This is an optimization exercise on Yosys and OpenROAD, whose aim is small area and a short achievable clock period, not a production implementation.
The RTL was checked by simulation tests, not by an equivalence proof against the original design.
The series may have gaps, and a smaller design here may also do less where the tests do not look.

### design/flow/run.sh
#!/bin/bash
# synth_recipe.tcl (not shown) runs the flow's synth.tcl, then flattens the netlist and writes it again
# the make line also repeats each setting of config.mk as NAME=value (left out here)
make -C /OpenROAD-flow-scripts/flow DESIGN_CONFIG=/design/flow/config.mk WORK_HOME=/design/flow/orfs CLKGATE_MAP_FILE= SYNTH_SCRIPT=/design/flow/synth_recipe.tcl finish
### design/flow/config.mk
export PLATFORM = sky130hd
export DESIGN_NAME = MipsMain
export DESIGN_NICKNAME = MipsMain
export VERILOG_FILES = /design/flow/design.v
export SDC_FILE = /design/flow/constraint.sdc
export NUM_CORES = 4
export LEC_CHECK = 0
export CAP_MARGIN = 20
export CORE_MARGIN = 2
export CORE_UTILIZATION = 40
export SLEW_MARGIN = 20
### design/flow/constraint.sdc
create_clock -name core_clock -period 50.0 [get_ports {clk}]
set_input_delay 10.0000 -clock core_clock [delete_from_list [all_inputs] [get_ports {clk}]]
set_output_delay 10.0000 -clock core_clock [all_outputs]
set_load 0.01 [all_outputs]
### design/flow/design.v
`timescale 1ns / 1ps
module MUX(
		input [19:0] a,
		input [19:0] b,
		input sel,
		output reg [19:0] x
    );
	always @ (*)
	begin
		if (sel == 0)
			x = a;
		else
			x = b;
	end
endmodule
`timescale 1ns / 1ps
module Extend(
		input [7:0] unextended,
		output reg [19:0] extended
    );
	 always @ (*)
	 begin
		extended[19:0] <= { {12{unextended[7]}}, unextended[7:0] };
	 end
endmodule
`timescale 1ns / 1ps
module ZeroExtend(
		input [7:0] unextended,
		output reg [19:0] extended
    );
		always @ (*)
		begin
			extended[7:0] <= unextended[7:0];
			extended[19:8] <= 12'b0;
		end
endmodule
`timescale 1ns / 1ps
module AluCont(func, aluop, aluctr
    );
	 input [3:0] func;
	 input [2:0] aluop;
	 output reg [2:0]aluctr;
    always@(*)
	 begin
    if(aluop == 3'b 100)
		aluctr = func[2:0];
    else
		aluctr = aluop;    
	 end
endmodule
`timescale 1ns / 1ps
module contUnit(opcode, RegWrite, RegDst, AluSrc, MemToReg, MemWrite, MemRead, branch, extOp, AluOp
    );
		input [3:0]opcode;
		output reg RegWrite;
		output reg RegDst;
		output reg AluSrc;
		output reg MemToReg;
		output reg MemWrite;
		output reg MemRead;
		output reg branch;
		output reg extOp;
		output reg [2:0]AluOp;
		always@(*)
		begin
			case(opcode)
			4'b0000:     
			begin
				RegWrite = 1;
				RegDst = 1;
				AluSrc = 0;
				MemToReg = 0;
				MemWrite = 0;
				MemRead = 0;
				branch = 0;
				extOp = 0;
				AluOp = 3'b100;
			end
			4'b0001:    
			begin
				RegWrite = 1;
				RegDst = 0;
				AluSrc = 1;
				MemToReg = 1;
				MemWrite = 0;
				MemRead = 1;
				branch = 0;
				extOp = 1;
				AluOp = 3'b001;
			end
			4'b0010:    
			begin
				RegWrite = 0;
				RegDst = 0;
				AluSrc = 1;
				MemToReg = 0;
				MemWrite = 1;
				MemRead = 0;
				branch = 0;
				extOp = 1;
				AluOp = 3'b001;
			end
			4'b0011:    
			begin
				RegWrite = 0;
				RegDst = 0;
				AluSrc = 0;
				MemToReg = 0;
				MemWrite = 0;
				MemRead = 0;
				branch = 1;
				extOp = 0;
				AluOp = 3'b010;
			end
			default:    
			begin
				RegWrite = 0;
				RegDst = 0;
				AluSrc = 0;
				MemToReg = 0;
				MemWrite = 0;
				MemRead = 0;
				branch = 0;
				extOp = 0;
				AluOp = 3'b000;
			end
			endcase
		end
endmodule
`timescale 1ns / 1ps
module ALU(a, b, sel, c, zeroCheck
    );
	 input [19:0]a;
	 input [19:0]b;
	 input [2:0]sel;
	 output reg[19:0]c;
	 output reg zeroCheck;
	 always@(*)
	 begin
		case(sel)
		3'b001 : c = a + b;
		3'b010 : c = a - b;
		3'b011 : c = a * b;
		3'b100 : c = (b == 20'b0) ? 20'hFFFFF : a / b;
		3'b101 : c = a & b;
		3'b110 : c = a | b;
		3'b111 : c = a ^ b;
		default : c = 20'b0;
		endcase
		if (c == 0) 
		begin
			zeroCheck = 1;
		end
		else
		begin
			zeroCheck = 0;
		end
	 end
endmodule
`timescale 1ns / 1ps
module RegisterFile(
		reg1,
		reg2,
		regaddress,
		regwrite,
		writedata,
		clk,
		reset,
		reg1out,
		reg2out
    );
	 input [3:0] reg1;
	 input [3:0] reg2;
	 input [3:0] regaddress;
	 input regwrite;
	 input [19:0] writedata;
	 input clk;
	 input reset;
	 output reg [19:0] reg1out;
	 output reg [19:0] reg2out;
	 reg [19:0] register [15:0];
	 integer i;
	 always @ (posedge clk)
	 begin
		if (reset) begin
			for (i = 0; i < 16; i = i + 1) begin
				register[i] <= 20'b0;
			end
			reg1out <= 20'b0;
			reg2out <= 20'b0;
		end
		else begin
			if (regwrite) begin
				register[regaddress] <= writedata;
			end
			reg1out <= (regwrite && regaddress == reg1) ? writedata : register[reg1];
			reg2out <= (regwrite && regaddress == reg2) ? writedata : register[reg2];
		end
	 end
endmodule
`timescale 1ns / 1ps
module DataMemory(
		address, 
		writeData,
		memwrite,
		memread,
		memtoreg,
		clk,
		reset,
		readData
    );
	 input [19:0] address;
	 input wire [19:0] writeData;
	 input memwrite;
    input memread;
	 input memtoreg;
	 input clk;
	 input reset;
	 output reg [19:0] readData;
	 reg [19:0] mem [31:0];
	 integer i;
	 always @ (posedge clk)
	 begin
	 if (reset)
	 begin
		readData <= 20'b0;
		for (i = 0; i < 32; i = i + 1) begin
			mem[i] <= i[19:0];
		end
	 end
	 else
	 begin
	 if (memwrite)
	 begin
		mem[address[4:0]] <= writeData;
	 end
	 if (memread)
	 begin
		readData <= mem[address[4:0]];
	 end
	 if (memtoreg == 0)
	 begin
		readData <= address;
	 end
	 end
	 end
endmodule
`timescale 1ns / 1ps
module IFetch(
		pcSrc,
		clk,
		reset,
		extended,
		pc
    );
	 input pcSrc;
	 input clk;
	 input reset;
	 input [19:0] extended;
	 output reg [19:0] pc;
	 reg [19:0] inpc;
	 reg [19:0] nextpc;
	 reg [19:0] adderOut;
	 reg [19:0] extAdderOut;
	 always @ (*)
	 begin
		if (reset == 1)
		begin
			nextpc = 20'b0;
		end
		else
		begin
			nextpc = inpc;
		end
		adderOut = nextpc + 20'b000000000000000000001;
		extAdderOut = adderOut + extended;
	 end
	 always @ (posedge clk)
	 begin
		pc <= nextpc;
		if (pcSrc == 0) 
		begin
			inpc <= adderOut;
		end
		else
		begin
			inpc <= extAdderOut;
		end
	 end
endmodule
`timescale 1ns / 1ps
module MipsMain(
		clk,
		reset,
		instruction,
		pc,
		writedata
    );
	 input clk;
	 input reset;
	 input [19:0] instruction;
	 output wire [19:0] pc;
	 output wire [19:0] writedata;
	 wire pcSrc;
	 wire [19:0] extended;
	 IFetch ifetch1(pcSrc, clk, reset, extended, pc);
	 wire [3:0] opcode; 
	 wire RegWrite; 
	 wire RegDst;
    wire AluSrc; 
	 wire MemToReg;
	 wire MemWrite;
	 wire MemRead;
	 wire branch;
	 wire extOp; 
	 wire [2:0] AluOp;
	 contUnit controlunit1(instruction[19:16], RegWrite, RegDst, AluSrc, MemToReg, MemWrite, MemRead, branch, extOp, AluOp);
	 wire [3:0] regaddress;
	 assign regaddress = RegDst ? instruction[7:4] : instruction[11:8];
	 wire [19:0] reg1out;
	 wire [19:0] reg2out;
	 RegisterFile registerfile1(instruction[15:12], instruction[11:8], regaddress, RegWrite, writedata, clk, reset, reg1out, reg2out);
	 wire [2:0]aluctr;
	 AluCont alucontrol1(instruction[3:0], AluOp, aluctr);
	 wire [19:0] zeroExtended;
	 wire [19:0] signExtended;
	 ZeroExtend zeroExtend1(instruction[7:0], zeroExtended);
	 Extend extend1(instruction[7:0], signExtended);
	 MUX mux1(zeroExtended, signExtended, extOp, extended);
	 wire [19:0] b;
	 MUX mux2(reg2out, extended, AluSrc, b);
	 wire [19:0] result;
	 wire zeroCheck;
	 ALU alu1(reg1out, b, aluctr, result, zeroCheck);
	 assign pcSrc = zeroCheck & branch;
	 DataMemory dataMemory1(result, reg2out, MemWrite, MemRead, MemToReg, clk, reset, writedata);
endmodule
==> run_1/port_nets.png <==
(1.5 px per um)
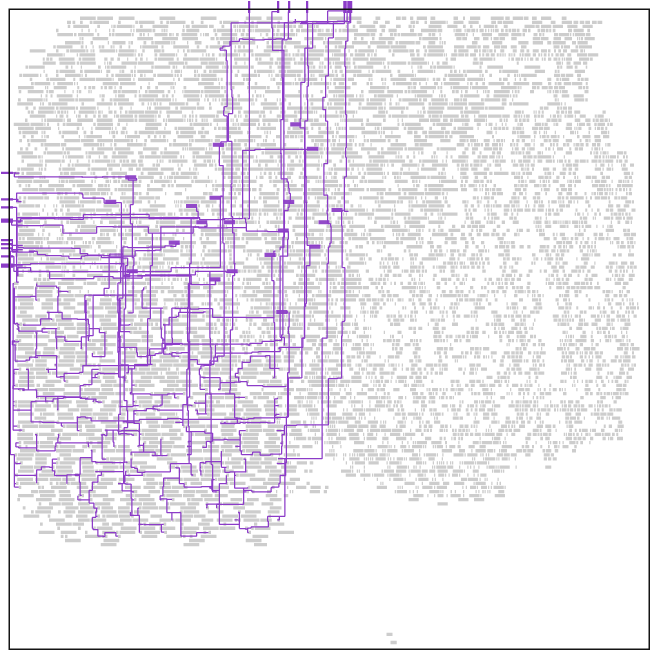
port	color	bits	direction	end cells	buffers	wire
`writedata`	purple	20	output	20	23	9320 um
IO Count: 62
IO Port Bufs: 61

==> run_1/gate_families.png <==
(2 px per um)
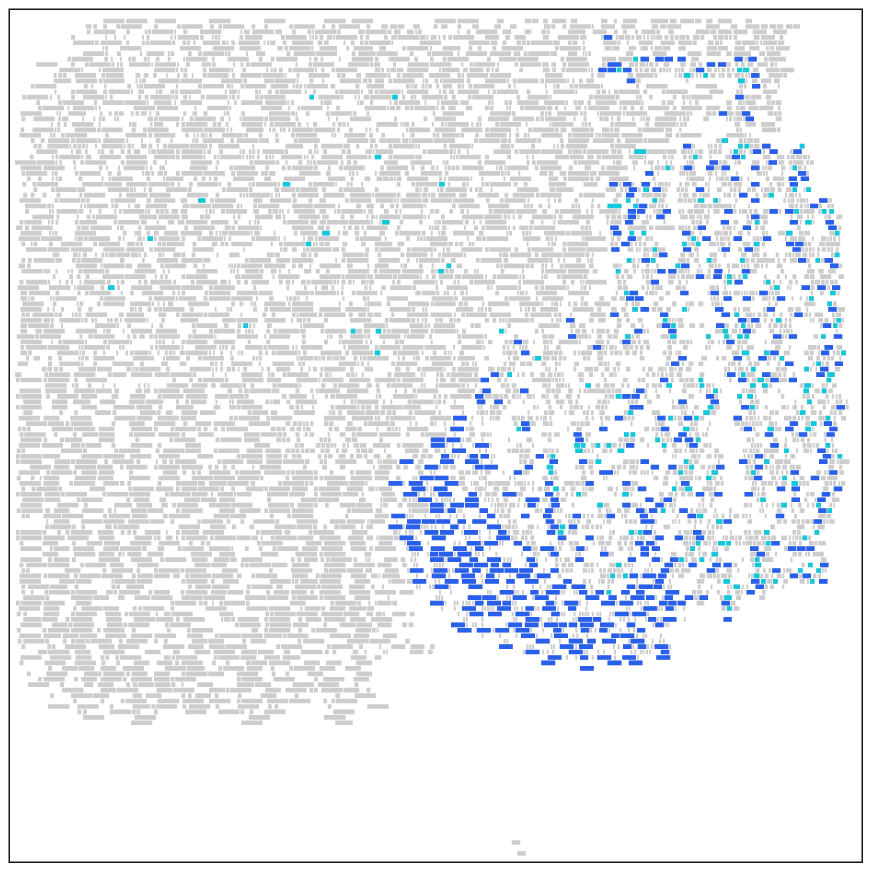
family	color	cells
AND-OR and OR-AND gates	cyan	205
adder and majority cells	blue	495
most common cell after layout, fill and taps aside: edfxtp_1
multi-input combinational area share: 0.4787

==> flow_metrics.env, run 1 <==
export IMPL_result_of_the_run="timing/DRC/antenna clean"
export IMPL_clock_transition_time_at_the_flip_flop_clock_pins_of_the_worst_setup_and_hold_paths_ns=0.06
export IMPL_maxSlewHeadroom=0.1392
export IMPL_period_needed_ns=47.81
export IMPL_syn_inst=6888
export IMPL_syn_to_final_growth_pct=11.68
export IMPL_number_of_remaining_drc_errors=0
export IMPL_clock_sink_count=1060
export IMPL_fp_dieH_um=425.7
export IMPL_multiInputGateArea_um2=38040
export IMPL_synth_top_cell_area_share=0.4052
export IMPL_path_delay_family="compound AO/OA/AOI/OAI gates"
export IMPL_endpoint_kind="flop"
export IMPL_die_width_um=425.7
export IMPL_finalMaxSlewViolations=0
export IMPL_place_ws_ns=-1.877
export IMPL_rows=154
export IMPL_first_pass_grt_wire_length_mm=374.9
export IMPL_whs_endpoint="ifetch1.pc[19]"
export IMPL_largest_net_degree_at_the_start_of_global_routing=125
export IMPL_register_area_um2=30840
export IMPL_hold_crit_depth=1
export IMPL_async_flop_share=0
export IMPL_fp_coreArea_um2=176500
export IMPL_timing_critical_path_buf_inv=20
export IMPL_h_tree_depth=3
export IMPL_post_cts_hold_buffer_count=0
export IMPL_cts_root_buffer="clkbuf_16"
export IMPL_final_estimated_routing_congestion_in_global_placement=0.9669
export IMPL_fin_hold_ws_ns=0.4882
export IMPL_highest_cell_delay_on_the_worst_timing_path_ns=0.60
export IMPL_min_delay_path_class="flop to flop"
export IMPL_timing_final_ws_setup_ns=2.194
export IMPL_critical_path_top_cell_by_count="ha_1"
export IMPL_final_min_period_over_clock_period=0.9561
export IMPL_synth_largest_area_cell="edfxtp_1"
export IMPL_cts_inserted_buffers=112
export IMPL_worstHoldStart="ifetch1.inpc[19]"
export IMPL_r2r_end="dataMemory1.readData[3]"
export IMPL_critPathLaunchType="input pin"
export IMPL_mappedNetlistArea_um2=71150
export IMPL_via_per_inst=6.074
export IMPL_post_route_cells_drive_above_1_share=0.1324
export IMPL_drt_antenna_violating_nets=0
export IMPL_overflow=0
export IMPL_drtPass1Iterations=6
export IMPL_max_slew_worst_pin_slew_ns=1.291
export IMPL_setup_worst_path_class="input pin to flop"
export IMPL_initial_utilization=0.4031
export IMPL_cp_data_required_time_ns=50.63
export IMPL_tritoncts="done"
export IMPL_seq_area_frac_synth=0.4333
export IMPL_grt_pass1_vias=54180
export IMPL_fmax_ghz=0.02092
export IMPL_postLayoutCoreUtil=0.4502
export IMPL_reg2regPathDepth=171
export IMPL_maxCapViolations=0
export IMPL_finalHoldViolCount=0
export IMPL_synthesis_nets=7405
export IMPL_grt_antenna_before_repair=17
export IMPL_synthTopCellsByCount="edfxtp_1 (960), nand2_1 (902), and2_1 (875), nor2_1 (413), ha_1 (356)"
export IMPL_synth_top_cells_by_area="edfxtp_1 (41%), and2_1 (7.7%), mux4_2 (6.3%), ha_1 (6.3%), nand2_1 (4.8%)"
export IMPL_worstReg2RegStart="registerfile1.reg2out[17]"
export IMPL_synth_seq_cells=1060
export IMPL_wl_mm=261.1
export IMPL_final_cell_mix="edfxtp_1 (960), nand2_1 (900), and2_1 (874)"
export IMPL_finalSetupViolations=0
export IMPL_synth_top_flop_cell="edfxtp_1"
export IMPL_dpl_hpwl_mm=170.9
export IMPL_finalClockSkew_ns=0.1021
export IMPL_synth_edf_count=960
export IMPL_layout_nets=7382
export IMPL_cts_max_path_buffers=3
export IMPL_timing_setup_tns_ns=0
export IMPL_clk_latency_ns=0.79
export IMPL_timing_critical_path_depth=174
export IMPL_post_synth_top_count_cell="edfxtp_1"
export IMPL_dr_first_iter_drc_count=7423
export IMPL_critPathArrivalTime_ns=48.44
export IMPL_timing_reg2reg_setup_slack_ns=11.11
==> run_1/final_routing.png <==
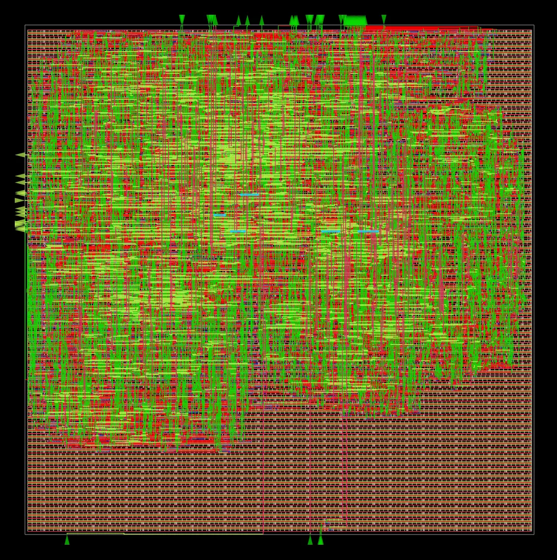
wire length on met2: 115.7 mm
sum of met3 wire segment lengths after detailed routing: 28.33 mm
global-route usage over all layers: 0.2808

run 1: stage by stage:
stage | instance area [um2] | std cells
floorplan | 71150 | 6888
global placement | 74910 | 9069
detailed placement | 74920 | 9069
CTS | 78800 | 9285
global route | 79450 | 9309
finish | 79460 | 9312
run 1: layer usage:
metal,vias up,wire (um),part of all wire,track usage
li1,24490,-,-,-
met1,28220,104800,0.40,0.3880
met2,3209,115700,0.44,0.4292
met3,630,28330,0.11,0.05685
met4,10,12190,0.047,0.1171
met5,-,62,0.00024,0
run 1: what timing repair did:
| action | CTS | global route |
|---|---|---|
| cloned | 2 | 3 |
| gates resized for setup | 10 | 106 |
| buffers inserted | 1 | 14 |
| pin swaps | 2 | 10 |
| endpoints found under the setup margin | 984 | 1320 |
run 1: state kept, by name, summed over array words and instances (netlist names):
| register | count |
|---|---|
| ifetch1.inpc | 20 |
| dataMemory1.mem | 640 |
| registerfile1.reg2out | 20 |
| registerfile1.register | 320 |
| registerfile1.reg1out | 20 |
| ifetch1.pc | 20 |
| dataMemory1.readData | 20 |
run 1: how the worst max path moves through the flow:
| stage | startpoint | end | slack (ns) |
|---|---|---|---|
| after floorplan | instruction[16] | ifetch1.inpc[10] | 1.92 |
| after CTS | instruction[19] | dataMemory1.mem[5][1] | 0.001 |
| after global placement | instruction[7] | ifetch1.inpc[15] | -1.23 |
| final | instruction[17] | dataMemory1.readData[3] | 2.19 |
| after detailed placement | instruction[7] | ifetch1.inpc[17] | -1.88 |
| after global routing | instruction[17] | dataMemory1.readData[3] | -0.14 |
run 1: logic make-up after synthesis:
family | share of synthesized area
buf+inv | 0.04163
simple gates | 0.2108
flops | 0.4333
xor+xnor | 0.02766
compound gates | 0.09396
fa+ha+maj | 0.1017
mux | 0.09090
run 1: layout make-up:
cell class | count | area share
inverters | 291 | 0.01375
diodes | 8 | 0.0002519
clock inverters | 48 | 0.007983
well taps | 2340 | 0.03685
flip-flops and latches | 1060 | 0.3881
clock buffers | 165 | 0.04004
multi-input cells | 5073 | 0.4787
repair buffers | 327 | 0.03430
## Run 2: what changed since run 1
==> design/flow/design.v (replaced) <==
module Divider #(parameter S1 = 8) (
    input clk,
    input [19:0] an,
    input [19:0] bn,
    input [19:0] a,
    input [19:0] b,
    output [19:0] quo
);
  wire [19:0] rem [0:20];
  wire [19:0] qb;
  reg  [S1-1:0] rem1_r;    
  reg  [S1-1:0] q1_r;
  assign rem[0] = 20'd0;
  genvar k;
  generate
    for (k = 1; k <= 20; k = k + 1) begin : row
      wire [19:0] a_s = (k <= S1) ? an : a;
      wire [19:0] b_s = (k <= S1) ? bn : b;
      wire [19:0] rprev = (k == S1 + 1) ? {{(20-S1){1'b0}}, rem1_r} : rem[k-1];
      wire [k-1:0] r2;
      if (k == 1) begin : r2a
        assign r2 = a_s[19];
      end else begin : r2b
        assign r2 = {rprev[k-2:0], a_s[20-k]};
      end
      wire hz;
      if (k == 20) begin : hza
        assign hz = 1'b1;
      end else begin : hzb
        assign hz = ~|b_s[19:k];
      end
      wire [k:0] diff = {1'b0, r2} - {1'b0, b_s[k-1:0]};
      wire ge = hz & ~diff[k];
      assign qb[20-k] = ge;
      assign rem[k] = ge ? diff[k-1:0] : r2;
    end
  endgenerate
  always @(posedge clk) begin
    rem1_r <= rem[S1][S1-1:0];
    q1_r   <= qb[19:20-S1];
  end
  assign quo = {q1_r, qb[19-S1:0]};
endmodule
module MipsMain(
    input clk,
    input reset,
    input [19:0] instruction,
    output [19:0] pc,
    output [19:0] writedata
);
  localparam S1 = 8;    
  wire [3:0] op  = instruction[19:16];
  wire [3:0] rs  = instruction[15:12];
  wire [3:0] rt  = instruction[11:8];
  wire [3:0] rd  = instruction[7:4];
  wire [2:0] fn  = instruction[2:0];
  wire [7:0] imm = instruction[7:0];
  wire isR   = (op == 4'd0);
  wire isLW  = (op == 4'd1);
  wire isSW  = (op == 4'd2);
  wire isBEQ = (op == 4'd3);
  wire regwrite = isR | isLW;
  wire [3:0] wa = isR ? rd : rt;
  reg [19:0] pc_r, npc, A, B, D;
  reg [19:0] R [0:15];
  reg [19:0] M [0:31];
  assign pc = pc_r;
  assign writedata = D;
  wire [19:0] simm = {{12{imm[7]}}, imm};
  wire [19:0] asum = A + simm;
  wire [19:0] add  = A + B;
  wire [19:0] sub  = A - B;
  wire [19:0] mul  = A * B;
  wire [19:0] quo;
  reg [19:0] rres;
  always @(*) begin
    case (fn)
      3'd1: rres = add;
      3'd2: rres = sub;
      3'd3: rres = mul;
      3'd4: rres = quo;
      3'd5: rres = A & B;
      3'd6: rres = A | B;
      3'd7: rres = A ^ B;
      default: rres = 20'd0;
    endcase
  end
  wire [4:0] maddr = A[4:0] + imm[4:0];
  wire [19:0] mrd = M[maddr];
  reg [19:0] dnext;
  always @(*) begin
    if (isR) dnext = rres;
    else if (isLW) dnext = mrd;
    else if (isSW) dnext = asum;
    else if (isBEQ) dnext = sub;
    else dnext = 20'd0;
  end
  wire taken = isBEQ & (A == B);
  wire [19:0] pcbase = reset ? 20'd0 : npc;
  always @(posedge clk) begin
    pc_r <= pcbase;
    npc  <= pcbase + 20'd1 + (taken ? {12'd0, imm} : 20'd0);
  end
  wire [19:0] rA = R[rs];
  wire [19:0] rB = R[rt];
  wire [19:0] An = reset ? 20'd0 : ((regwrite && wa == rs) ? D : rA);
  wire [19:0] Bn = reset ? 20'd0 : ((regwrite && wa == rt) ? D : rB);
  always @(posedge clk) begin
    A <= An;
    B <= Bn;
    D <= dnext & {20{~reset}};
  end
  wire [19:0] rwd = D & {20{~reset}};
  integer i;
  always @(posedge clk) begin
    for (i = 0; i < 16; i = i + 1)
      if (reset | (regwrite & (wa == i))) R[i] <= rwd;
  end
  wire [19:0] mw0 = B & {20{~reset}};
  wire [19:0] mw1 = B | {20{reset}};
  integer m;
  always @(posedge clk) begin
    for (m = 0; m < 32; m = m + 1)
      if (reset | (isSW & (asum[4:0] == m)))
        M[m] <= (mw1 & m) | (mw0 & ~m);
  end
  Divider #(.S1(S1)) div1 (.clk(clk), .an(An), .bn(Bn), .a(A), .b(B), .quo(quo));
endmodule
==> run_2/wire_density.png <==
(1 px per um) The die is cut into 20 by 20 equal tiles; white is low, dark blue is high, scaled to the fullest tile. Values are wire area over tile area, all layers added.
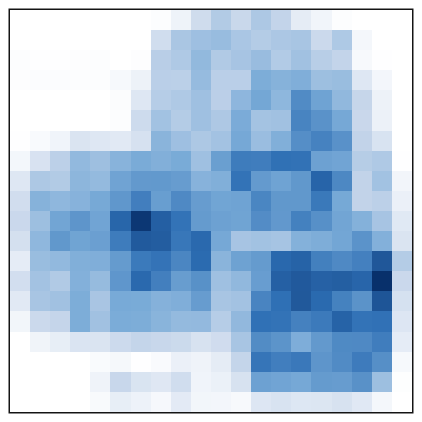
tiles over half the peak	31%
densest ninth of the die	middle
nearly empty tiles	17%
Total Wirelength: 239.0 mm
global-route usage over all layers: 0.2884

==> run_2/cell_classes.png <==
(1 px per um) Fill, decap, tap and diode cells in gray.
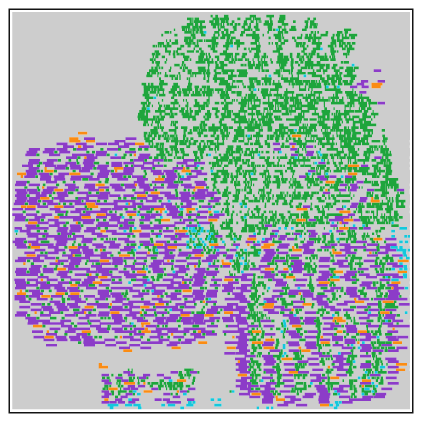
class	color	cells
other buffers and delay cells	cyan	220
flip-flops	purple	1076
all other logic	green	4253
clock drivers and dummy loads	orange	203
core area: 157800 um2
Non-Filler Cell Area, Final: 70540 um2
post-route core utilization: 0.4470

==> flow_metrics.env, run 2 <==
export IMPL_post_place_cells=7618
export IMPL_port_buffers=61
export IMPL_drt_antenna_violating_nets=0
export IMPL_whs_endpoint="pc_r[3]"
export IMPL_maxSlewHeadroom=0.1612
export IMPL_hold_crit_depth=1
export IMPL_via_per_inst=6.387
export IMPL_post_cts_resize_count=0
export IMPL_worstHoldStart="npc[3]"
export IMPL_h_tree_depth=3
export IMPL_clk_latency_ns=0.78
export IMPL_timing_setup_tns_ns=0
export IMPL_cts_max_path_buffers=3
export IMPL_drtPass1Iterations=6
export IMPL_cts_inserted_buffers=109
export IMPL_cts_root_buffer="clkbuf_16"
export IMPL_finalSetupViolations=0
export IMPL_critPathLaunchType="flop"
export IMPL_grt_antenna_before_repair=13
export IMPL_critical_path_top_cell_by_count="o21ai_0"
export IMPL_async_flop_share=0
export IMPL_r2r_end="D[0]"
export IMPL_result_of_the_run="timing/DRC/antenna clean"
export IMPL_ios=62
export IMPL_multiInputGateArea_um2=29960
export IMPL_clock_transition_time_at_the_flip_flop_clock_pins_of_the_worst_setup_and_hold_paths_ns=0.06
export IMPL_layout_nets=6215
export IMPL_rows=146
export IMPL_syn_to_final_growth_pct=11.39
export IMPL_post_synth_top_count_cell="edfxtp_1"
export IMPL_post_cts_hold_buffer_count=0
export IMPL_fp_dieH_um=401.9
export IMPL_timing_reg2reg_setup_slack_ns=17.05
export IMPL_endpoint_kind="flop"
export IMPL_worstReg2RegStart="B[19]"
export IMPL_fmax_ghz=0.03035
export IMPL_synth_seq_cells=1076
export IMPL_overflow=0
export IMPL_setup_worst_path_class="flop to flop"
export IMPL_synth_largest_area_cell="edfxtp_1"
export IMPL_critPathArrivalTime_ns=33.57
export IMPL_synth_top_flop_cell="edfxtp_1"
export IMPL_largest_net_degree_at_the_start_of_global_routing=139
export IMPL_cp_data_required_time_ns=50.62
export IMPL_timing_final_ws_setup_ns=17.05
export IMPL_synthesis_nets=6157
export IMPL_min_delay_path_class="flop to flop"
export IMPL_finalClockSkew_ns=0.09359
export IMPL_dpl_hpwl_mm=150.8
export IMPL_mappedNetlistArea_um2=63330
export IMPL_synthTopCellsByCount="edfxtp_1 (960), nor2_1 (418), nand2_1 (377), ha_1 (374), inv_1 (366)"
export IMPL_die_width_um=401.9
export IMPL_synth_top_cells_by_area="edfxtp_1 (46%), ha_1 (7.4%), fa_1 (5.0%), dfxtp_1 (3.7%), a22oi_1 (2.6%)"
export IMPL_number_of_remaining_drc_errors=0
export IMPL_initial_utilization=0.4013
export IMPL_finalHoldViolCount=0
export IMPL_instances_no_fill=7828
export IMPL_final_min_period_over_clock_period=0.6591
export IMPL_registers_top_by_ff_count="M"
export IMPL_reg_largest_list="M (640), R (320)"
export IMPL_tritoncts="done"
export IMPL_seq_area_frac_synth=0.4919
export IMPL_first_pass_grt_wire_length_mm=340.7
## run 2: cells by family after synthesis
group | after synthesis | synth area share
flip-flops | 1076 | 0.4919
AO/OA/AOI/OAI | 1528 | 0.1739
XOR/XNOR | 235 | 0.03250
multiplexers | 173 | 0.03129
buffers and inverters | 645 | 0.04007
adder cells (fa/ha/maj) | 533 | 0.1242
AND/OR/NAND/NOR | 1412 | 0.1063
## run 2: layer usage
metal,up-vias,GRT usage,part of all wire
li1,21220,-,-
met1,24770,0.3925,0.39
met2,3319,0.4457,0.44
met3,679,0.05711,0.11
met4,14,0.1281,0.050
met5,-,0,0.00043
## run 2: final cells by class
type,instances,area share
Inverter,372,0.01979
Tap cell,2072,0.03675
Antenna cell,4,0.0001419
Clock inverter,64,0.01075
Multi-Input combinational cell,3881,0.4246
Clock buffer,139,0.04097
Timing Repair Buffer,220,0.02540
Sequential cell,1076,0.4416
## run 2: through the flow
stage / instance area [um2]
global placement: 66810
floorplan: 63330
finish: 70540
CTS: 70470
detailed placement: 66820
global route: 70530
## run 2: worst max-delay path: cells and delay by family, from the launching register on
family | cells | cell delay, ns
mux | 4 | 1.58
buf+inv | 7 | 1.23
simple gates | 20 | 4.61
compound gates | 80 | 20.91
fa+ha+maj | 11 | 3.88
flops | 1 | 0.50
## run 2: worst max path at each step
stage | from | end | cells after the start
after floorplan | B[1] | D[0] | 130
after global placement | B[19] | D[0] | 121
after detailed placement | B[19] | D[0] | 122
after CTS | B[19] | D[0] | 122
after global routing | B[19] | D[0] | 121
final | B[19] | D[0] | 122
## Run 3: what changed since run 2
--- a/design/flow/config.mk
+++ b/design/flow/config.mk
@@ -5,6 +5,7 @@
 export SDC_FILE = /design/flow/constraint.sdc
 export NUM_CORES = 4
 export LEC_CHECK = 0
+export ABC_CLOCK_PERIOD_IN_PS = 10000
 export CAP_MARGIN = 20
 export CORE_MARGIN = 2
 export CORE_UTILIZATION = 40
==> run_3/final_routing.png <==
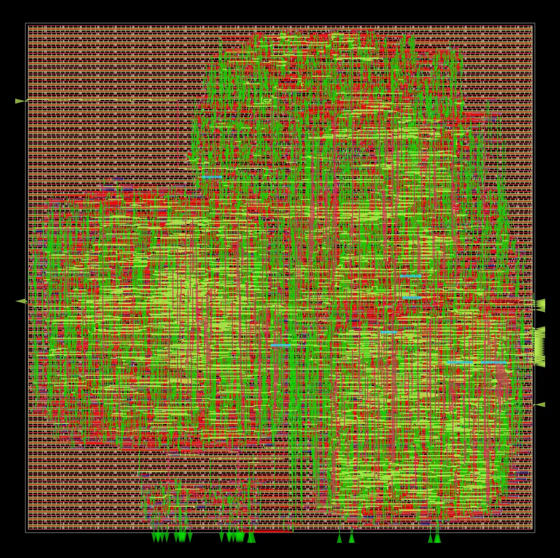
topmost layer with routed signal wires: met5
DR vias: 50000

==> run_3/port_nets.png <==
(1.5 px per um)
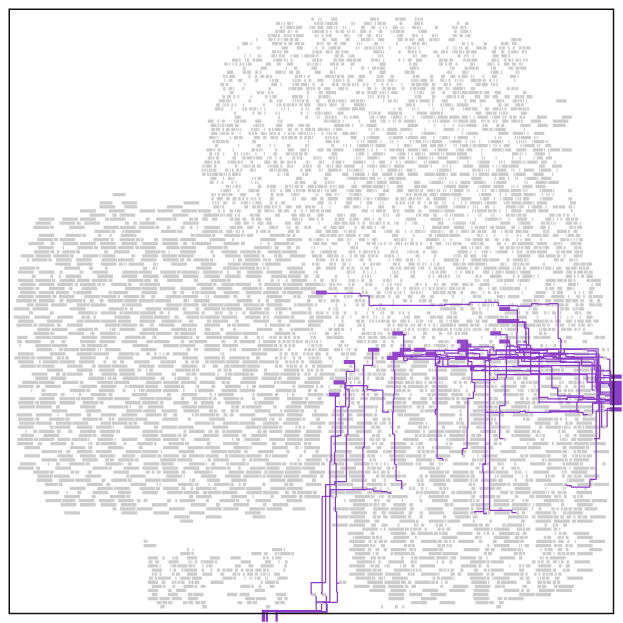
port	color	bits	direction	end cells	buffers	wire
`writedata`	purple	20	output	20	20	4130 um

==> flow_metrics.env, run 3 <==
export IMPL_result_of_the_run="timing/DRC/antenna clean"
export IMPL_synthTopCellsByCount="edfxtp_1 (960), nor2_1 (418), nand2_1 (377), ha_1 (374), inv_1 (366)"
export IMPL_layout_nets=6215
export IMPL_syn_to_final_growth_pct=11.39
export IMPL_mostFrequentLayoutCell="edfxtp_1"
export IMPL_timing_setup_tns_ns=0
export IMPL_fraction_of_the_mapped_netlist_area_in_compound_gates=0.1739
export IMPL_reg_largest_list="M (640), R (320)"
export IMPL_hold_crit_depth=1
export IMPL_cts_max_path_buffers=3
export IMPL_final_min_period_over_clock_period=0.6591
export IMPL_seq_area_frac_synth=0.4919
export IMPL_flip_flop_count_of_the_largest_register_after_layout=640
export IMPL_synth_edf_count=960
export IMPL_clock_sink_count=1076
export IMPL_highest_cell_delay_on_the_worst_timing_path_ns=0.77
export IMPL_worstHoldStart="npc[3]"
export IMPL_rows=146
export IMPL_period_needed_ns=32.95
export IMPL_endpoint_kind="flop"
export IMPL_maxCapViolations=0
export IMPL_fp_coreArea_um2=157800
export IMPL_combinational_family_with_the_most_area_after_synthesis="compound AO/OA/AOI/OAI gates"
export IMPL_grt_pass1_vias=48080
export IMPL_wl_mm=239.0
export IMPL_drtPass1Iterations=6
export IMPL_critPathLaunchType="flop"
export IMPL_synth_largest_area_cell="edfxtp_1"
export IMPL_syn_inst=5602
export IMPL_maxSlewHeadroom=0.1612
export IMPL_final_cell_mix="edfxtp_1 (960), nand2_1 (377), ha_1 (374)"
export IMPL_synth_top_cells_by_area="edfxtp_1 (46%), ha_1 (7.4%), fa_1 (5.0%), dfxtp_1 (3.7%), a22oi_1 (2.6%)"
export IMPL_die_width_um=401.9
export IMPL_finalSetupViolations=0
export IMPL_worstReg2RegStart="B[19]"
export IMPL_synth_adder_area_share=0.1242
export IMPL_grt_total_usage=0.2884
export IMPL_post_route_cells_drive_above_1_share=0.09718
export IMPL_timing_reg2reg_setup_slack_ns=17.05
export IMPL_cts_repair_timing_setup_buffer_count=0
## run 3: cell counts in the layout (fill, tap and decap cells not counted)
No cell type changed its count.
## run 3: kinds of logic after synthesis
kind of cell / Yosys count
flops: 1076
buf+inv: 645
simple gates: 1412
fa+ha+maj: 533
mux: 173
compound gates: 1528
xor+xnor: 235
## run 3: final cells by class
class | instances | area, um2
fillers | 14560 | 87290
flip-flops and latches | 1076 | 31150
multi-input cells | 3881 | 29960
clock buffers | 139 | 2890
well taps | 2072 | 2592
repair buffers | 220 | 1792
inverters | 372 | 1396
clock inverters | 64 | 758.2
diodes | 4 | 10.01
## run 3: worst max path at each step
stage | to | startpoint | cells after the start
after detailed placement | D[0] | B[19] | 122
after global routing | D[0] | B[19] | 121
after CTS | D[0] | B[19] | 122
after global placement | D[0] | B[19] | 121
after floorplan | D[0] | B[1] | 130
final | D[0] | B[19] | 122
## run 3: per-layer routing
layer  vias to the layer above  wire length, um  GRT usage
li1                      21220                -          -
met1                     24770            93740     0.3925
met2                      3319           105900     0.4457
met3                       679            27390    0.05711
met4                        14            11870     0.1281
met5                         -              103          0
## run 3: through the flow
step | util | setup slack [ns] | instance area, um2 | cells | hold WS [ns]
2_1_floorplan | - | 21.92 | 63330 | 5602 | 0.4208
3_3_place_gp | 0.4233 | 18.45 | 66810 | 7617 | 0.4709
3_5_place_dp | 0.4234 | 17.70 | 66820 | 7618 | 0.4676
4_1_cts | 0.4465 | 17.47 | 70470 | 7821 | 0.4764
5_1_grt | 0.4469 | 13.84 | 70530 | 7824 | 0.4916
6_report | 0.4470 | 17.05 | 70540 | 7828 | 0.4761
## run 3: critical path: cells and delay by family (launching register included)
family / cells / cell delay [ns]
buf+inv: 7 / 1.23
flops: 1 / 0.50
mux: 4 / 1.58
simple gates: 20 / 4.61
fa+ha+maj: 11 / 3.88
compound gates: 80 / 20.91
## Run 4: files that changed since run 3, shown whole
==> design/flow/design.v <==
module Divider #(parameter P1 = 2, parameter P2 = 8) (
    input clk,
    input [19:0] an,
    input [19:0] bn,
    input [19:0] a,
    input [19:0] b,
    output [19:0] quo
);
  wire [19:0] rem [0:10];
  wire [19:0] qb;
  reg  [2*P1-1:0] rem1_r, q1_r;
  reg  [2*P2-1:0] rem2_r, q2_r;
  reg  [19-2*P2:0] alow_r;
  reg  [19:0] b2_r;
  reg  [21:0] b32_r;
  assign rem[0] = 20'd0;
  wire [21:0] bn3 = {2'b0, bn} + {1'b0, bn, 1'b0};
  wire [21:0] b3  = {2'b0, b} + {1'b0, b, 1'b0};
  genvar p;
  generate
    for (p = 1; p <= 10; p = p + 1) begin : pr
      localparam W = 2 * p;
      wire [19:0] a_s = (p <= P1) ? an : (p <= P2) ? a : {{(2*P2){1'b0}}, alow_r};
      wire [21:0] m1 = (p <= P1) ? {2'b0, bn} : (p <= P2) ? {2'b0, b} : {2'b0, b2_r};
      wire [21:0] m3 = (p <= P1) ? bn3 : (p <= P2) ? b3 : b32_r;
      wire [21:0] m2 = {m1[20:0], 1'b0};
      wire [19:0] rprev = (p == P1 + 1) ? {{(20-2*P1){1'b0}}, rem1_r} :
                          (p == P2 + 1) ? {{(20-2*P2){1'b0}}, rem2_r} : rem[p-1];
      wire [W-1:0] r4;
      if (p == 1) begin : ra
        assign r4 = a_s[19:18];
      end else begin : rb
        assign r4 = {rprev[W-3:0], a_s[21-W:20-W]};
      end
      wire [W:0] d1 = {1'b0, r4} - {1'b0, m1[W-1:0]};
      wire [W:0] d2 = {1'b0, r4} - {1'b0, m2[W-1:0]};
      wire [W:0] d3 = {1'b0, r4} - {1'b0, m3[W-1:0]};
      wire g1 = ~|m1[21:W] & ~d1[W];
      wire g2 = ~|m2[21:W] & ~d2[W];
      wire g3 = ~|m3[21:W] & ~d3[W];
      assign qb[21-W] = g2;
      assign qb[20-W] = g3 | (g1 & ~g2);
      assign rem[p] = g3 ? d3[W-1:0] : g2 ? d2[W-1:0] : g1 ? d1[W-1:0] : r4;
    end
  endgenerate
  always @(posedge clk) begin
    rem1_r <= rem[P1][2*P1-1:0];
    q1_r   <= qb[19:20-2*P1];
    rem2_r <= rem[P2][2*P2-1:0];
    q2_r   <= {q1_r, qb[19-2*P1:20-2*P2]};
    alow_r <= a[19-2*P2:0];
    b2_r   <= b;
    b32_r  <= b3;
  end
  assign quo = {q2_r, qb[19-2*P2:0]};
endmodule
module MipsMain(
    input clk,
    input reset,
    input [19:0] instruction,
    output [19:0] pc,
    output [19:0] writedata
);
  wire [3:0] op  = instruction[19:16];
  wire [3:0] rs  = instruction[15:12];
  wire [3:0] rt  = instruction[11:8];
  wire [3:0] rd  = instruction[7:4];
  wire [2:0] fn  = instruction[2:0];
  wire [7:0] imm = instruction[7:0];
  wire isR   = (op == 4'd0);
  wire isLW  = (op == 4'd1);
  wire isSW  = (op == 4'd2);
  wire isBEQ = (op == 4'd3);
  wire regwrite = isR | isLW;
  wire [3:0] wa = isR ? rd : rt;
  reg [19:0] pc_r, npc, A, B, D;
  reg isdiv;          
  wire [19:0] Dv = isdiv ? quo : D;
  reg [19:0] R [0:15];
  reg [19:0] M [0:31];
  assign pc = pc_r;
  assign writedata = Dv;
  wire [19:0] simm = {{12{imm[7]}}, imm};
  wire [19:0] asum = A + simm;
  wire [19:0] add  = A + B;
  wire [19:0] sub  = A - B;
  wire [19:0] mul  = A * B;
  wire [19:0] quo;
  reg [19:0] rres;
  always @(*) begin
    case (fn)
      3'd1: rres = add;
      3'd2: rres = sub;
      3'd3: rres = mul;
      3'd5: rres = A & B;
      3'd6: rres = A | B;
      3'd7: rres = A ^ B;
      default: rres = 20'd0;
    endcase
  end
  wire [4:0] maddr = A[4:0] + imm[4:0];
  wire [19:0] mrd = M[maddr];
  reg [19:0] dnext;
  always @(*) begin
    if (isR) dnext = rres;
    else if (isLW) dnext = mrd;
    else if (isSW) dnext = asum;
    else if (isBEQ) dnext = sub;
    else dnext = 20'd0;
  end
  wire taken = isBEQ & (A == B);
  wire [19:0] pcbase = reset ? 20'd0 : npc;
  always @(posedge clk) begin
    pc_r <= pcbase;
    npc  <= pcbase + 20'd1 + (taken ? {12'd0, imm} : 20'd0);
  end
  wire [19:0] rA = R[rs];
  wire [19:0] rB = R[rt];
  wire [19:0] An = reset ? 20'd0 : ((regwrite && wa == rs) ? Dv : rA);
  wire [19:0] Bn = reset ? 20'd0 : ((regwrite && wa == rt) ? Dv : rB);
  always @(posedge clk) begin
    A <= An;
    B <= Bn;
    D <= dnext & {20{~reset}};
    isdiv <= ~reset & isR & (fn == 3'd4);
  end
  wire [19:0] rwd = Dv & {20{~reset}};
  integer i;
  always @(posedge clk) begin
    for (i = 0; i < 16; i = i + 1)
      if (reset | (regwrite & (wa == i))) R[i] <= rwd;
  end
  wire [19:0] mw0 = B & {20{~reset}};
  wire [19:0] mw1 = B | {20{reset}};
  integer m;
  always @(posedge clk) begin
    for (m = 0; m < 32; m = m + 1)
      if (reset | (isSW & (asum[4:0] == m)))
        M[m] <= (mw1 & m) | (mw0 & ~m);
  end
  Divider div1 (.clk(clk), .an(An), .bn(Bn), .a(A), .b(B), .quo(quo));
endmodule
==> design/flow/config.mk <==
export PLATFORM = sky130hd
export DESIGN_NAME = MipsMain
export DESIGN_NICKNAME = MipsMain
export VERILOG_FILES = /design/flow/design.v
export SDC_FILE = /design/flow/constraint.sdc
export NUM_CORES = 4
export LEC_CHECK = 0
export ABC_AREA = 1
export CAP_MARGIN = 20
export CORE_MARGIN = 2
export CORE_UTILIZATION = 40
export SLEW_MARGIN = 20
==> run_4/cell_classes.png <==
(1 px per um) Fill, decap, tap and diode cells in gray.
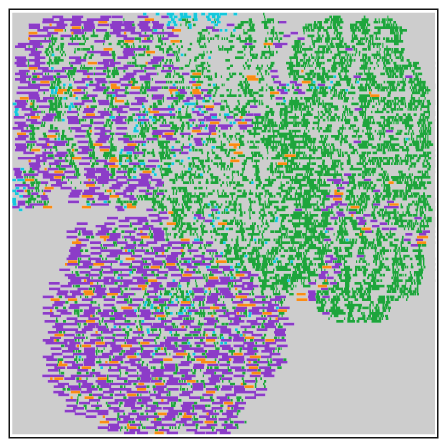
class	color	cells
clock drivers and dummy loads	orange	235
other buffers and delay cells	cyan	245
flip-flops	purple	1146
all other logic	green	6380
core area: 178200 um2
sequential portion of the cell area: 0.4062
Non-Filler Cell Area, Final: 80140 um2
std cell rows: 155

==> run_4/final_routing.png <==
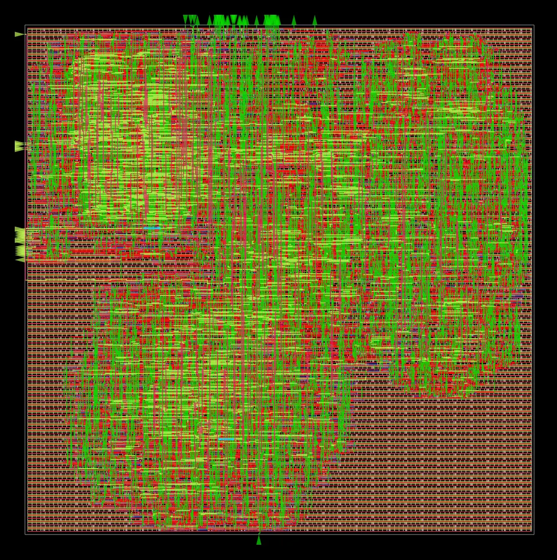
post-route met1 wirelength: 107.2 mm
sum of met3 wire segment lengths after detailed routing: 23.60 mm
global-route usage over all layers: 0.2844

==> flow_metrics.env, run 4 <==
export IMPL_synth_seq_cells=1146
export IMPL_h_tree_depth=4
export IMPL_syn_inst=7752
export IMPL_registers_top_by_ff_count="M"
export IMPL_fmax_ghz=0.05499
export IMPL_routed_via_count=59660
export IMPL_synth_largest_area_cell="edfxtp_1"
export IMPL_period_needed_ns=18.19
export IMPL_post_cts_resize_count=0
export IMPL_synthTopCellsByCount="nand2_1 (1617), inv_1 (1059), edfxtp_1 (960), ha_1 (553), a21oi_1 (515)"
export IMPL_final_min_period_over_clock_period=0.3637
export IMPL_post_cts_hold_buffer_count=0
export IMPL_timing_final_ws_setup_ns=31.81
export IMPL_first_pass_grt_wire_length_mm=383.1
export IMPL_drt_antenna_violating_nets=0
export IMPL_min_delay_path_class="flop to flop"
export IMPL_maxUsedRoutingLayer="met5"
export IMPL_drtPass1Iterations=7
export IMPL_timing_setup_tns_ns=0
export IMPL_die_width_um=427.0
export IMPL_maxCapViolations=0
export IMPL_finalClockSkew_ns=0.04396
export IMPL_fraction_of_the_mapped_netlist_area_in_compound_gates=0.1277
export IMPL_finalHoldViolCount=0
export IMPL_cts_max_path_buffers=3
export IMPL_path_delay_family="compound AO/OA/AOI/OAI gates"
export IMPL_port_buffers=61
export IMPL_critPathLaunchType="flop"
export IMPL_endpoint_kind="primary output"
export IMPL_cts_inserted_buffers=130
export IMPL_grt_pass1_vias=57810
export IMPL_final_estimated_routing_congestion_in_global_placement=0.9648
export IMPL_synth_top_flop_cell="edfxtp_1"
export IMPL_synthesis_nets=8496
export IMPL_result_of_the_run="timing/DRC/antenna clean"
export IMPL_cts_root_buffer="clkbuf_16"
export IMPL_fp_dieH_um=427.0
export IMPL_largest_net_degree_at_the_start_of_global_routing=65
export IMPL_number_of_remaining_drc_errors=0
export IMPL_final_cell_mix="nand2_1 (1614), inv_1 (1056), edfxtp_1 (960)"
export IMPL_post_synth_top_count_cell="nand2_1"
export IMPL_grt_antenna_before_repair=12
export IMPL_via_per_inst=5.754
export IMPL_ios=62
export IMPL_syn_to_final_growth_pct=11.95
export IMPL_seq_area_frac_synth=0.4547
export IMPL_setup_worst_path_class="flop to primary output"
export IMPL_async_flop_share=0
export IMPL_synth_xor_area_share=0.03303
export IMPL_max_slew_worst_pin_slew_ns=1.196
export IMPL_clock_sink_count=1146
export IMPL_finalMaxSlewViolations=0
export IMPL_dr_first_iter_drc_count=7284
export IMPL_tritoncts="done"
export IMPL_synth_edf_count=960
export IMPL_finalSetupViolations=0
export IMPL_reg_largest_list="M (640), R (320), div1.b32_r (22)"
export IMPL_layout_nets=8647
export IMPL_dpl_hpwl_mm=185.2
export IMPL_flip_flop_count_of_the_largest_register_after_layout=640
export IMPL_synth_top_cells_by_area="edfxtp_1 (40%), ha_1 (9.7%), nand2_1 (8.5%), inv_1 (5.6%), dfxtp_1 (5.2%)"
export IMPL_cp_data_required_time_ns=40.00
export IMPL_combinational_family_with_the_most_area_after_synthesis="simple AND/OR/NAND/NOR gates"
export IMPL_cts_repair_timing_setup_buffer_count=0
export IMPL_fin_hold_ws_ns=0.3324
export IMPL_clk_latency_ns=0.80
export IMPL_synthSimpleGateAreaFrac=0.1692
export IMPL_synthMuxAreaShare=0.0006991
export IMPL_met2_wirelength_mm=118.7
==> run 4: cell count changes after synthesis, moves of 109 or more <==
| cell | before | now |
|---|---|---|
| a22o_1 | 155 | 39 |
| nand3_1 | 106 | 432 |
| a21oi_1 | 258 | 515 |
| nor2b_1 | 113 | 0 |
| xor2_1 | 71 | 180 |
| nand2_1 | 377 | 1617 |
| o21ai_0 | 188 | 336 |
| ha_1 | 374 | 553 |
| a22oi_1 | 216 | 5 |
| inv_1 | 366 | 1059 |
==> run 4: worst reg2reg max path, delay by kind of cell (launching register included) <==
family,cells,cell delay (ns)
compound gates,26,4.86
fa+ha+maj,6,2.64
flops,1,0.32
simple gates,44,5.97
buf+inv,14,3.13
==> run 4: area by class of cell <==
cell class                 instances  area, um2
antenna                            7      17.52
clock buffer                     170       3517
clock inverter                    65      616.8
fill                           16950      98090
inverter                        1100       4139
multi-input combinational       5280      34360
sequential                      1146      32550
tap                             2355       2947
timing repair buffer             245       1989
==> run 4: final timing paths <==
check	from	to	slack, ns	cells after the start
hold / removal	div1.q1_r[3]	div1.q2_r[15]	0.33	0
setup / recovery	div1.rem2_r[1]	writedata[0]	31.81	24
setup reg to reg	B[9]	div1.rem2_r[6]	32.94	90
hold reg to reg	div1.q1_r[3]	div1.q2_r[15]	0.33	0
==> run 4: cells by family after synthesis <==
group                    after synthesis
AO/OA/AOI/OAI                       1467
XOR/XNOR                             270
flip-flops                          1146
adder cells (fa/ha/maj)              722
multiplexers                           5
buffers and inverters               1326
AND/OR/NAND/NOR                     2816
==> run 4: per-stage QoR <==
step	instances	utilization
global route	10360	0.4496
detailed placement	10130	0.4263
global placement	10130	0.4261
floorplan	7752	-
finish	10370	0.4496
CTS	10360	0.4495
==> run 4: routing by layer <==
layer  up-vias  global-route usage
met5         -                   0
met4         4              0.1253
met3       645             0.05227
met2      2916              0.4551
met1     28960              0.3760
li1      27140                   -
==> run 5: a larger rewrite; changed files in full <==
==> design/flow/design.v <==
module Mul20(
    input [19:0] a,
    input [19:0] b,
    output [19:0] p
);
  wire [20:0] bx = {b, 1'b0};
  reg [19:0] acc;
  integer i;
  reg one, two, neg;
  reg [20:0] m;
  always @(*) begin
    acc = 20'd0;
    for (i = 0; i < 10; i = i + 1) begin
      one = bx[2*i] ^ bx[2*i+1];
      two = (bx[2*i+2] & ~bx[2*i+1] & ~bx[2*i]) | (~bx[2*i+2] & bx[2*i+1] & bx[2*i]);
      neg = bx[2*i+2];
      m = ({21{one}} & {1'b0, a}) | ({21{two}} & {a, 1'b0});
      m = m ^ {21{neg}};
      acc = acc + ((m[19:0] << (2*i)) + ({19'd0, neg} << (2*i)));
    end
  end
  assign p = acc;
endmodule
module Divider #(parameter P1 = 1, parameter P2 = 8) (
    input clk,
    input [19:0] an,
    input [19:0] bn,
    input [19:0] a,
    input [19:0] b,
    output [19:0] quo
);
  wire [19:0] rem [0:10];
  wire [19:0] qb;
  reg  [2*P1-1:0] rem1_r, q1_r;
  reg  [2*P2-1:0] rem2_r, q2_r;
  reg  [19-2*P2:0] alow_r;
  reg  [19:0] b2_r;
  reg  [21:0] b3_r, b32_r;    
  assign rem[0] = 20'd0;
  wire [21:0] bn3 = {2'b0, bn} + {1'b0, bn, 1'b0};
  genvar p;
  generate
    for (p = 1; p <= 10; p = p + 1) begin : pr
      localparam W = 2 * p;
      wire [19:0] a_s = (p <= P1) ? an : (p <= P2) ? a : {{(2*P2){1'b0}}, alow_r};
      wire [21:0] m1 = (p <= P1) ? {2'b0, bn} : (p <= P2) ? {2'b0, b} : {2'b0, b2_r};
      wire [21:0] m3 = (p <= P1) ? bn3 : (p <= P2) ? b3_r : b32_r;
      wire [21:0] m2 = {m1[20:0], 1'b0};
      wire [19:0] rprev = (p == P1 + 1) ? {{(20-2*P1){1'b0}}, rem1_r} :
                          (p == P2 + 1) ? {{(20-2*P2){1'b0}}, rem2_r} : rem[p-1];
      wire [W-1:0] r4;
      if (p == 1) begin : ra
        assign r4 = a_s[19:18];
      end else begin : rb
        assign r4 = {rprev[W-3:0], a_s[21-W:20-W]};
      end
      wire [W:0] d1 = {1'b0, r4} - {1'b0, m1[W-1:0]};
      wire [W:0] d2 = {1'b0, r4} - {1'b0, m2[W-1:0]};
      wire [W:0] d3 = {1'b0, r4} - {1'b0, m3[W-1:0]};
      wire g1 = ~|m1[21:W] & ~d1[W];
      wire g2 = ~|m2[21:W] & ~d2[W];
      wire [W+1:0] t3 = {2'b0, m1[W-1:0]} + {1'b0, m1[W-1:0], 1'b0};
      wire h3 = (p <= P1) ? (~|m1[21:W] & ~|t3[W+1:W]) : ~|m3[21:W];
      wire g3 = h3 & ~d3[W];
      assign qb[21-W] = g2;
      assign qb[20-W] = g3 | (g1 & ~g2);
      assign rem[p] = g3 ? d3[W-1:0] : g2 ? d2[W-1:0] : g1 ? d1[W-1:0] : r4;
    end
  endgenerate
  always @(posedge clk) begin
    rem1_r <= rem[P1][2*P1-1:0];
    q1_r   <= qb[19:20-2*P1];
    rem2_r <= rem[P2][2*P2-1:0];
    q2_r   <= {q1_r, qb[19-2*P1:20-2*P2]};
    alow_r <= a[19-2*P2:0];
    b2_r   <= b;
    b3_r   <= bn3;
    b32_r  <= b3_r;
  end
  assign quo = {q2_r, qb[19-2*P2:0]};
endmodule
module MipsMain(
    input clk,
    input reset,
    input [19:0] instruction,
    output [19:0] pc,
    output [19:0] writedata
);
  wire [3:0] op  = instruction[19:16];
  wire [3:0] rs  = instruction[15:12];
  wire [3:0] rt  = instruction[11:8];
  wire [3:0] rd  = instruction[7:4];
  wire [2:0] fn  = instruction[2:0];
  wire [7:0] imm = instruction[7:0];
  wire isR   = (op == 4'd0);
  wire isLW  = (op == 4'd1);
  wire isSW  = (op == 4'd2);
  wire isBEQ = (op == 4'd3);
  wire regwrite = isR | isLW;
  wire [3:0] wa = isR ? rd : rt;
  reg [19:0] pc_r, npc, A, B, D;
  reg isdiv;          
  wire [19:0] Dv = isdiv ? quo : D;
  reg [19:0] R [0:15];
  reg [19:0] M [0:31];
  assign pc = pc_r;
  assign writedata = Dv;
  wire [19:0] simm = {{12{imm[7]}}, imm};
  wire [19:0] asum = A + simm;
  wire [19:0] add  = A + B;
  wire [19:0] sub  = A - B;
  wire [19:0] mul;
  Mul20 mul1 (.a(A), .b(B), .p(mul));
  wire [19:0] quo;
  reg [19:0] rres;
  always @(*) begin
    case (fn)
      3'd1: rres = add;
      3'd2: rres = sub;
      3'd3: rres = mul;
      3'd5: rres = A & B;
      3'd6: rres = A | B;
      3'd7: rres = A ^ B;
      default: rres = 20'd0;
    endcase
  end
  wire [4:0] maddr = A[4:0] + imm[4:0];
  wire [31:0] msel = 32'd1 << maddr;
  reg [19:0] mrd;
  integer j;
  always @(*) begin
    mrd = 20'd0;
    for (j = 0; j < 32; j = j + 1)
      mrd = mrd | (M[j] & {20{msel[j]}});
  end
  reg [19:0] dnext;
  always @(*) begin
    if (isR) dnext = rres;
    else if (isLW) dnext = mrd;
    else if (isSW) dnext = asum;
    else if (isBEQ) dnext = sub;
    else dnext = 20'd0;
  end
  wire taken = isBEQ & (A == B);
  wire [19:0] npc1 = npc + 20'd1;
  wire [19:0] npcb = npc1 + {12'd0, imm};
  wire [8:0]  rstb = {1'b0, imm} + 9'd1;
  always @(posedge clk) begin
    pc_r <= reset ? 20'd0 : npc;
    if (reset) npc <= taken ? {11'd0, rstb} : 20'd1;
    else       npc <= taken ? npcb : npc1;
  end
  wire [15:0] sa = 16'd1 << rs;
  wire [15:0] sb = 16'd1 << rt;
  reg [19:0] rA, rB;
  integer n;
  always @(*) begin
    rA = 20'd0;
    rB = 20'd0;
    for (n = 0; n < 16; n = n + 1) begin
      rA = rA | (R[n] & {20{sa[n]}});
      rB = rB | (R[n] & {20{sb[n]}});
    end
  end
  wire [19:0] An = reset ? 20'd0 : ((regwrite && wa == rs) ? Dv : rA);
  wire [19:0] Bn = reset ? 20'd0 : ((regwrite && wa == rt) ? Dv : rB);
  always @(posedge clk) begin
    A <= An;
    B <= Bn;
    D <= dnext & {20{~reset}};
    isdiv <= ~reset & isR & (fn == 3'd4);
  end
  wire [19:0] rwd = Dv & {20{~reset}};
  integer i;
  always @(posedge clk) begin
    for (i = 0; i < 16; i = i + 1)
      if (reset | (regwrite & (wa == i))) R[i] <= rwd;
  end
  wire [19:0] mw0 = B & {20{~reset}};
  wire [19:0] mw1 = B | {20{reset}};
  integer m;
  always @(posedge clk) begin
    for (m = 0; m < 32; m = m + 1)
      if (reset | (isSW & msel[m]))
        M[m] <= (mw1 & m) | (mw0 & ~m);
  end
  Divider div1 (.clk(clk), .an(An), .bn(Bn), .a(A), .b(B), .quo(quo));
endmodule
==> design/flow/config.mk <==
export PLATFORM = sky130hd
export DESIGN_NAME = MipsMain
export DESIGN_NICKNAME = MipsMain
export VERILOG_FILES = /design/flow/design.v
export SDC_FILE = /design/flow/constraint.sdc
export NUM_CORES = 4
export LEC_CHECK = 0
export ABC_AREA = 1
export CAP_MARGIN = 20
export CORE_MARGIN = 2
export CORE_UTILIZATION = 40
export CTS_BUF_LIST = sky130_fd_sc_hd__clkbuf_8
export CTS_CLUSTER_DIAMETER = 60
export CTS_CLUSTER_SIZE = 20
export SLEW_MARGIN = 20
==> run_5/wire_density.png <==
(1 px per um) The die is cut into 21 by 21 equal tiles; white is low, dark blue is high, scaled to the fullest tile. Values are wire area over tile area, all layers added.
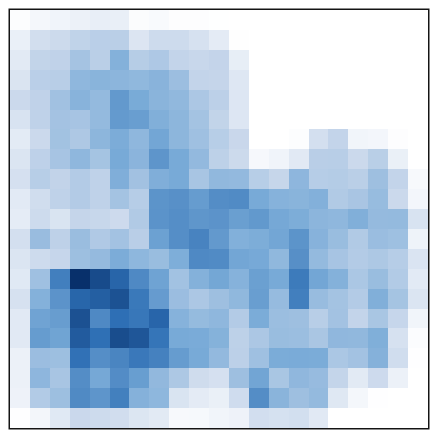
fullest tile	0.80
nearly empty tiles	18%
mean over tiles	0.25
emptiest ninth of the die	top right
tiles over half the peak	18%
DR vias: 56610
Total Wirelength: 254.3 mm
post-DR wirelength/cell: 26.69 um
global-route usage over all layers: 0.2843

==> run_5/cell_classes.png <==
(1 px per um) Fill, decap, tap and diode cells in gray.
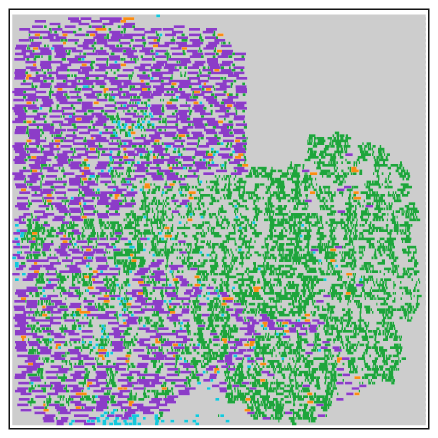
class	color	cells
clock drivers and dummy loads	orange	171
all other logic	green	5732
flip-flops	purple	1163
other buffers and delay cells	cyan	236
core area: 169800 um2
std cell rows: 151
sequential portion of the cell area: 0.4386
post-route core utilization: 0.4416
Non-Filler Cell Area, Final: 75000 um2

==> flow_metrics.env, run 5 <==
export IMPL_synth_largest_area_cell="edfxtp_1"
export IMPL_cts_inserted_buffers=95
export IMPL_synthSimpleGateAreaFrac=0.1375
export IMPL_syn_inst=7113
export IMPL_timing_final_ws_setup_ns=31.63
export IMPL_cp_data_required_time_ns=50.63
export IMPL_worst_setup_path_startpoint="B[13]"
export IMPL_synthesis_nets=7747
export IMPL_clock_transition_time_at_the_flip_flop_clock_pins_of_the_worst_setup_and_hold_paths_ns=0.10
export IMPL_synthTopCellsByCount="nand2_1 (1225), edfxtp_1 (960), inv_1 (824), a21oi_1 (514), ha_1 (514)"
export IMPL_registers_top_by_ff_count="M"
export IMPL_timing_reg2reg_setup_slack_ns=31.63
export IMPL_post_place_cells=9347
export IMPL_grt_pass1_vias=53710
export IMPL_drt_antenna_violating_nets=0
export IMPL_final_min_period_over_clock_period=0.3675
export IMPL_number_of_remaining_drc_errors=0
export IMPL_synth_adder_area_share=0.1225
export IMPL_setup_worst_path_class="flop to flop"
export IMPL_synthMuxAreaShare=0.0003104
export IMPL_cts_root_buffer="clkbuf_8"
export IMPL_maxCapViolations=0
export IMPL_clock_sink_count=1163
export IMPL_synth_seq_cells=1163
export IMPL_drtPass1Iterations=7
export IMPL_flip_flop_count_of_the_largest_register_after_layout=640
export IMPL_post_cts_resize_count=0
export IMPL_reg2regPathDepth=89
export IMPL_layout_filler_cells=16260
export IMPL_synth_xor_area_share=0.04204
export IMPL_tritoncts="done"
export IMPL_final_cell_mix="nand2_1 (1224), edfxtp_1 (960), inv_1 (830)"
export IMPL_via_per_inst=5.941
export IMPL_maxSlewHeadroom=0.1420
export IMPL_layout_nets=7862
export IMPL_result_of_the_run="timing/DRC/antenna clean"
export IMPL_endpoint_kind="flop"
export IMPL_post_route_cells_drive_above_1_share=0.06984
export IMPL_clk_latency_ns=0.93
export IMPL_min_delay_path_class="flop to flop"
export IMPL_place_ws_ns=31.86
export IMPL_finalMaxSlewViolations=0
export IMPL_worstReg2RegStart="B[13]"
export IMPL_synth_top_flop_cell="edfxtp_1"
export IMPL_synth_top_cell_area_share=0.4206
export IMPL_cts_repair_timing_setup_buffer_count=0
export IMPL_first_pass_grt_wire_length_mm=366.3
-- run 5: changes by cell type in the layout (fill, tap and decap cells not counted), moves of 52 or more --
| cell | change |
|---|---|
| nand3_1 | -159 |
| clkbuf_8 | +94 |
| inv_1 | -226 |
| xor2_1 | +79 |
| o22ai_1 | +52 |
| clkbuf_16 | -133 |
| a22oi_1 | +80 |
| fa_1 | -71 |
| nand2_1 | -390 |
-- run 5: cell type report --
type                       instances  area, um2  share of cell area
antenna                            8      20.02           0.0002669
clock buffer                      99       1363             0.01817
clock inverter                    72      849.6             0.01133
inverter                         874       3286             0.04381
multi-input combinational       4858      31870              0.4249
sequential                      1163      32890              0.4386
tap                             2218       2775             0.03700
timing repair buffer             236       1944             0.02592
-- run 5: critical path, delay by kind of cell, from the launching register on --
| kind | cells | cell delay (ns) |
|---|---|---|
| DFF | 1 | 0.52 |
| adders and majority gates | 7 | 2.88 |
| buffers and inverters | 9 | 2.17 |
| AOI/OAI and AO/OA | 28 | 5.89 |
| and+or+nand+nor | 45 | 6.72 |
-- run 5: layer usage --
metal | global-route usage | routed length [um] | vias to the layer above | share of wire
met5 | 0 | 40 | - | 0.00016
met4 | 0.1270 | 12600 | 6 | 0.050
met3 | 0.05492 | 24210 | 607 | 0.095
met2 | 0.4420 | 112700 | 2892 | 0.44
met1 | 0.3848 | 104800 | 27570 | 0.41
li1 | - | - | 25540 | -
-- run 5: how the worst min path moves through the flow --
stage / endpoint / cells past startpoint
2_1_floorplan: div1.q2_r[14] / 0
3_3_place_gp: div1.q2_r[15] / 0
3_5_place_dp: div1.q2_r[15] / 0
4_1_cts: div1.b32_r[18] / 0
5_1_grt: div1.b32_r[18] / 0
6_report: div1.b32_r[18] / 0
-- run 5: logic make-up after synthesis --
group           after synthesis
xor+xnor                    329
flops                      1163
buf+inv                    1092
mux                           2
fa+ha+maj                   612
compound gates             1700
simple gates               2215
-- run 5: stage by stage --
stage          hold slack (ns)  cell area (um2)
6_report                0.3285            75000
5_1_grt                 0.3213            75000
3_5_place_dp            0.3157            72730
3_3_place_gp            0.3189            72710
2_1_floorplan           0.3096            68540
4_1_cts                 0.3175            74940
## Run 6: files that changed since run 5, shown whole
==> design/flow/design.v <==
module Mul20(
    input [19:0] a,
    input [19:0] b,
    output [19:0] p
);
  wire [20:0] bx = {b, 1'b0};
  reg [19:0] acc;
  integer i;
  reg one, two, neg;
  reg [20:0] m;
  always @(*) begin
    acc = 20'd0;
    for (i = 0; i < 10; i = i + 1) begin
      one = bx[2*i] ^ bx[2*i+1];
      two = (bx[2*i+2] & ~bx[2*i+1] & ~bx[2*i]) | (~bx[2*i+2] & bx[2*i+1] & bx[2*i]);
      neg = bx[2*i+2];
      m = ({21{one}} & {1'b0, a}) | ({21{two}} & {a, 1'b0});
      m = m ^ {21{neg}};
      acc = acc + ((m[19:0] << (2*i)) + ({19'd0, neg} << (2*i)));
    end
  end
  assign p = acc;
endmodule
module Divider #(parameter P1 = 1) (
    input clk,
    input [19:0] an,
    input [19:0] bn,
    input [19:0] a,
    input [19:0] b,
    output [19:0] quo
);
  wire [19:0] rem [0:10];
  wire [19:0] qb;
  reg  [2*P1-1:0] rem1_r, q1_r;
  reg  [21:0] b3_r;           
  assign rem[0] = 20'd0;
  wire [21:0] bn3 = {2'b0, bn} + {1'b0, bn, 1'b0};
  genvar p;
  generate
    for (p = 1; p <= 10; p = p + 1) begin : pr
      localparam W = 2 * p;
      wire [19:0] a_s = (p <= P1) ? an : a;
      wire [21:0] m1 = (p <= P1) ? {2'b0, bn} : {2'b0, b};
      wire [21:0] m3 = (p <= P1) ? bn3 : b3_r;
      wire [21:0] m2 = {m1[20:0], 1'b0};
      wire [19:0] rprev = (p == P1 + 1) ? {{(20-2*P1){1'b0}}, rem1_r} : rem[p-1];
      wire [W-1:0] r4;
      if (p == 1) begin : ra
        assign r4 = a_s[19:18];
      end else begin : rb
        assign r4 = {rprev[W-3:0], a_s[21-W:20-W]};
      end
      wire c1, c2, c3;
      wire [W-1:0] d1, d2, d3;
      Cmp #(.K(W)) cmp1 (.r(r4), .m(m1[W-1:0]), .ge(c1), .d(d1));
      Cmp #(.K(W)) cmp2 (.r(r4), .m(m2[W-1:0]), .ge(c2), .d(d2));
      Cmp #(.K(W)) cmp3 (.r(r4), .m(m3[W-1:0]), .ge(c3), .d(d3));
      wire g1 = ~|m1[21:W] & c1;
      wire g2 = ~|m2[21:W] & c2;
      wire [W+1:0] t3 = {2'b0, m1[W-1:0]} + {1'b0, m1[W-1:0], 1'b0};
      wire h3 = (p <= P1) ? (~|m1[21:W] & ~|t3[W+1:W]) : ~|m3[21:W];
      wire g3 = h3 & c3;
      assign qb[21-W] = g2;
      assign qb[20-W] = g3 | (g1 & ~g2);
      assign rem[p] = g3 ? d3 : g2 ? d2 : g1 ? d1 : r4;
    end
  endgenerate
  always @(posedge clk) begin
    rem1_r <= rem[P1][2*P1-1:0];
    q1_r   <= qb[19:20-2*P1];
    b3_r   <= bn3;
  end
  assign quo = {q1_r, qb[19-2*P1:0]};
endmodule
module Cmp #(parameter K = 4) (
    input [K-1:0] r,
    input [K-1:0] m,
    output ge,
    output [K-1:0] d
);
  localparam L = (K <= 2) ? 1 : (K <= 4) ? 2 : (K <= 8) ? 3 : (K <= 16) ? 4 : 5;
  wire [K-1:0] G [0:L];
  wire [K-1:0] P [0:L];
  genvar i, l;
  generate
    for (i = 0; i < K; i = i + 1) begin : pg
      if (i == 0) begin : c
        assign G[0][i] = r[i] | ~m[i];    
      end else begin : n
        assign G[0][i] = r[i] & ~m[i];
      end
      assign P[0][i] = r[i] | ~m[i];
    end
    for (l = 0; l < L; l = l + 1) begin : lv
      for (i = 0; i < K; i = i + 1) begin : bt
        if ((i >> l) & 1) begin : cmb
          localparam integer J = ((i >> l) << l) - 1;
          assign G[l+1][i] = G[l][i] | (P[l][i] & G[l][J]);
          assign P[l+1][i] = P[l][i] & P[l][J];
        end else begin : pass
          assign G[l+1][i] = G[l][i];
          assign P[l+1][i] = P[l][i];
        end
      end
    end
    wire [K:0] C = {G[L], 1'b1};
    assign ge = C[K];
    for (i = 0; i < K; i = i + 1) begin : o
      assign d[i] = r[i] ^ (~m[i] ^ C[i]);
    end
  endgenerate
endmodule
module MipsMain(
    input clk,
    input reset,
    input [19:0] instruction,
    output [19:0] pc,
    output [19:0] writedata
);
  wire [3:0] op  = instruction[19:16];
  wire [3:0] rs  = instruction[15:12];
  wire [3:0] rt  = instruction[11:8];
  wire [3:0] rd  = instruction[7:4];
  wire [2:0] fn  = instruction[2:0];
  wire [7:0] imm = instruction[7:0];
  wire isR   = (op == 4'd0);
  wire isLW  = (op == 4'd1);
  wire isSW  = (op == 4'd2);
  wire isBEQ = (op == 4'd3);
  wire regwrite = isR | isLW;
  wire [3:0] wa = isR ? rd : rt;
  reg [19:0] pc_r, npc, A, B, D;
  wire [19:0] Dv = D;
  reg [19:0] R [0:15];
  reg [19:0] M [0:31];
  assign pc = pc_r;
  assign writedata = Dv;
  wire [19:0] simm = {{12{imm[7]}}, imm};
  wire [19:0] asum = A + simm;
  wire [19:0] add  = A + B;
  wire [19:0] sub  = A - B;
  wire [19:0] mul;
  Mul20 mul1 (.a(A), .b(B), .p(mul));
  wire [19:0] quo;
  reg [19:0] rres;
  always @(*) begin
    case (fn)
      3'd1: rres = add;
      3'd2: rres = sub;
      3'd3: rres = mul;
      3'd4: rres = quo;
      3'd5: rres = A & B;
      3'd6: rres = A | B;
      3'd7: rres = A ^ B;
      default: rres = 20'd0;
    endcase
  end
  wire [4:0] maddr = A[4:0] + imm[4:0];
  wire [31:0] msel = 32'd1 << maddr;
  reg [19:0] mrd;
  integer j;
  always @(*) begin
    mrd = 20'd0;
    for (j = 0; j < 32; j = j + 1)
      mrd = mrd | (M[j] & {20{msel[j]}});
  end
  reg [19:0] dnext;
  always @(*) begin
    if (isR) dnext = rres;
    else if (isLW) dnext = mrd;
    else if (isSW) dnext = asum;
    else if (isBEQ) dnext = sub;
    else dnext = 20'd0;
  end
  wire taken = isBEQ & (A == B);
  wire [19:0] npc1 = npc + 20'd1;
  wire [19:0] npcb = npc1 + {12'd0, imm};
  wire [8:0]  rstb = {1'b0, imm} + 9'd1;
  always @(posedge clk) begin
    pc_r <= reset ? 20'd0 : npc;
    if (reset) npc <= taken ? {11'd0, rstb} : 20'd1;
    else       npc <= taken ? npcb : npc1;
  end
  wire [15:0] sa = 16'd1 << rs;
  wire [15:0] sb = 16'd1 << rt;
  reg [19:0] rA, rB;
  integer n;
  always @(*) begin
    rA = 20'd0;
    rB = 20'd0;
    for (n = 0; n < 16; n = n + 1) begin
      rA = rA | (R[n] & {20{sa[n]}});
      rB = rB | (R[n] & {20{sb[n]}});
    end
  end
  wire [19:0] An = reset ? 20'd0 : ((regwrite && wa == rs) ? Dv : rA);
  wire [19:0] Bn = reset ? 20'd0 : ((regwrite && wa == rt) ? Dv : rB);
  always @(posedge clk) begin
    A <= An;
    B <= Bn;
    D <= dnext & {20{~reset}};
  end
  wire [19:0] rwd = Dv & {20{~reset}};
  integer i;
  always @(posedge clk) begin
    for (i = 0; i < 16; i = i + 1)
      if (reset | (regwrite & (wa == i))) R[i] <= rwd;
  end
  wire [19:0] mw0 = B & {20{~reset}};
  wire [19:0] mw1 = B | {20{reset}};
  integer m;
  always @(posedge clk) begin
    for (m = 0; m < 32; m = m + 1)
      if (reset | (isSW & msel[m]))
        M[m] <= (mw1 & m) | (mw0 & ~m);
  end
  Divider div1 (.clk(clk), .an(An), .bn(Bn), .a(A), .b(B), .quo(quo));
endmodule
==> design/flow/config.mk <==
export PLATFORM = sky130hd
export DESIGN_NAME = MipsMain
export DESIGN_NICKNAME = MipsMain
export VERILOG_FILES = /design/flow/design.v
export SDC_FILE = /design/flow/constraint.sdc
export NUM_CORES = 4
export LEC_CHECK = 0
export ABC_AREA = 1
export CAP_MARGIN = 20
export CORE_MARGIN = 2
export CORE_UTILIZATION = 40
export CTS_BUF_LIST = sky130_fd_sc_hd__clkbuf_16
export CTS_CLUSTER_DIAMETER = 80
export CTS_CLUSTER_SIZE = 24
export SLEW_MARGIN = 20
==> run_6/port_nets.png <==
(1.5 px per um)
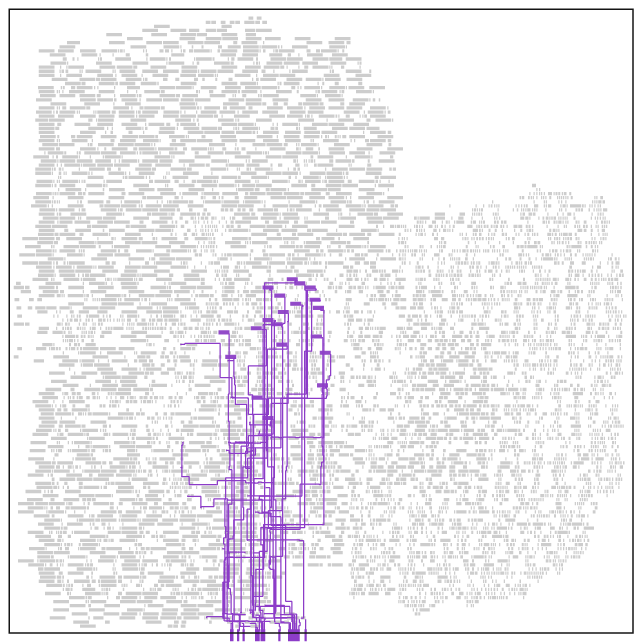
port	color	bits	direction	end cells	buffers	wire
`writedata`	purple	20	output	20	20	5350 um

==> run_6/final_routing.png <==
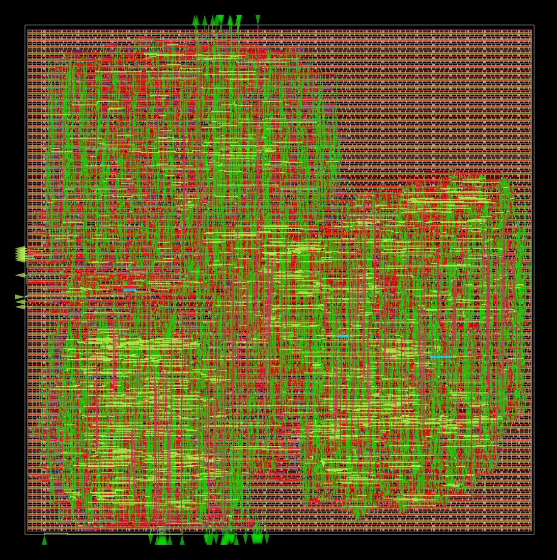
wire length on met2: 109.9 mm
post-route met1 wirelength: 101.4 mm
Total Wirelength: 242.0 mm

==> flow_metrics.env, run 6 <==
export IMPL_result_of_the_run="timing/DRC/antenna clean"
export IMPL_synth_top_flop_cell="edfxtp_1"
export IMPL_finalHoldViolCount=0
export IMPL_min_delay_path_class="flop to flop"
export IMPL_flip_flop_count_of_the_largest_register_after_layout=640
export IMPL_ios=62
export IMPL_final_estimated_routing_congestion_in_global_placement=0.9645
export IMPL_finalSetupViolations=0
export IMPL_finalMaxSlewViolations=0
export IMPL_initial_utilization=0.4033
export IMPL_timing_setup_tns_ns=0
export IMPL_critPathArrivalTime_ns=18.14
export IMPL_overflow=0
export IMPL_clock_sink_count=1085
export IMPL_synth_largest_area_cell="edfxtp_1"
export IMPL_layout_filler_cells=16270
export IMPL_layout_nets=8040
export IMPL_post_route_cells_drive_above_1_share=0.08004
export IMPL_syn_to_final_growth_pct=7.472
export IMPL_tritoncts="done"
export IMPL_synthesis_nets=8057
export IMPL_cts_repair_timing_setup_buffer_count=0
export IMPL_detailed_place_area_um2=70920
export IMPL_synth_top_cell_area_share=0.4270
export IMPL_post_synth_top_count_cell="nand2_1"
export IMPL_synth_seq_cells=1085
export IMPL_endpoint_kind="flop"
export IMPL_final_min_period_over_clock_period=0.3510
export IMPL_cts_root_buffer="clkbuf_16"
export IMPL_setup_worst_path_class="input pin to flop"
export IMPL_postLayoutCoreUtil=0.4334
export IMPL_cp_data_required_time_ns=50.59
export IMPL_cts_max_path_buffers=3
export IMPL_critPathLaunchType="input pin"
export IMPL_async_flop_share=0
export IMPL_fp_coreArea_um2=167400
export IMPL_instances_no_fill=9919
export IMPL_finalInstanceArea_um2=72560
export IMPL_rows=150
export IMPL_via_per_inst=5.738
export IMPL_mappedNetlistArea_um2=67510
export IMPL_clock_transition_time_at_the_flip_flop_clock_pins_of_the_worst_setup_and_hold_paths_ns=0.11
-- run 6: changes by cell type in the layout (fill, tap and decap cells not counted), moves of 130 or more --
cell / before / now
a21oi_1: 513 / 248
ha_1: 514 / 227
nand2_1: 1224 / 2048
nand2_2: 3 / 135
nand3_1: 273 / 579
nor2_1: 369 / 499
-- run 6: cells by family after synthesis --
| group | synth area share |
|---|---|
| DFF | 0.4640 |
| AOI/OAI and AO/OA | 0.1177 |
| muxes | 0.0001668 |
| buffers and inverters | 0.06781 |
| adders and majority gates | 0.07854 |
| and+or+nand+nor | 0.2336 |
| xor gates and xnor gates | 0.03814 |
-- run 6: final cells by class --
cell class | count | area, um2 | share of cell area
flip-flops and latches | 1085 | 31340 | 0.4319
multi-input cells | 5455 | 31900 | 0.4396
diodes | 6 | 15.01 | 0.0002069
repair buffers | 215 | 1772 | 0.02442
inverters | 860 | 3238 | 0.04463
clock buffers | 53 | 1326 | 0.01828
well taps | 2204 | 2758 | 0.03801
clock inverters | 41 | 215.2 | 0.002966
-- run 6: final timing paths --
check | startpoint | endpoint | slack (ns) | cells after the start
min | npc[19] | pc_r[19] | 0.45 | 2
min reg2reg | npc[19] | pc_r[19] | 0.45 | 2
max | instruction[19] | div1.b3_r[19] | 32.45 | 35
max reg2reg | B[17] | D[1] | 33.23 | 103
-- run 6: metrics by stage --
| step | setup WS [ns] |
|---|---|
| 2_1_floorplan | 34.52 |
| 5_1_grt | 31.80 |
| 6_report | 32.45 |
| 3_5_place_dp | 31.44 |
| 4_1_cts | 32.12 |
| 3_3_place_gp | 31.60 |
-- run 6: critical path, delay by kind of cell --
kind	cells	cell delay, ns
adder cells (fa/ha/maj)	2	0.63
buffers and inverters	9	2.41
XOR/XNOR	1	0.16
AND/OR/NAND/NOR	10	1.75
AO/OA/AOI/OAI	13	3.15
-- run 6: layer usage --
metal | share of wire | track usage | vias to the layer above
li1 | - | - | 26300
met1 | 0.42 | 0.3678 | 27600
met3 | 0.076 | 0.03483 | 493
met2 | 0.45 | 0.4355 | 2520
met4 | 0.051 | 0.1246 | 6
met5 | 0.00013 | 0 | -
## Run 7: what changed since run 6
==> design/flow/flow/run.sh (new file) <==
#!/bin/bash
# The standard layout (standard.sh), with its timing repair steps aiming for
# a setup slack margin instead of zero slack.
set -uo pipefail
export SETUP_SLACK_MARGIN=36.5
bash standard.sh > standard.log 2>&1
status=$?
cp -r orfs/logs logs_orfs 2>/dev/null
exit $status
==> design/flow/standard.sh (new file) <==
#!/bin/bash
# synth_recipe.tcl (not shown) runs the flow's synth.tcl, then flattens the netlist and writes it again
# the make line also repeats each setting of config.mk as NAME=value (left out here)
make -C /OpenROAD-flow-scripts/flow DESIGN_CONFIG=/design/flow/config.mk WORK_HOME=/design/flow/orfs CLKGATE_MAP_FILE= SYNTH_SCRIPT=/design/flow/synth_recipe.tcl "${@:-finish}"
removed: design/flow/run.sh
==> run_7/gate_families.png <==
(2 px per um)
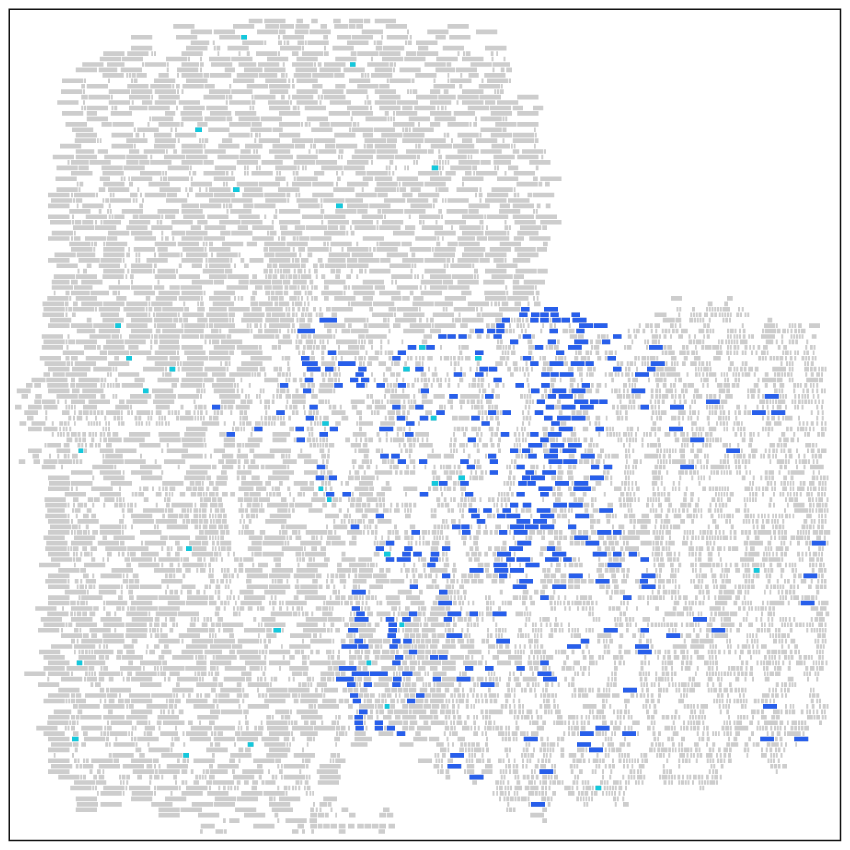
family	color	cells
AND-OR and OR-AND gates	cyan	32
adder and majority cells	blue	350
multi-input combinational area share: 0.4453
Cell Count, Final, Fillers Out: 10190
most common cell after layout, fill and taps aside: nand2_1

==> run_7/wire_density.png <==
(1 px per um) The die is cut into 21 by 21 equal tiles; white is low, dark blue is high, scaled to the fullest tile. Values are wire area over tile area, all layers added.
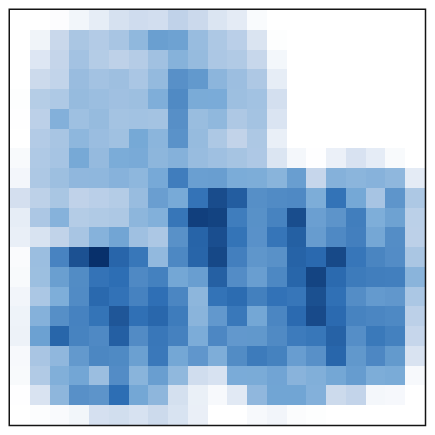
tiles over half the peak	37%
nearly empty tiles	17%
densest ninth of the die	middle
mean over tiles	0.25
DR vias: 59350
post-DR wirelength/cell: 24.86 um
global-route usage over all layers: 0.2799

==> flow_metrics.env, run 7 <==
export IMPL_clock_transition_time_at_the_flip_flop_clock_pins_of_the_worst_setup_and_hold_paths_ns=0.09
export IMPL_cts_max_path_buffers=3
export IMPL_place_ws_ns=33.25
export IMPL_reg_largest_list="M (640), R (320), div1.b3_r (22)"
export IMPL_period_needed_ns=14.50
export IMPL_port_buffers=61
export IMPL_postLayoutCoreUtil=0.4706
export IMPL_synthTopCellsByCount="nand2_1 (2058), edfxtp_1 (960), inv_1 (755), nand3_1 (579), nor2_1 (532)"
export IMPL_number_of_remaining_drc_errors=0
export IMPL_cts_root_buffer="clkbuf_16"
export IMPL_endpoint_kind="flop"
export IMPL_timing_reg2reg_setup_slack_ns=36.55
export IMPL_dr_first_iter_drc_count=6699
export IMPL_flip_flop_count_of_the_largest_register_after_layout=640
export IMPL_rows=150
export IMPL_synth_top_flop_cell="edfxtp_1"
export IMPL_detailed_place_area_um2=71560
export IMPL_critPathArrivalTime_ns=15.06
export IMPL_async_flop_share=0
export IMPL_syn_to_final_growth_pct=16.69
export IMPL_reg2regPathDepth=96
export IMPL_grt_antenna_before_repair=12
export IMPL_clock_sink_count=1085
export IMPL_synth_top_cells_by_area="edfxtp_1 (43%), nand2_1 (11%), nand3_1 (4.3%), ha_1 (4.2%), inv_1 (4.2%)"
export IMPL_grt_pass1_vias=55180
export IMPL_min_delay_path_class="flop to flop"
export IMPL_final_estimated_routing_congestion_in_global_placement=0.9884
export IMPL_synth_seq_cells=1085
export IMPL_layout_nets=8308
export IMPL_initial_utilization=0.4033
export IMPL_fp_coreArea_um2=167400
export IMPL_cp_data_required_time_ns=50.56
export IMPL_drt_antenna_violating_nets=0
export IMPL_result_of_the_run="timing/DRC/antenna clean"
export IMPL_timing_setup_tns_ns=0
export IMPL_critical_path_top_cell_by_count="a221oi_2"
export IMPL_synth_edf_count=960
export IMPL_worstHoldStart="npc[19]"
export IMPL_finalClockSkew_ns=0.05503
export IMPL_max_slew_worst_pin_slew_ns=1.194
export IMPL_setup_worst_path_class="input pin to flop"
export IMPL_hold_crit_depth=2
export IMPL_fmax_ghz=0.06896
export IMPL_drtPass1Iterations=8
export IMPL_registers_top_by_ff_count="M"
export IMPL_r2r_end="D[0]"
export IMPL_seq_area_frac_synth=0.4640
export IMPL_largest_net_degree_at_the_start_of_global_routing=66
export IMPL_whs_endpoint="pc_r[19]"
[run 7: cell types whose count changed in the layout (fill, tap and decap cells not counted), moves of 45 or more]
cell and delta:
nand3_2 +46, nand2_1 -87, nor2_1 -45, buf_4 +161, a221oi_2 +120, nand3_1 -55
buf_6 +49, a221oi_1 -141
[run 7: area by class of cell]
cell class / count / area share
clock buffers: 54 / 0.01715
flip-flops and latches: 1085 / 0.3979
repair inverters: 1 / 0.0001112
inverters: 860 / 0.04388
clock inverters: 46 / 0.003478
repair buffers: 468 / 0.05689
well taps: 2204 / 0.03500
diodes: 8 / 0.0002541
multi-input cells: 5467 / 0.4453
[run 7: stage by stage]
step,cells,hold WS [ns]
floorplan,7685,0.4269
global placement,9813,0.4509
detailed placement,9815,0.4477
CTS,10060,0.4666
global route,10190,0.4898
finish,10190,0.4650
[run 7: worst max-delay path, delay by kind of cell]
kind                     cells  cell delay [ns]
buffers and inverters        4             0.44
adder cells (fa/ha/maj)      1             0.29
AND/OR/NAND/NOR             16             2.11
AO/OA/AOI/OAI               12             2.17
[run 7: logic make-up (layout without fill, tap and decap cells)]
kind of cell,Yosys count,count (layout),share of synthesized area
flops,1085,1085,0.4640
other cells,0,8,0
mux,1,1,0.0001668
simple gates,3627,3639,0.2336
buf+inv,1145,1429,0.06781
fa+ha+maj,350,350,0.07854
compound gates,1183,1183,0.1177
xor+xnor,294,294,0.03814
[run 7: what timing repair did]
action                                  CTS  global route
endpoints found under the setup margin   71            34
pin swaps                               146           192
resized for setup                       426           342
hold endpoints to repair                  0             0
buffers inserted                        130           114
hold buffers                              0             0
cloned                                   12            11
[run 7: routing by layer]
metal,up-vias,share of wire,global-route usage
li1,26920,-,-
met1,28840,0.40,0.3718
met2,2997,0.46,0.4509
met3,582,0.084,0.03521
met4,2,0.056,0.1392
met5,-,0.000055,0
[run 7: worst max path at each step]
stage / from / endpoint
5_1_grt: instruction[0] / D[7]
4_1_cts: instruction[0] / D[12]
6_report: instruction[2] / D[7]
3_5_place_dp: instruction[2] / D[13]
2_1_floorplan: instruction[19] / div1.b3_r[21]
3_3_place_gp: instruction[2] / D[13]
## Run 8: what changed since run 7
--- a/design/flow/design.v
+++ b/design/flow/design.v
@@ -32,16 +32,15 @@
   wire [19:0] rem [0:10];
   wire [19:0] qb;
   reg  [2*P1-1:0] rem1_r, q1_r;
-  reg  [21:0] b3_r;           
   assign rem[0] = 20'd0;
-  wire [21:0] bn3 = {2'b0, bn} + {1'b0, bn, 1'b0};
+  wire [21:0] b3 = {2'b0, b} + {1'b0, b, 1'b0};
   genvar p;
   generate
     for (p = 1; p <= 10; p = p + 1) begin : pr
       localparam W = 2 * p;
       wire [19:0] a_s = (p <= P1) ? an : a;
       wire [21:0] m1 = (p <= P1) ? {2'b0, bn} : {2'b0, b};
-      wire [21:0] m3 = (p <= P1) ? bn3 : b3_r;
+      wire [21:0] m3 = (p <= P1) ? 22'd0 : b3;    
       wire [21:0] m2 = {m1[20:0], 1'b0};
       wire [19:0] rprev = (p == P1 + 1) ? {{(20-2*P1){1'b0}}, rem1_r} : rem[p-1];
       wire [W-1:0] r4;
@@ -50,15 +49,15 @@
       end else begin : rb
         assign r4 = {rprev[W-3:0], a_s[21-W:20-W]};
       end
+      wire [W+1:0] t3 = (p <= P1) ? {2'b0, m1[W-1:0]} + {1'b0, m1[W-1:0], 1'b0} : {(W+2){1'b0}};
       wire c1, c2, c3;
       wire [W-1:0] d1, d2, d3;
       Cmp #(.K(W)) cmp1 (.r(r4), .m(m1[W-1:0]), .ge(c1), .d(d1));
       Cmp #(.K(W)) cmp2 (.r(r4), .m(m2[W-1:0]), .ge(c2), .d(d2));
-      Cmp #(.K(W)) cmp3 (.r(r4), .m(m3[W-1:0]), .ge(c3), .d(d3));
+      Cmp #(.K(W)) cmp3 (.r(r4), .m((p <= P1) ? t3[W-1:0] : m3[W-1:0]), .ge(c3), .d(d3));
       wire g1 = ~|m1[21:W] & c1;
       wire g2 = ~|m2[21:W] & c2;
-      wire [W+1:0] t3 = {2'b0, m1[W-1:0]} + {1'b0, m1[W-1:0], 1'b0};
-      wire h3 = (p <= P1) ? (~|m1[21:W] & ~|t3[W+1:W]) : ~|m3[21:W];
+      wire h3 = (p <= P1) ? (~|m1[21:W] & ~|t3[W+1:W]) : (~|m1[21:W-1] & ~m3[W]);
       wire g3 = h3 & c3;
       assign qb[21-W] = g2;
       assign qb[20-W] = g3 | (g1 & ~g2);
@@ -68,7 +67,6 @@
   always @(posedge clk) begin
     rem1_r <= rem[P1][2*P1-1:0];
     q1_r   <= qb[19:20-2*P1];
-    b3_r   <= bn3;
   end
   assign quo = {q1_r, qb[19-2*P1:0]};
 endmodule
@@ -157,13 +155,17 @@
   end
   wire [4:0] maddr = A[4:0] + imm[4:0];
   wire [31:0] msel = 32'd1 << maddr;
-  reg [19:0] mrd;
-  integer j;
-  always @(*) begin
-    mrd = 20'd0;
-    for (j = 0; j < 32; j = j + 1)
-      mrd = mrd | (M[j] & {20{msel[j]}});
-  end
+  wire [19:0] mrd;
+  genvar gj, gm;
+  generate
+    for (gj = 0; gj < 20; gj = gj + 1) begin : mcol
+      wire [31:0] t;
+      for (gm = 0; gm < 32; gm = gm + 1) begin : w
+        assign t[gm] = M[gm][gj] & msel[gm];
+      end
+      assign mrd[gj] = |t;     
+    end
+  endgenerate
   reg [19:0] dnext;
   always @(*) begin
     if (isR) dnext = rres;
@@ -183,16 +185,18 @@
   end
   wire [15:0] sa = 16'd1 << rs;
   wire [15:0] sb = 16'd1 << rt;
-  reg [19:0] rA, rB;
-  integer n;
-  always @(*) begin
-    rA = 20'd0;
-    rB = 20'd0;
-    for (n = 0; n < 16; n = n + 1) begin
-      rA = rA | (R[n] & {20{sa[n]}});
-      rB = rB | (R[n] & {20{sb[n]}});
-    end
-  end
+  wire [19:0] rA, rB;
+  generate
+    for (gj = 0; gj < 20; gj = gj + 1) begin : rcol
+      wire [15:0] ta, tb;
+      for (gm = 0; gm < 16; gm = gm + 1) begin : w
+        assign ta[gm] = R[gm][gj] & sa[gm];
+        assign tb[gm] = R[gm][gj] & sb[gm];
+      end
+      assign rA[gj] = |ta;
+      assign rB[gj] = |tb;
+    end
+  endgenerate
   wire [19:0] An = reset ? 20'd0 : ((regwrite && wa == rs) ? Dv : rA);
   wire [19:0] Bn = reset ? 20'd0 : ((regwrite && wa == rt) ? Dv : rB);
   always @(posedge clk) begin
==> design/flow/flow/run.sh (replaced) <==
#!/bin/bash
# The standard layout (standard.sh), with its timing repair steps aiming for
# a setup slack margin instead of zero slack.
set -uo pipefail
export SETUP_SLACK_MARGIN=37
bash standard.sh > standard.log 2>&1
status=$?
cp -r orfs/logs logs_orfs 2>/dev/null
exit $status
--- a/design/flow/config.mk
+++ b/design/flow/config.mk
@@ -13,3 +13,4 @@
 export CTS_CLUSTER_DIAMETER = 80
 export CTS_CLUSTER_SIZE = 24
 export SLEW_MARGIN = 20
+export TNS_END_PERCENT = 0
==> run_8/gate_families.png <==
(2 px per um)
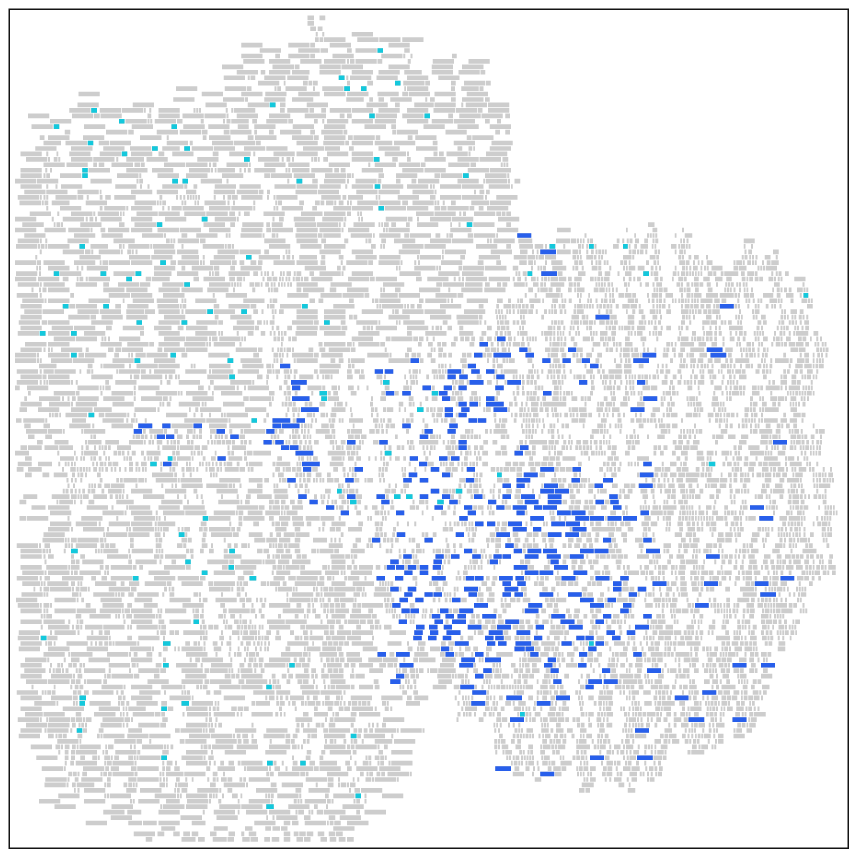
family	color	cells
AND-OR and OR-AND gates	cyan	104
adder and majority cells	blue	357
multi-input combinational area share: 0.4483
Cell Count, Final, Fillers Out: 10150

==> run_8/port_nets.png <==
(1.5 px per um)
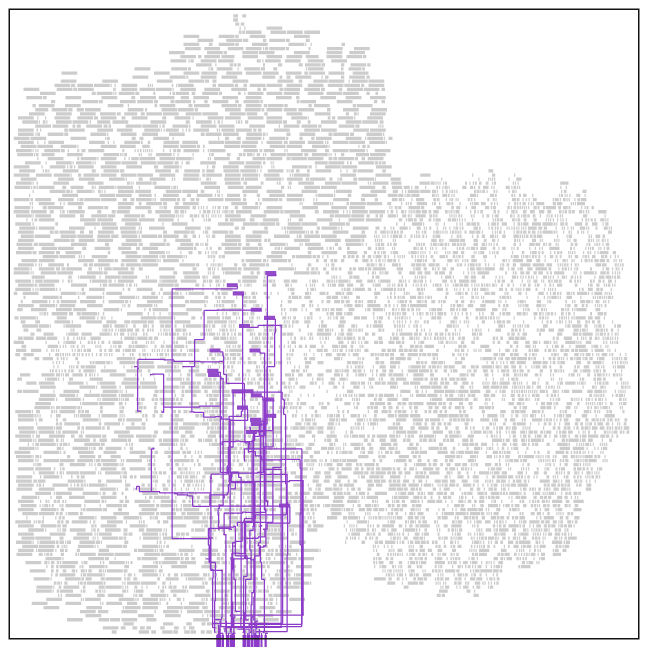
port	color	bits	direction	end cells	buffers	wire
`writedata`	purple	20	output	20	20	5050 um

==> flow_metrics.env, run 8 <==
export IMPL_endpoint_kind="flop"
export IMPL_highest_cell_delay_on_the_worst_timing_path_ns=0.36
export IMPL_wl_mm=259.5
export IMPL_post_synth_top_count_cell="nand2_1"
export IMPL_finalHoldViolCount=0
export IMPL_grt_total_usage=0.2857
export IMPL_dpl_hpwl_mm=177.0
export IMPL_synth_top_cell_area_share=0.4190
export IMPL_reg2regPathDepth=95
export IMPL_critical_path_top_cell_by_count="buf_4"
export IMPL_cts_root_buffer="clkbuf_16"
export IMPL_setup_worst_path_class="input pin to flop"
export IMPL_min_delay_path_class="flop to flop"
export IMPL_maxCapViolations=0
export IMPL_worstReg2RegStart="B[0]"
export IMPL_synth_seq_cells=1064
export IMPL_initial_utilization=0.4020
export IMPL_drt_antenna_violating_nets=0
export IMPL_synthesis_nets=7906
export IMPL_worstHoldStart="npc[14]"
export IMPL_async_flop_share=0
export IMPL_final_estimated_routing_congestion_in_global_placement=0.9733
export IMPL_mappedNetlistArea_um2=68810
export IMPL_finalSetupViolations=0
export IMPL_post_cts_hold_buffer_count=0
export IMPL_synth_edf_count=960
export IMPL_post_route_cells_drive_above_1_share=0.2048
export IMPL_dr_first_iter_drc_count=6966
export IMPL_fp_coreArea_um2=171200
export IMPL_syn_inst=7527
export IMPL_critPathLaunchType="input pin"
export IMPL_syn_to_final_growth_pct=14.70
export IMPL_reg_largest_list="M (640), R (320)"
export IMPL_result_of_the_run="timing/DRC/antenna clean"
export IMPL_die_width_um=418.7
export IMPL_routed_via_count=59200
export IMPL_final_min_period_over_clock_period=0.2653
export IMPL_flip_flop_count_of_the_largest_register_after_layout=640
export IMPL_synth_top_flop_cell="edfxtp_1"
export IMPL_cp_data_required_time_ns=50.61
export IMPL_drtPass1Iterations=6
export IMPL_timing_critical_path_depth=19
export IMPL_timing_reg2reg_setup_slack_ns=37.14
export IMPL_clock_transition_time_at_the_flip_flop_clock_pins_of_the_worst_setup_and_hold_paths_ns=0.09
export IMPL_via_per_inst=5.833
export IMPL_number_of_remaining_drc_errors=0
export IMPL_hold_crit_depth=2
export IMPL_final_cell_mix="nand2_1 (1611), edfxtp_1 (960), inv_1 (791)"
export IMPL_finalInstanceArea_um2=78920
export IMPL_postLayoutCoreUtil=0.4611
export IMPL_ios=62
export IMPL_registers_top_by_ff_count="M"
export IMPL_cts_inserted_buffers=51
export IMPL_grt_antenna_before_repair=14
export IMPL_finalClockSkew_ns=0.04934
export IMPL_detailed_place_area_um2=72420
export IMPL_clock_sink_count=1064
export IMPL_tritoncts="done"
export IMPL_synthTopCellsByCount="nand2_1 (1702), edfxtp_1 (960), inv_1 (784), nor2_1 (474), nand3_1 (408)"
export IMPL_period_needed_ns=13.27
export IMPL_clk_latency_ns=0.69
export IMPL_max_slew_worst_pin_slew_ns=1.282
export IMPL_post_place_cells=9768
export IMPL_post_drt_wl_per_cell_um=25.56
export IMPL_layout_filler_cells=16230
export IMPL_maxSlewHeadroom=0.1373
export IMPL_grt_pass1_vias=55510
export IMPL_synth_largest_area_cell="edfxtp_1"
-- run 8: changes by cell type after synthesis, sizes merged, moves of 63 or more --
cell / before / now
a221oi: 238 / 149
a22o: 12 / 75
a22oi: 18 / 107
nand2: 2209 / 2017
nand3: 610 / 526
o22ai: 129 / 204
-- run 8: how the worst max path moves through the flow --
stage,endpoint
3_5_place_dp,div1.rem1_r[0]
5_1_grt,D[0]
6_report,div1.q1_r[1]
4_1_cts,D[0]
3_3_place_gp,div1.rem1_r[0]
2_1_floorplan,div1.rem1_r[0]
-- run 8: cell families after synthesis --
family	after synthesis	synth area share
AOI/OAI and AO/OA	1241	0.1235
xor gates and xnor gates	306	0.03895
adders and majority gates	357	0.07834
buffers and inverters	1174	0.07428
DFF	1064	0.4492
muxes	10	0.001491
and+or+nand+nor	3375	0.2342
-- run 8: final cells by class --
class / instances / area, um2 / share of cell area
clock buffer: 52 / 1301 / 0.01649
clock inverter: 42 / 232.7 / 0.002949
sequential: 1064 / 30930 / 0.3919
timing repair buffer: 531 / 4634 / 0.05872
tap: 2233 / 2794 / 0.03540
antenna: 2 / 5.005 / 0.00006341
multi-input combinational: 5307 / 35380 / 0.4483
inverter: 918 / 3641 / 0.04613
-- run 8: per-stage QoR --
| stage | worst slack, ns | hold slack [ns] |
|---|---|---|
| final | 36.73 | 0.4835 |
| after global routing | 36.37 | 0.5232 |
| after CTS | 36.96 | 0.4861 |
| after detailed placement | 34.34 | 0.4703 |
| after global placement | 34.51 | 0.4746 |
| after floorplan | 36.48 | 0.4269 |
-- run 8: what timing repair did --
item                                    CTS  global route
endpoints found under the setup margin  826            34
pin swaps                                71           151
gates cloned                             14             8
gates resized for setup                 333           312
hold endpoints to repair                  0             0
buffers inserted                        132           131
-- run 8: per-layer routing --
layer	global-route usage	up-vias	share of wire
met5	0	-	0.00032
met3	0.04875	718	0.097
met2	0.4457	3091	0.44
met1	0.3849	28750	0.40
met4	0.1385	12	0.061
li1	-	26630	-
## Run 9: what changed since run 8
--- a/design/flow/config.mk
+++ b/design/flow/config.mk
@@ -13,4 +13,4 @@
 export CTS_CLUSTER_DIAMETER = 80
 export CTS_CLUSTER_SIZE = 24
 export SLEW_MARGIN = 20
-export TNS_END_PERCENT = 0
+export TNS_END_PERCENT = 10
==> run_9/final_routing.png <==
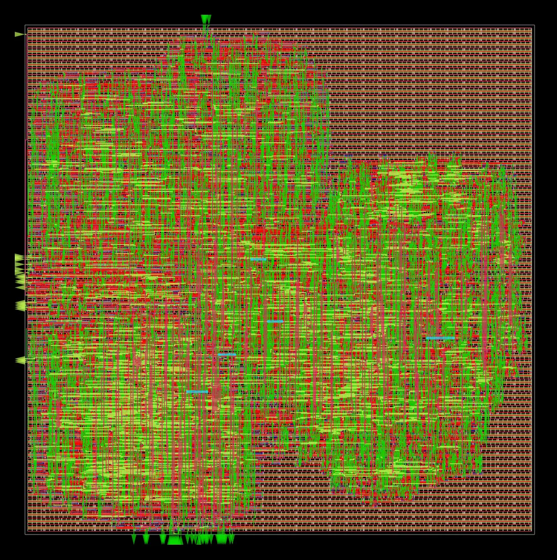
sum of met3 wire segment lengths after detailed routing: 26.00 mm
Total Wirelength: 266.8 mm

==> run_9/port_nets.png <==
(1.5 px per um)
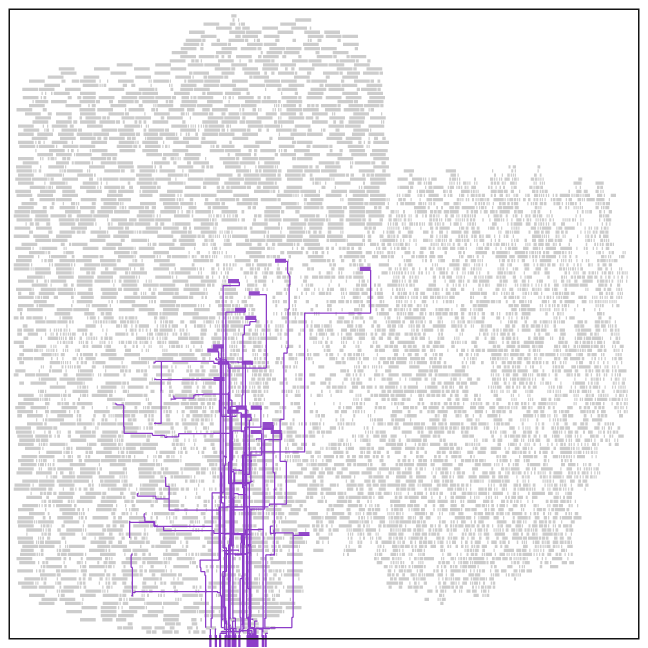
port	color	bits	direction	end cells	buffers	wire
`writedata`	purple	20	output	20	20	4870 um

==> flow_metrics.env, run 9 <==
export IMPL_finalMaxSlewViolations=0
export IMPL_clk_latency_ns=0.70
export IMPL_synthSimpleGateAreaFrac=0.2342
export IMPL_synth_largest_area_cell="edfxtp_1"
export IMPL_final_min_period_over_clock_period=0.2658
export IMPL_number_of_remaining_drc_errors=0
export IMPL_post_synth_top_count_cell="nand2_1"
export IMPL_reg_largest_list="M (640), R (320)"
export IMPL_synth_top_flop_cell="edfxtp_1"
export IMPL_max_slew_worst_pin_slew_ns=1.236
export IMPL_multiInputGateArea_um2=36030
export IMPL_timing_setup_tns_ns=0
export IMPL_first_pass_grt_wire_length_mm=379.0
export IMPL_drtPass1Iterations=6
export IMPL_cts_root_buffer="clkbuf_16"
export IMPL_synth_xor_area_share=0.03895
export IMPL_cp_data_required_time_ns=50.54
export IMPL_async_flop_share=0
export IMPL_dr_first_iter_drc_count=7132
export IMPL_tritoncts="done"
export IMPL_timing_critical_path_buf_inv=5
export IMPL_fp_dieH_um=418.7
export IMPL_critPathLaunchType="input pin"
export IMPL_via_per_inst=5.936
export IMPL_seq_area_frac_synth=0.4492
export IMPL_crit_fanout=10
export IMPL_mappedNetlistArea_um2=68810
export IMPL_die_width_um=418.7
export IMPL_critPathArrivalTime_ns=13.82
export IMPL_synthesis_nets=7906
export IMPL_synth_seq_cells=1064
export IMPL_syn_inst=7527
export IMPL_h_tree_depth=2
export IMPL_register_area_um2=30940
export IMPL_drt_antenna_violating_nets=0
export IMPL_final_cell_mix="nand2_1 (1550), edfxtp_1 (960), inv_1 (766)"
export IMPL_rows=152
export IMPL_hold_crit_depth=2
export IMPL_post_route_cells_drive_above_1_share=0.2233
export IMPL_combinational_family_with_the_most_area_after_synthesis="simple AND/OR/NAND/NOR gates"
export IMPL_largest_net_degree_at_the_start_of_global_routing=59
export IMPL_clock_transition_time_at_the_flip_flop_clock_pins_of_the_worst_setup_and_hold_paths_ns=0.09
export IMPL_finalHoldViolCount=0
export IMPL_grt_pass1_vias=56340
export IMPL_finalSetupViolations=0
export IMPL_layout_nets=8269
export IMPL_result_of_the_run="timing/DRC/antenna clean"
export IMPL_reg2regPathDepth=92
export IMPL_flip_flop_count_of_the_largest_register_after_layout=640
export IMPL_post_drt_wl_per_cell_um=26.26
export IMPL_synthMuxAreaShare=0.001491
export IMPL_clock_sink_count=1064
export IMPL_overflow=0
export IMPL_synth_top_cell_area_share=0.4190
export IMPL_routed_via_count=60310
export IMPL_path_delay_family="simple AND/OR/NAND/NOR gates"
export IMPL_cts_max_path_buffers=3
export IMPL_cts_inserted_buffers=52
export IMPL_fp_coreArea_um2=171200
export IMPL_port_buffers=61
export IMPL_maxCapViolations=0
export IMPL_synth_edf_count=960
export IMPL_highest_cell_delay_on_the_worst_timing_path_ns=0.44
export IMPL_finalInstanceArea_um2=79970
export IMPL_syn_to_final_growth_pct=16.23
export IMPL_synth_top_cells_by_area="edfxtp_1 (42%), nand2_1 (9.3%), inv_1 (4.3%), ha_1 (4.3%), fa_1 (3.6%)"
export IMPL_timing_critical_path_depth=18
export IMPL_final_estimated_routing_congestion_in_global_placement=0.9515
export IMPL_endpoint_kind="flop"
export IMPL_synth_adder_area_share=0.07834
export IMPL_min_delay_path_class="flop to flop"
export IMPL_grt_total_usage=0.2917
export IMPL_mostFrequentLayoutCell="nand2_1"
export IMPL_fraction_of_the_mapped_netlist_area_in_compound_gates=0.1235
export IMPL_grt_antenna_before_repair=11
export IMPL_initial_utilization=0.4020
export IMPL_registers_top_by_ff_count="M"
export IMPL_finalClockSkew_ns=0.04551
export IMPL_period_needed_ns=13.29
export IMPL_synthTopCellsByCount="nand2_1 (1702), edfxtp_1 (960), inv_1 (784), nor2_1 (474), nand3_1 (408)"
[run 9: cell types whose count changed in the layout (fill, tap and decap cells not counted), moves of 7 or more]
cell	change
nand2_4	+23
buf_8	+7
nand3_1	-12
inv_1	-25
nand2_1	-61
nor2_1	-16
nand2_2	+29
buf_4	+9
a21oi_1	-11
a21oi_2	+9
nand3_4	+7
nor2_4	+16
[run 9: metrics by stage]
step	hold WS (ns)	utilization	std cells	setup slack, ns
detailed placement	0.4681	0.4228	9756	34.26
global route	0.5091	0.4672	10160	36.47
finish	0.4572	0.4672	10160	36.71
floorplan	0.4269	-	7527	36.48
CTS	0.4612	0.4459	9979	36.74
global placement	0.4846	0.4226	9755	32.98
[run 9: cell type report]
cell class	instances	area share
clock inverter	33	0.003739
multi-input combinational	5302	0.4505
timing repair inverter	1	0.0001095
sequential	1064	0.3868
inverter	918	0.04575
clock buffer	52	0.01627
timing repair buffer	551	0.06172
tap	2233	0.03494
antenna	5	0.0001565
[run 9: repair_timing]
item                       in CTS  in global routing
setup buffers                 129                156
gates resized for setup       313                543
pin swaps                      64                259
cloned                          9                 13
setup endpoints to repair     969                 22
hold buffers                    0                  0
[run 9: cells by family after synthesis]
kind of cell               count (synthesis)
and+or+nand+nor                         3375
AOI/OAI and AO/OA                       1241
buffers and inverters                   1174
DFF                                     1064
adders and majority gates                357
xor gates and xnor gates                 306
muxes                                     10
[run 9: per-layer routing]
metal / up-vias / wire (um) / share of wire / track usage
met4: 10 / 16990 / 0.064 / 0.1566
met2: 3410 / 117900 / 0.44 / 0.4528
met1: 29470 / 105800 / 0.40 / 0.3906
met5: - / 71 / 0.00027 / 0
li1: 26660 / - / - / -
met3: 760 / 26000 / 0.097 / 0.04724
[run 9: final timing paths]
kind | slack, ns | endpoint | start
max reg2reg | 37.11 | D[0] | B[2]
min | 0.46 | pc_r[11] | npc[11]
min reg2reg | 0.46 | pc_r[11] | npc[11]
max | 36.71 | div1.rem1_r[1] | instruction[11]
## Run 10: what changed since run 9
--- a/design/flow/design.v
+++ b/design/flow/design.v
@@ -133,6 +133,7 @@
   reg [19:0] M [0:31];
   assign pc = pc_r;
   assign writedata = Dv;
+  genvar gj, gm;
   wire [19:0] simm = {{12{imm[7]}}, imm};
   wire [19:0] asum = A + simm;
   wire [19:0] add  = A + B;
@@ -140,23 +141,9 @@
   wire [19:0] mul;
   Mul20 mul1 (.a(A), .b(B), .p(mul));
   wire [19:0] quo;
-  reg [19:0] rres;
-  always @(*) begin
-    case (fn)
-      3'd1: rres = add;
-      3'd2: rres = sub;
-      3'd3: rres = mul;
-      3'd4: rres = quo;
-      3'd5: rres = A & B;
-      3'd6: rres = A | B;
-      3'd7: rres = A ^ B;
-      default: rres = 20'd0;
-    endcase
-  end
   wire [4:0] maddr = A[4:0] + imm[4:0];
   wire [31:0] msel = 32'd1 << maddr;
   wire [19:0] mrd;
-  genvar gj, gm;
   generate
     for (gj = 0; gj < 20; gj = gj + 1) begin : mcol
       wire [31:0] t;
@@ -166,14 +153,26 @@
       assign mrd[gj] = |t;     
     end
   endgenerate
-  reg [19:0] dnext;
-  always @(*) begin
-    if (isR) dnext = rres;
-    else if (isLW) dnext = mrd;
-    else if (isSW) dnext = asum;
-    else if (isBEQ) dnext = sub;
-    else dnext = 20'd0;
-  end
+  wire fR = isR & ~reset;
+  wire [8:0] dsel = {
+    isSW & ~reset,                             
+    isLW & ~reset,                             
+    fR & (fn == 3'd7),                         
+    fR & (fn == 3'd6),                         
+    fR & (fn == 3'd5),                         
+    fR & (fn == 3'd4),                         
+    fR & (fn == 3'd3),                         
+    (fR & (fn == 3'd2)) | (isBEQ & ~reset),    
+    fR & (fn == 3'd1)                          
+  };
+  wire [19:0] dnext;
+  generate
+    for (gj = 0; gj < 20; gj = gj + 1) begin : dcol
+      wire [8:0] t = dsel & {asum[gj], mrd[gj], A[gj] ^ B[gj], A[gj] | B[gj],
+                             A[gj] & B[gj], quo[gj], mul[gj], sub[gj], add[gj]};
+      assign dnext[gj] = |t;
+    end
+  endgenerate
   wire taken = isBEQ & (A == B);
   wire [19:0] npc1 = npc + 20'd1;
   wire [19:0] npcb = npc1 + {12'd0, imm};
@@ -197,18 +196,22 @@
       assign rB[gj] = |tb;
     end
   endgenerate
-  wire [19:0] An = reset ? 20'd0 : ((regwrite && wa == rs) ? Dv : rA);
-  wire [19:0] Bn = reset ? 20'd0 : ((regwrite && wa == rt) ? Dv : rB);
+  wire fwdA = (isR & (rd == rs)) | (isLW & (rt == rs));
+  wire fwdB = isR & (rd == rt) | isLW;
+  wire [19:0] An = (fwdA ? Dv : rA) & {20{~reset}};
+  wire [19:0] Bn = (fwdB ? Dv : rB) & {20{~reset}};
   always @(posedge clk) begin
     A <= An;
     B <= Bn;
-    D <= dnext & {20{~reset}};
+    D <= dnext;
   end
   wire [19:0] rwd = Dv & {20{~reset}};
+  wire [15:0] rdh = 16'd1 << rd;
+  wire [15:0] rth = sb;
   integer i;
   always @(posedge clk) begin
     for (i = 0; i < 16; i = i + 1)
-      if (reset | (regwrite & (wa == i))) R[i] <= rwd;
+      if (reset | (isR & rdh[i]) | (isLW & rth[i])) R[i] <= rwd;
   end
   wire [19:0] mw0 = B & {20{~reset}};
   wire [19:0] mw1 = B | {20{reset}};
--- a/design/flow/config.mk
+++ b/design/flow/config.mk
@@ -13,4 +13,4 @@
 export CTS_CLUSTER_DIAMETER = 80
 export CTS_CLUSTER_SIZE = 24
 export SLEW_MARGIN = 20
-export TNS_END_PERCENT = 10
+export TNS_END_PERCENT = 0
==> run_10/final_routing.png <==
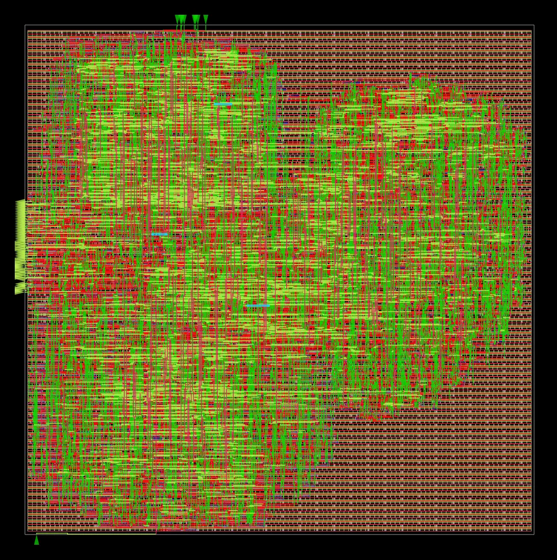
sum of met3 wire segment lengths after detailed routing: 32.19 mm
Total Wirelength: 263.6 mm
post-DR wirelength/cell: 26.42 um

==> run_10/cell_classes.png <==
(1 px per um) Fill, decap, tap and diode cells in gray.
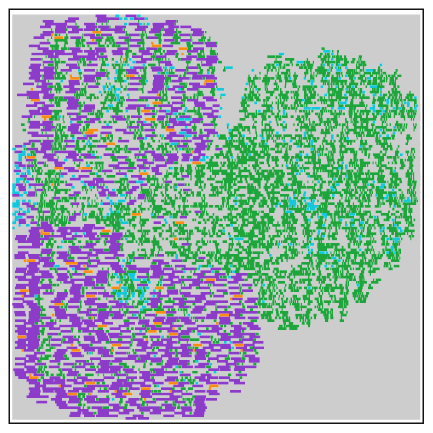
class	color	cells
clock drivers and dummy loads	orange	93
flip-flops	purple	1064
all other logic	green	6168
other buffers and delay cells	cyan	463
sequential portion of the cell area: 0.4019
std cell rows: 149
post-route core utilization: 0.4653

==> flow_metrics.env, run 10 <==
export IMPL_result_of_the_run="timing/DRC/antenna clean"
export IMPL_finalInstanceArea_um2=76950
export IMPL_post_cts_hold_buffer_count=0
export IMPL_grt_pass1_vias=55320
export IMPL_period_needed_ns=13.36
export IMPL_drtPass1Iterations=6
export IMPL_timing_setup_tns_ns=0
export IMPL_registers_top_by_ff_count="M"
export IMPL_endpoint_kind="flop"
export IMPL_grt_antenna_before_repair=11
export IMPL_finalHoldViolCount=0
export IMPL_clock_sink_count=1064
export IMPL_ios=62
export IMPL_worst_setup_path_endpoint="div1.rem1_r[0]"
export IMPL_timing_reg2reg_setup_slack_ns=37.13
export IMPL_mappedNetlistArea_um2=66770
export IMPL_cp_data_required_time_ns=50.53
export IMPL_initial_utilization=0.4038
export IMPL_finalSetupViolations=0
export IMPL_flip_flop_count_of_the_largest_register_after_layout=640
export IMPL_async_flop_share=0
export IMPL_dpl_hpwl_mm=176.6
export IMPL_r2r_end="D[0]"
export IMPL_overflow=0
export IMPL_maxSlewHeadroom=0.1350
export IMPL_fmax_ghz=0.07486
export IMPL_routed_via_count=59480
export IMPL_reg2regPathDepth=98
export IMPL_worstReg2RegStart="B[4]"
export IMPL_total_of_warnings_raised_by_yosys=15
export IMPL_finalClockSkew_ns=0.07184
export IMPL_tritoncts="done"
export IMPL_layout_nets=8140
export IMPL_fin_hold_ws_ns=0.4562
export IMPL_post_synth_top_count_cell="nand2_1"
export IMPL_design_die_area_um2=170200
export IMPL_cts_inserted_buffers=50
export IMPL_worst_setup_path_startpoint="instruction[15]"
export IMPL_fp_dieH_um=412.6
export IMPL_clk_latency_ns=0.72
export IMPL_post_route_cells_drive_above_1_share=0.1678
export IMPL_largest_net_degree_at_the_start_of_global_routing=52
export IMPL_synth_edf_count=960
export IMPL_number_of_remaining_drc_errors=0
export IMPL_die_width_um=412.6
export IMPL_setup_worst_path_class="input pin to flop"
export IMPL_first_pass_grt_wire_length_mm=375.6
export IMPL_synth_top_flop_cell="edfxtp_1"
export IMPL_dr_first_iter_drc_count=7924
export IMPL_fp_coreArea_um2=165400
export IMPL_min_delay_path_class="flop to flop"
export IMPL_syn_to_final_growth_pct=15.24
export IMPL_grt_total_usage=0.2982
export IMPL_seq_area_frac_synth=0.4629
export IMPL_syn_inst=7474
export IMPL_crit_fanout=24
export IMPL_reg_largest_list="M (640), R (320)"
export IMPL_final_min_period_over_clock_period=0.2672
export IMPL_rsz0062_at_grt="yes"
export IMPL_cts_max_path_buffers=3
export IMPL_final_cell_mix="nand2_1 (1677), edfxtp_1 (960), inv_1 (785)"
export IMPL_synth_top_cells_by_area="edfxtp_1 (43%), nand2_1 (10%), ha_1 (4.4%), inv_1 (4.3%), nand3_1 (4.1%)"
export IMPL_clock_transition_time_at_the_flip_flop_clock_pins_of_the_worst_setup_and_hold_paths_ns=0.09
export IMPL_final_estimated_routing_congestion_in_global_placement=0.9922
export IMPL_critPathLaunchType="input pin"
export IMPL_finalMaxSlewViolations=0
export IMPL_critPathArrivalTime_ns=13.89
export IMPL_post_cts_resize_count=319
export IMPL_syn_area_per_cell_um2=8.934
export IMPL_mostFrequentLayoutCell="nand2_1"
export IMPL_h_tree_depth=2
export IMPL_layout_filler_cells=15550
export IMPL_synth_largest_area_cell="edfxtp_1"
export IMPL_maxCapViolations=0
export IMPL_synth_top_cell_area_share=0.4318
export IMPL_via_per_inst=5.960
export IMPL_port_buffers=61
export IMPL_synth_cell_types=78
export IMPL_synthTopCellsByCount="nand2_1 (1852), edfxtp_1 (960), inv_1 (772), nand3_1 (542), nor2_1 (456)"
export IMPL_detailed_place_area_um2=70810
export IMPL_synthesis_nets=7867
export IMPL_drt_antenna_violating_nets=0
export IMPL_synth_seq_cells=1064
export IMPL_cts_root_buffer="clkbuf_16"
export IMPL_max_slew_worst_pin_slew_ns=1.293
export IMPL_cts_repair_timing_setup_buffer_count=87
-- run 10: cell count changes in the layout (fill, tap and decap cells not counted), sizes merged, moves of 22 or more --
cell and delta:
nor2 -55, buf -87, a21oi +42, nand2 -22, a22oi +26, nand3 +56, xor2 -32
-- run 10: worst max-delay path: stages --
cell	delay, ns
clkdlybuf4s50_1	0.46
buf_4	0.35
clkinv_2	0.25
nand3_2	0.32
clkinvlp_4	0.22
nand2_1	0.08
o21ai_0	0.08
a221oi_1	0.21
nand3_1	0.31
nor4_4	0.39
nor3_2	0.15
buf_4	0.18
fa_1	0.42
nand3_1	0.13
o21ai_0	0.15
nor2_1	0.11
a21oi_1	0.05
-- run 10: layout make-up --
cell class / instances / area (um2) / area share
tap: 2189 / 2739 / 0.03559
antenna: 3 / 7.507 / 0.00009756
inverter: 893 / 3520 / 0.04574
multi-input combinational: 5273 / 34160 / 0.4439
timing repair buffer: 463 / 4093 / 0.05319
clock buffer: 50 / 1251 / 0.01626
clock inverter: 43 / 239.0 / 0.003106
sequential: 1064 / 30920 / 0.4019
timing repair inverter: 2 / 17.52 / 0.0002276
-- run 10: kinds of logic (layout without fill, tap and decap cells) --
group | count (synthesis) | count (layout) | share of synthesized area
fa+ha+maj | 371 | 371 | 0.08470
other cells | 0 | 3 | 0
flops | 1064 | 1064 | 0.4629
buf+inv | 1156 | 1451 | 0.06845
simple gates | 3344 | 3362 | 0.2206
compound gates | 1247 | 1247 | 0.1246
mux | 10 | 10 | 0.001537
xor+xnor | 282 | 283 | 0.03722
-- run 10: per-stage QoR --
| step | setup slack, ns | instances |
|---|---|---|
| after floorplan | 36.89 | 7474 |
| after global placement | 32.70 | 9659 |
| final | 36.64 | 9980 |
| after global routing | 36.36 | 9977 |
| after detailed placement | 32.49 | 9661 |
| after CTS | 36.81 | 9854 |
-- run 10: routing by layer --
metal	global-route usage	share of wire	routed length [um]
met1	0.4112	0.40	104800
met4	0.1243	0.051	13440
met5	0	0.00015	40
met2	0.4530	0.43	113200
met3	0.06450	0.12	32190
-- run 10: worst min-delay path by stage --
stage,slack (ns),from,depth (start not counted),end
final,0.46,npc[19],2,pc_r[19]
after global routing,0.49,npc[19],2,pc_r[19]
after CTS,0.45,npc[19],2,pc_r[19]
after detailed placement,0.44,npc[19],2,pc_r[19]
after global placement,0.44,npc[19],2,pc_r[19]
after floorplan,0.41,npc[19],2,pc_r[19]

==> notes/layouts.md <==
Pictures saved along the way, in no particular order.

Gate families picked out.
(2 px per um)
picture 1
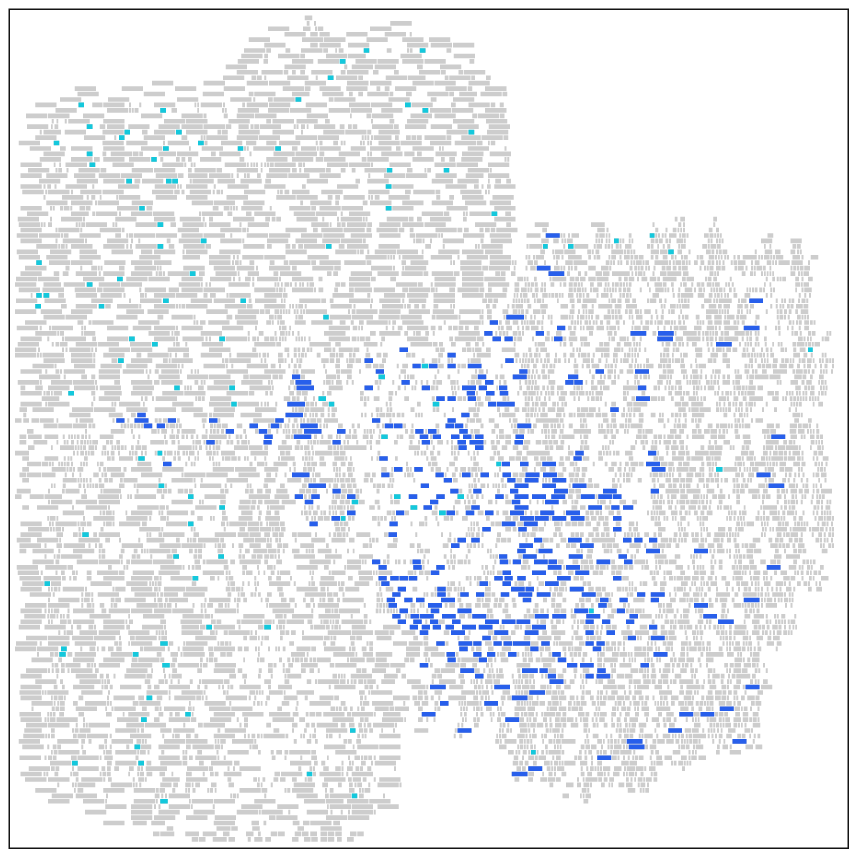
picture 2
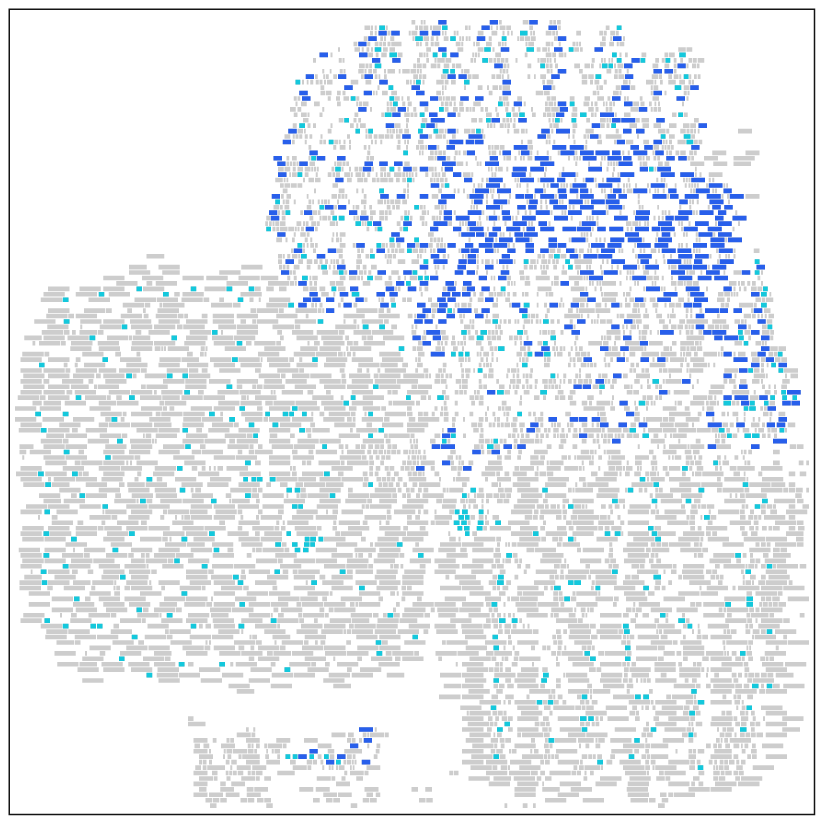
picture 3
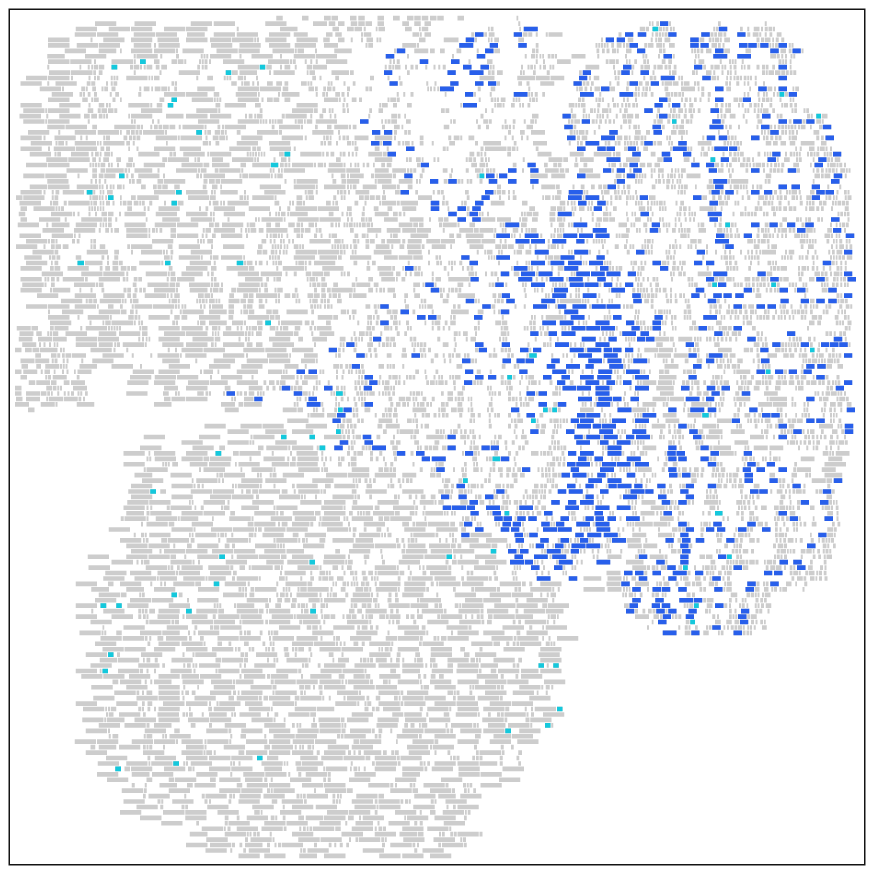
- fewest cells: picture 2
picture 3 -> run 4
picture 1 -> run 9
picture 2 -> run 2

re-timing with driven ports:
The results above use ideal ports. As a check the final layouts listed here were re-extracted and re-timed, cells and wires unchanged. Step 1 (the two cells are an assumption about what drives the block):
set clk [get_ports {clk}]
set_driving_cell -lib_cell sky130_fd_sc_hd__clkbuf_16 $clk
set_driving_cell -lib_cell sky130_fd_sc_hd__buf_2 [delete_from_list [all_inputs] $clk]
Step 2 adds t to the input delays and takes it off the output delays; t is the mean of the earliest and latest rising clock arrival at the registers after step 1. Input paths then give back, and output paths get back, about the clock's delay inside the block. Three values: ideal ports, drivers, drivers and shift; two values: the first two.
run	shift t [ns]	setup WS [ns]	latest minus earliest clock arrival (ns)	cell pins on the clock port's net
run 1	0.817	2.194 / 2.090 / 1.273	0.102 / 0.102	1
run 2	0.814	17.047 / 17.047 / 17.047	0.097 / 0.096	1
run 3	0.814	17.047 / 17.047 / 17.047	0.097 / 0.096	1
run 4	0.860	31.814 / 31.736 / 32.212	0.050 / 0.050	1
run 5	0.944	31.627 / 31.627 / 31.627	0.118 / 0.119	1
run 6	0.730	32.448 / 32.498 / 31.768	0.044 / 0.044	1
run 7	0.754	35.499 / 35.467 / 34.713	0.056 / 0.056	1
run 8	0.738	36.735 / 36.783 / 36.045	0.050 / 0.049	1
run 9	0.746	36.712 / 36.761 / 36.015	0.048 / 0.048	1
run 10	0.748	36.641 / 36.685 / 35.937	0.073 / 0.073	1
After both steps every run listed still meets setup and hold. For run 1, which loses most, drivers alone change the setup slack by -0.104 ns; drivers and shift together by -0.921 ns.
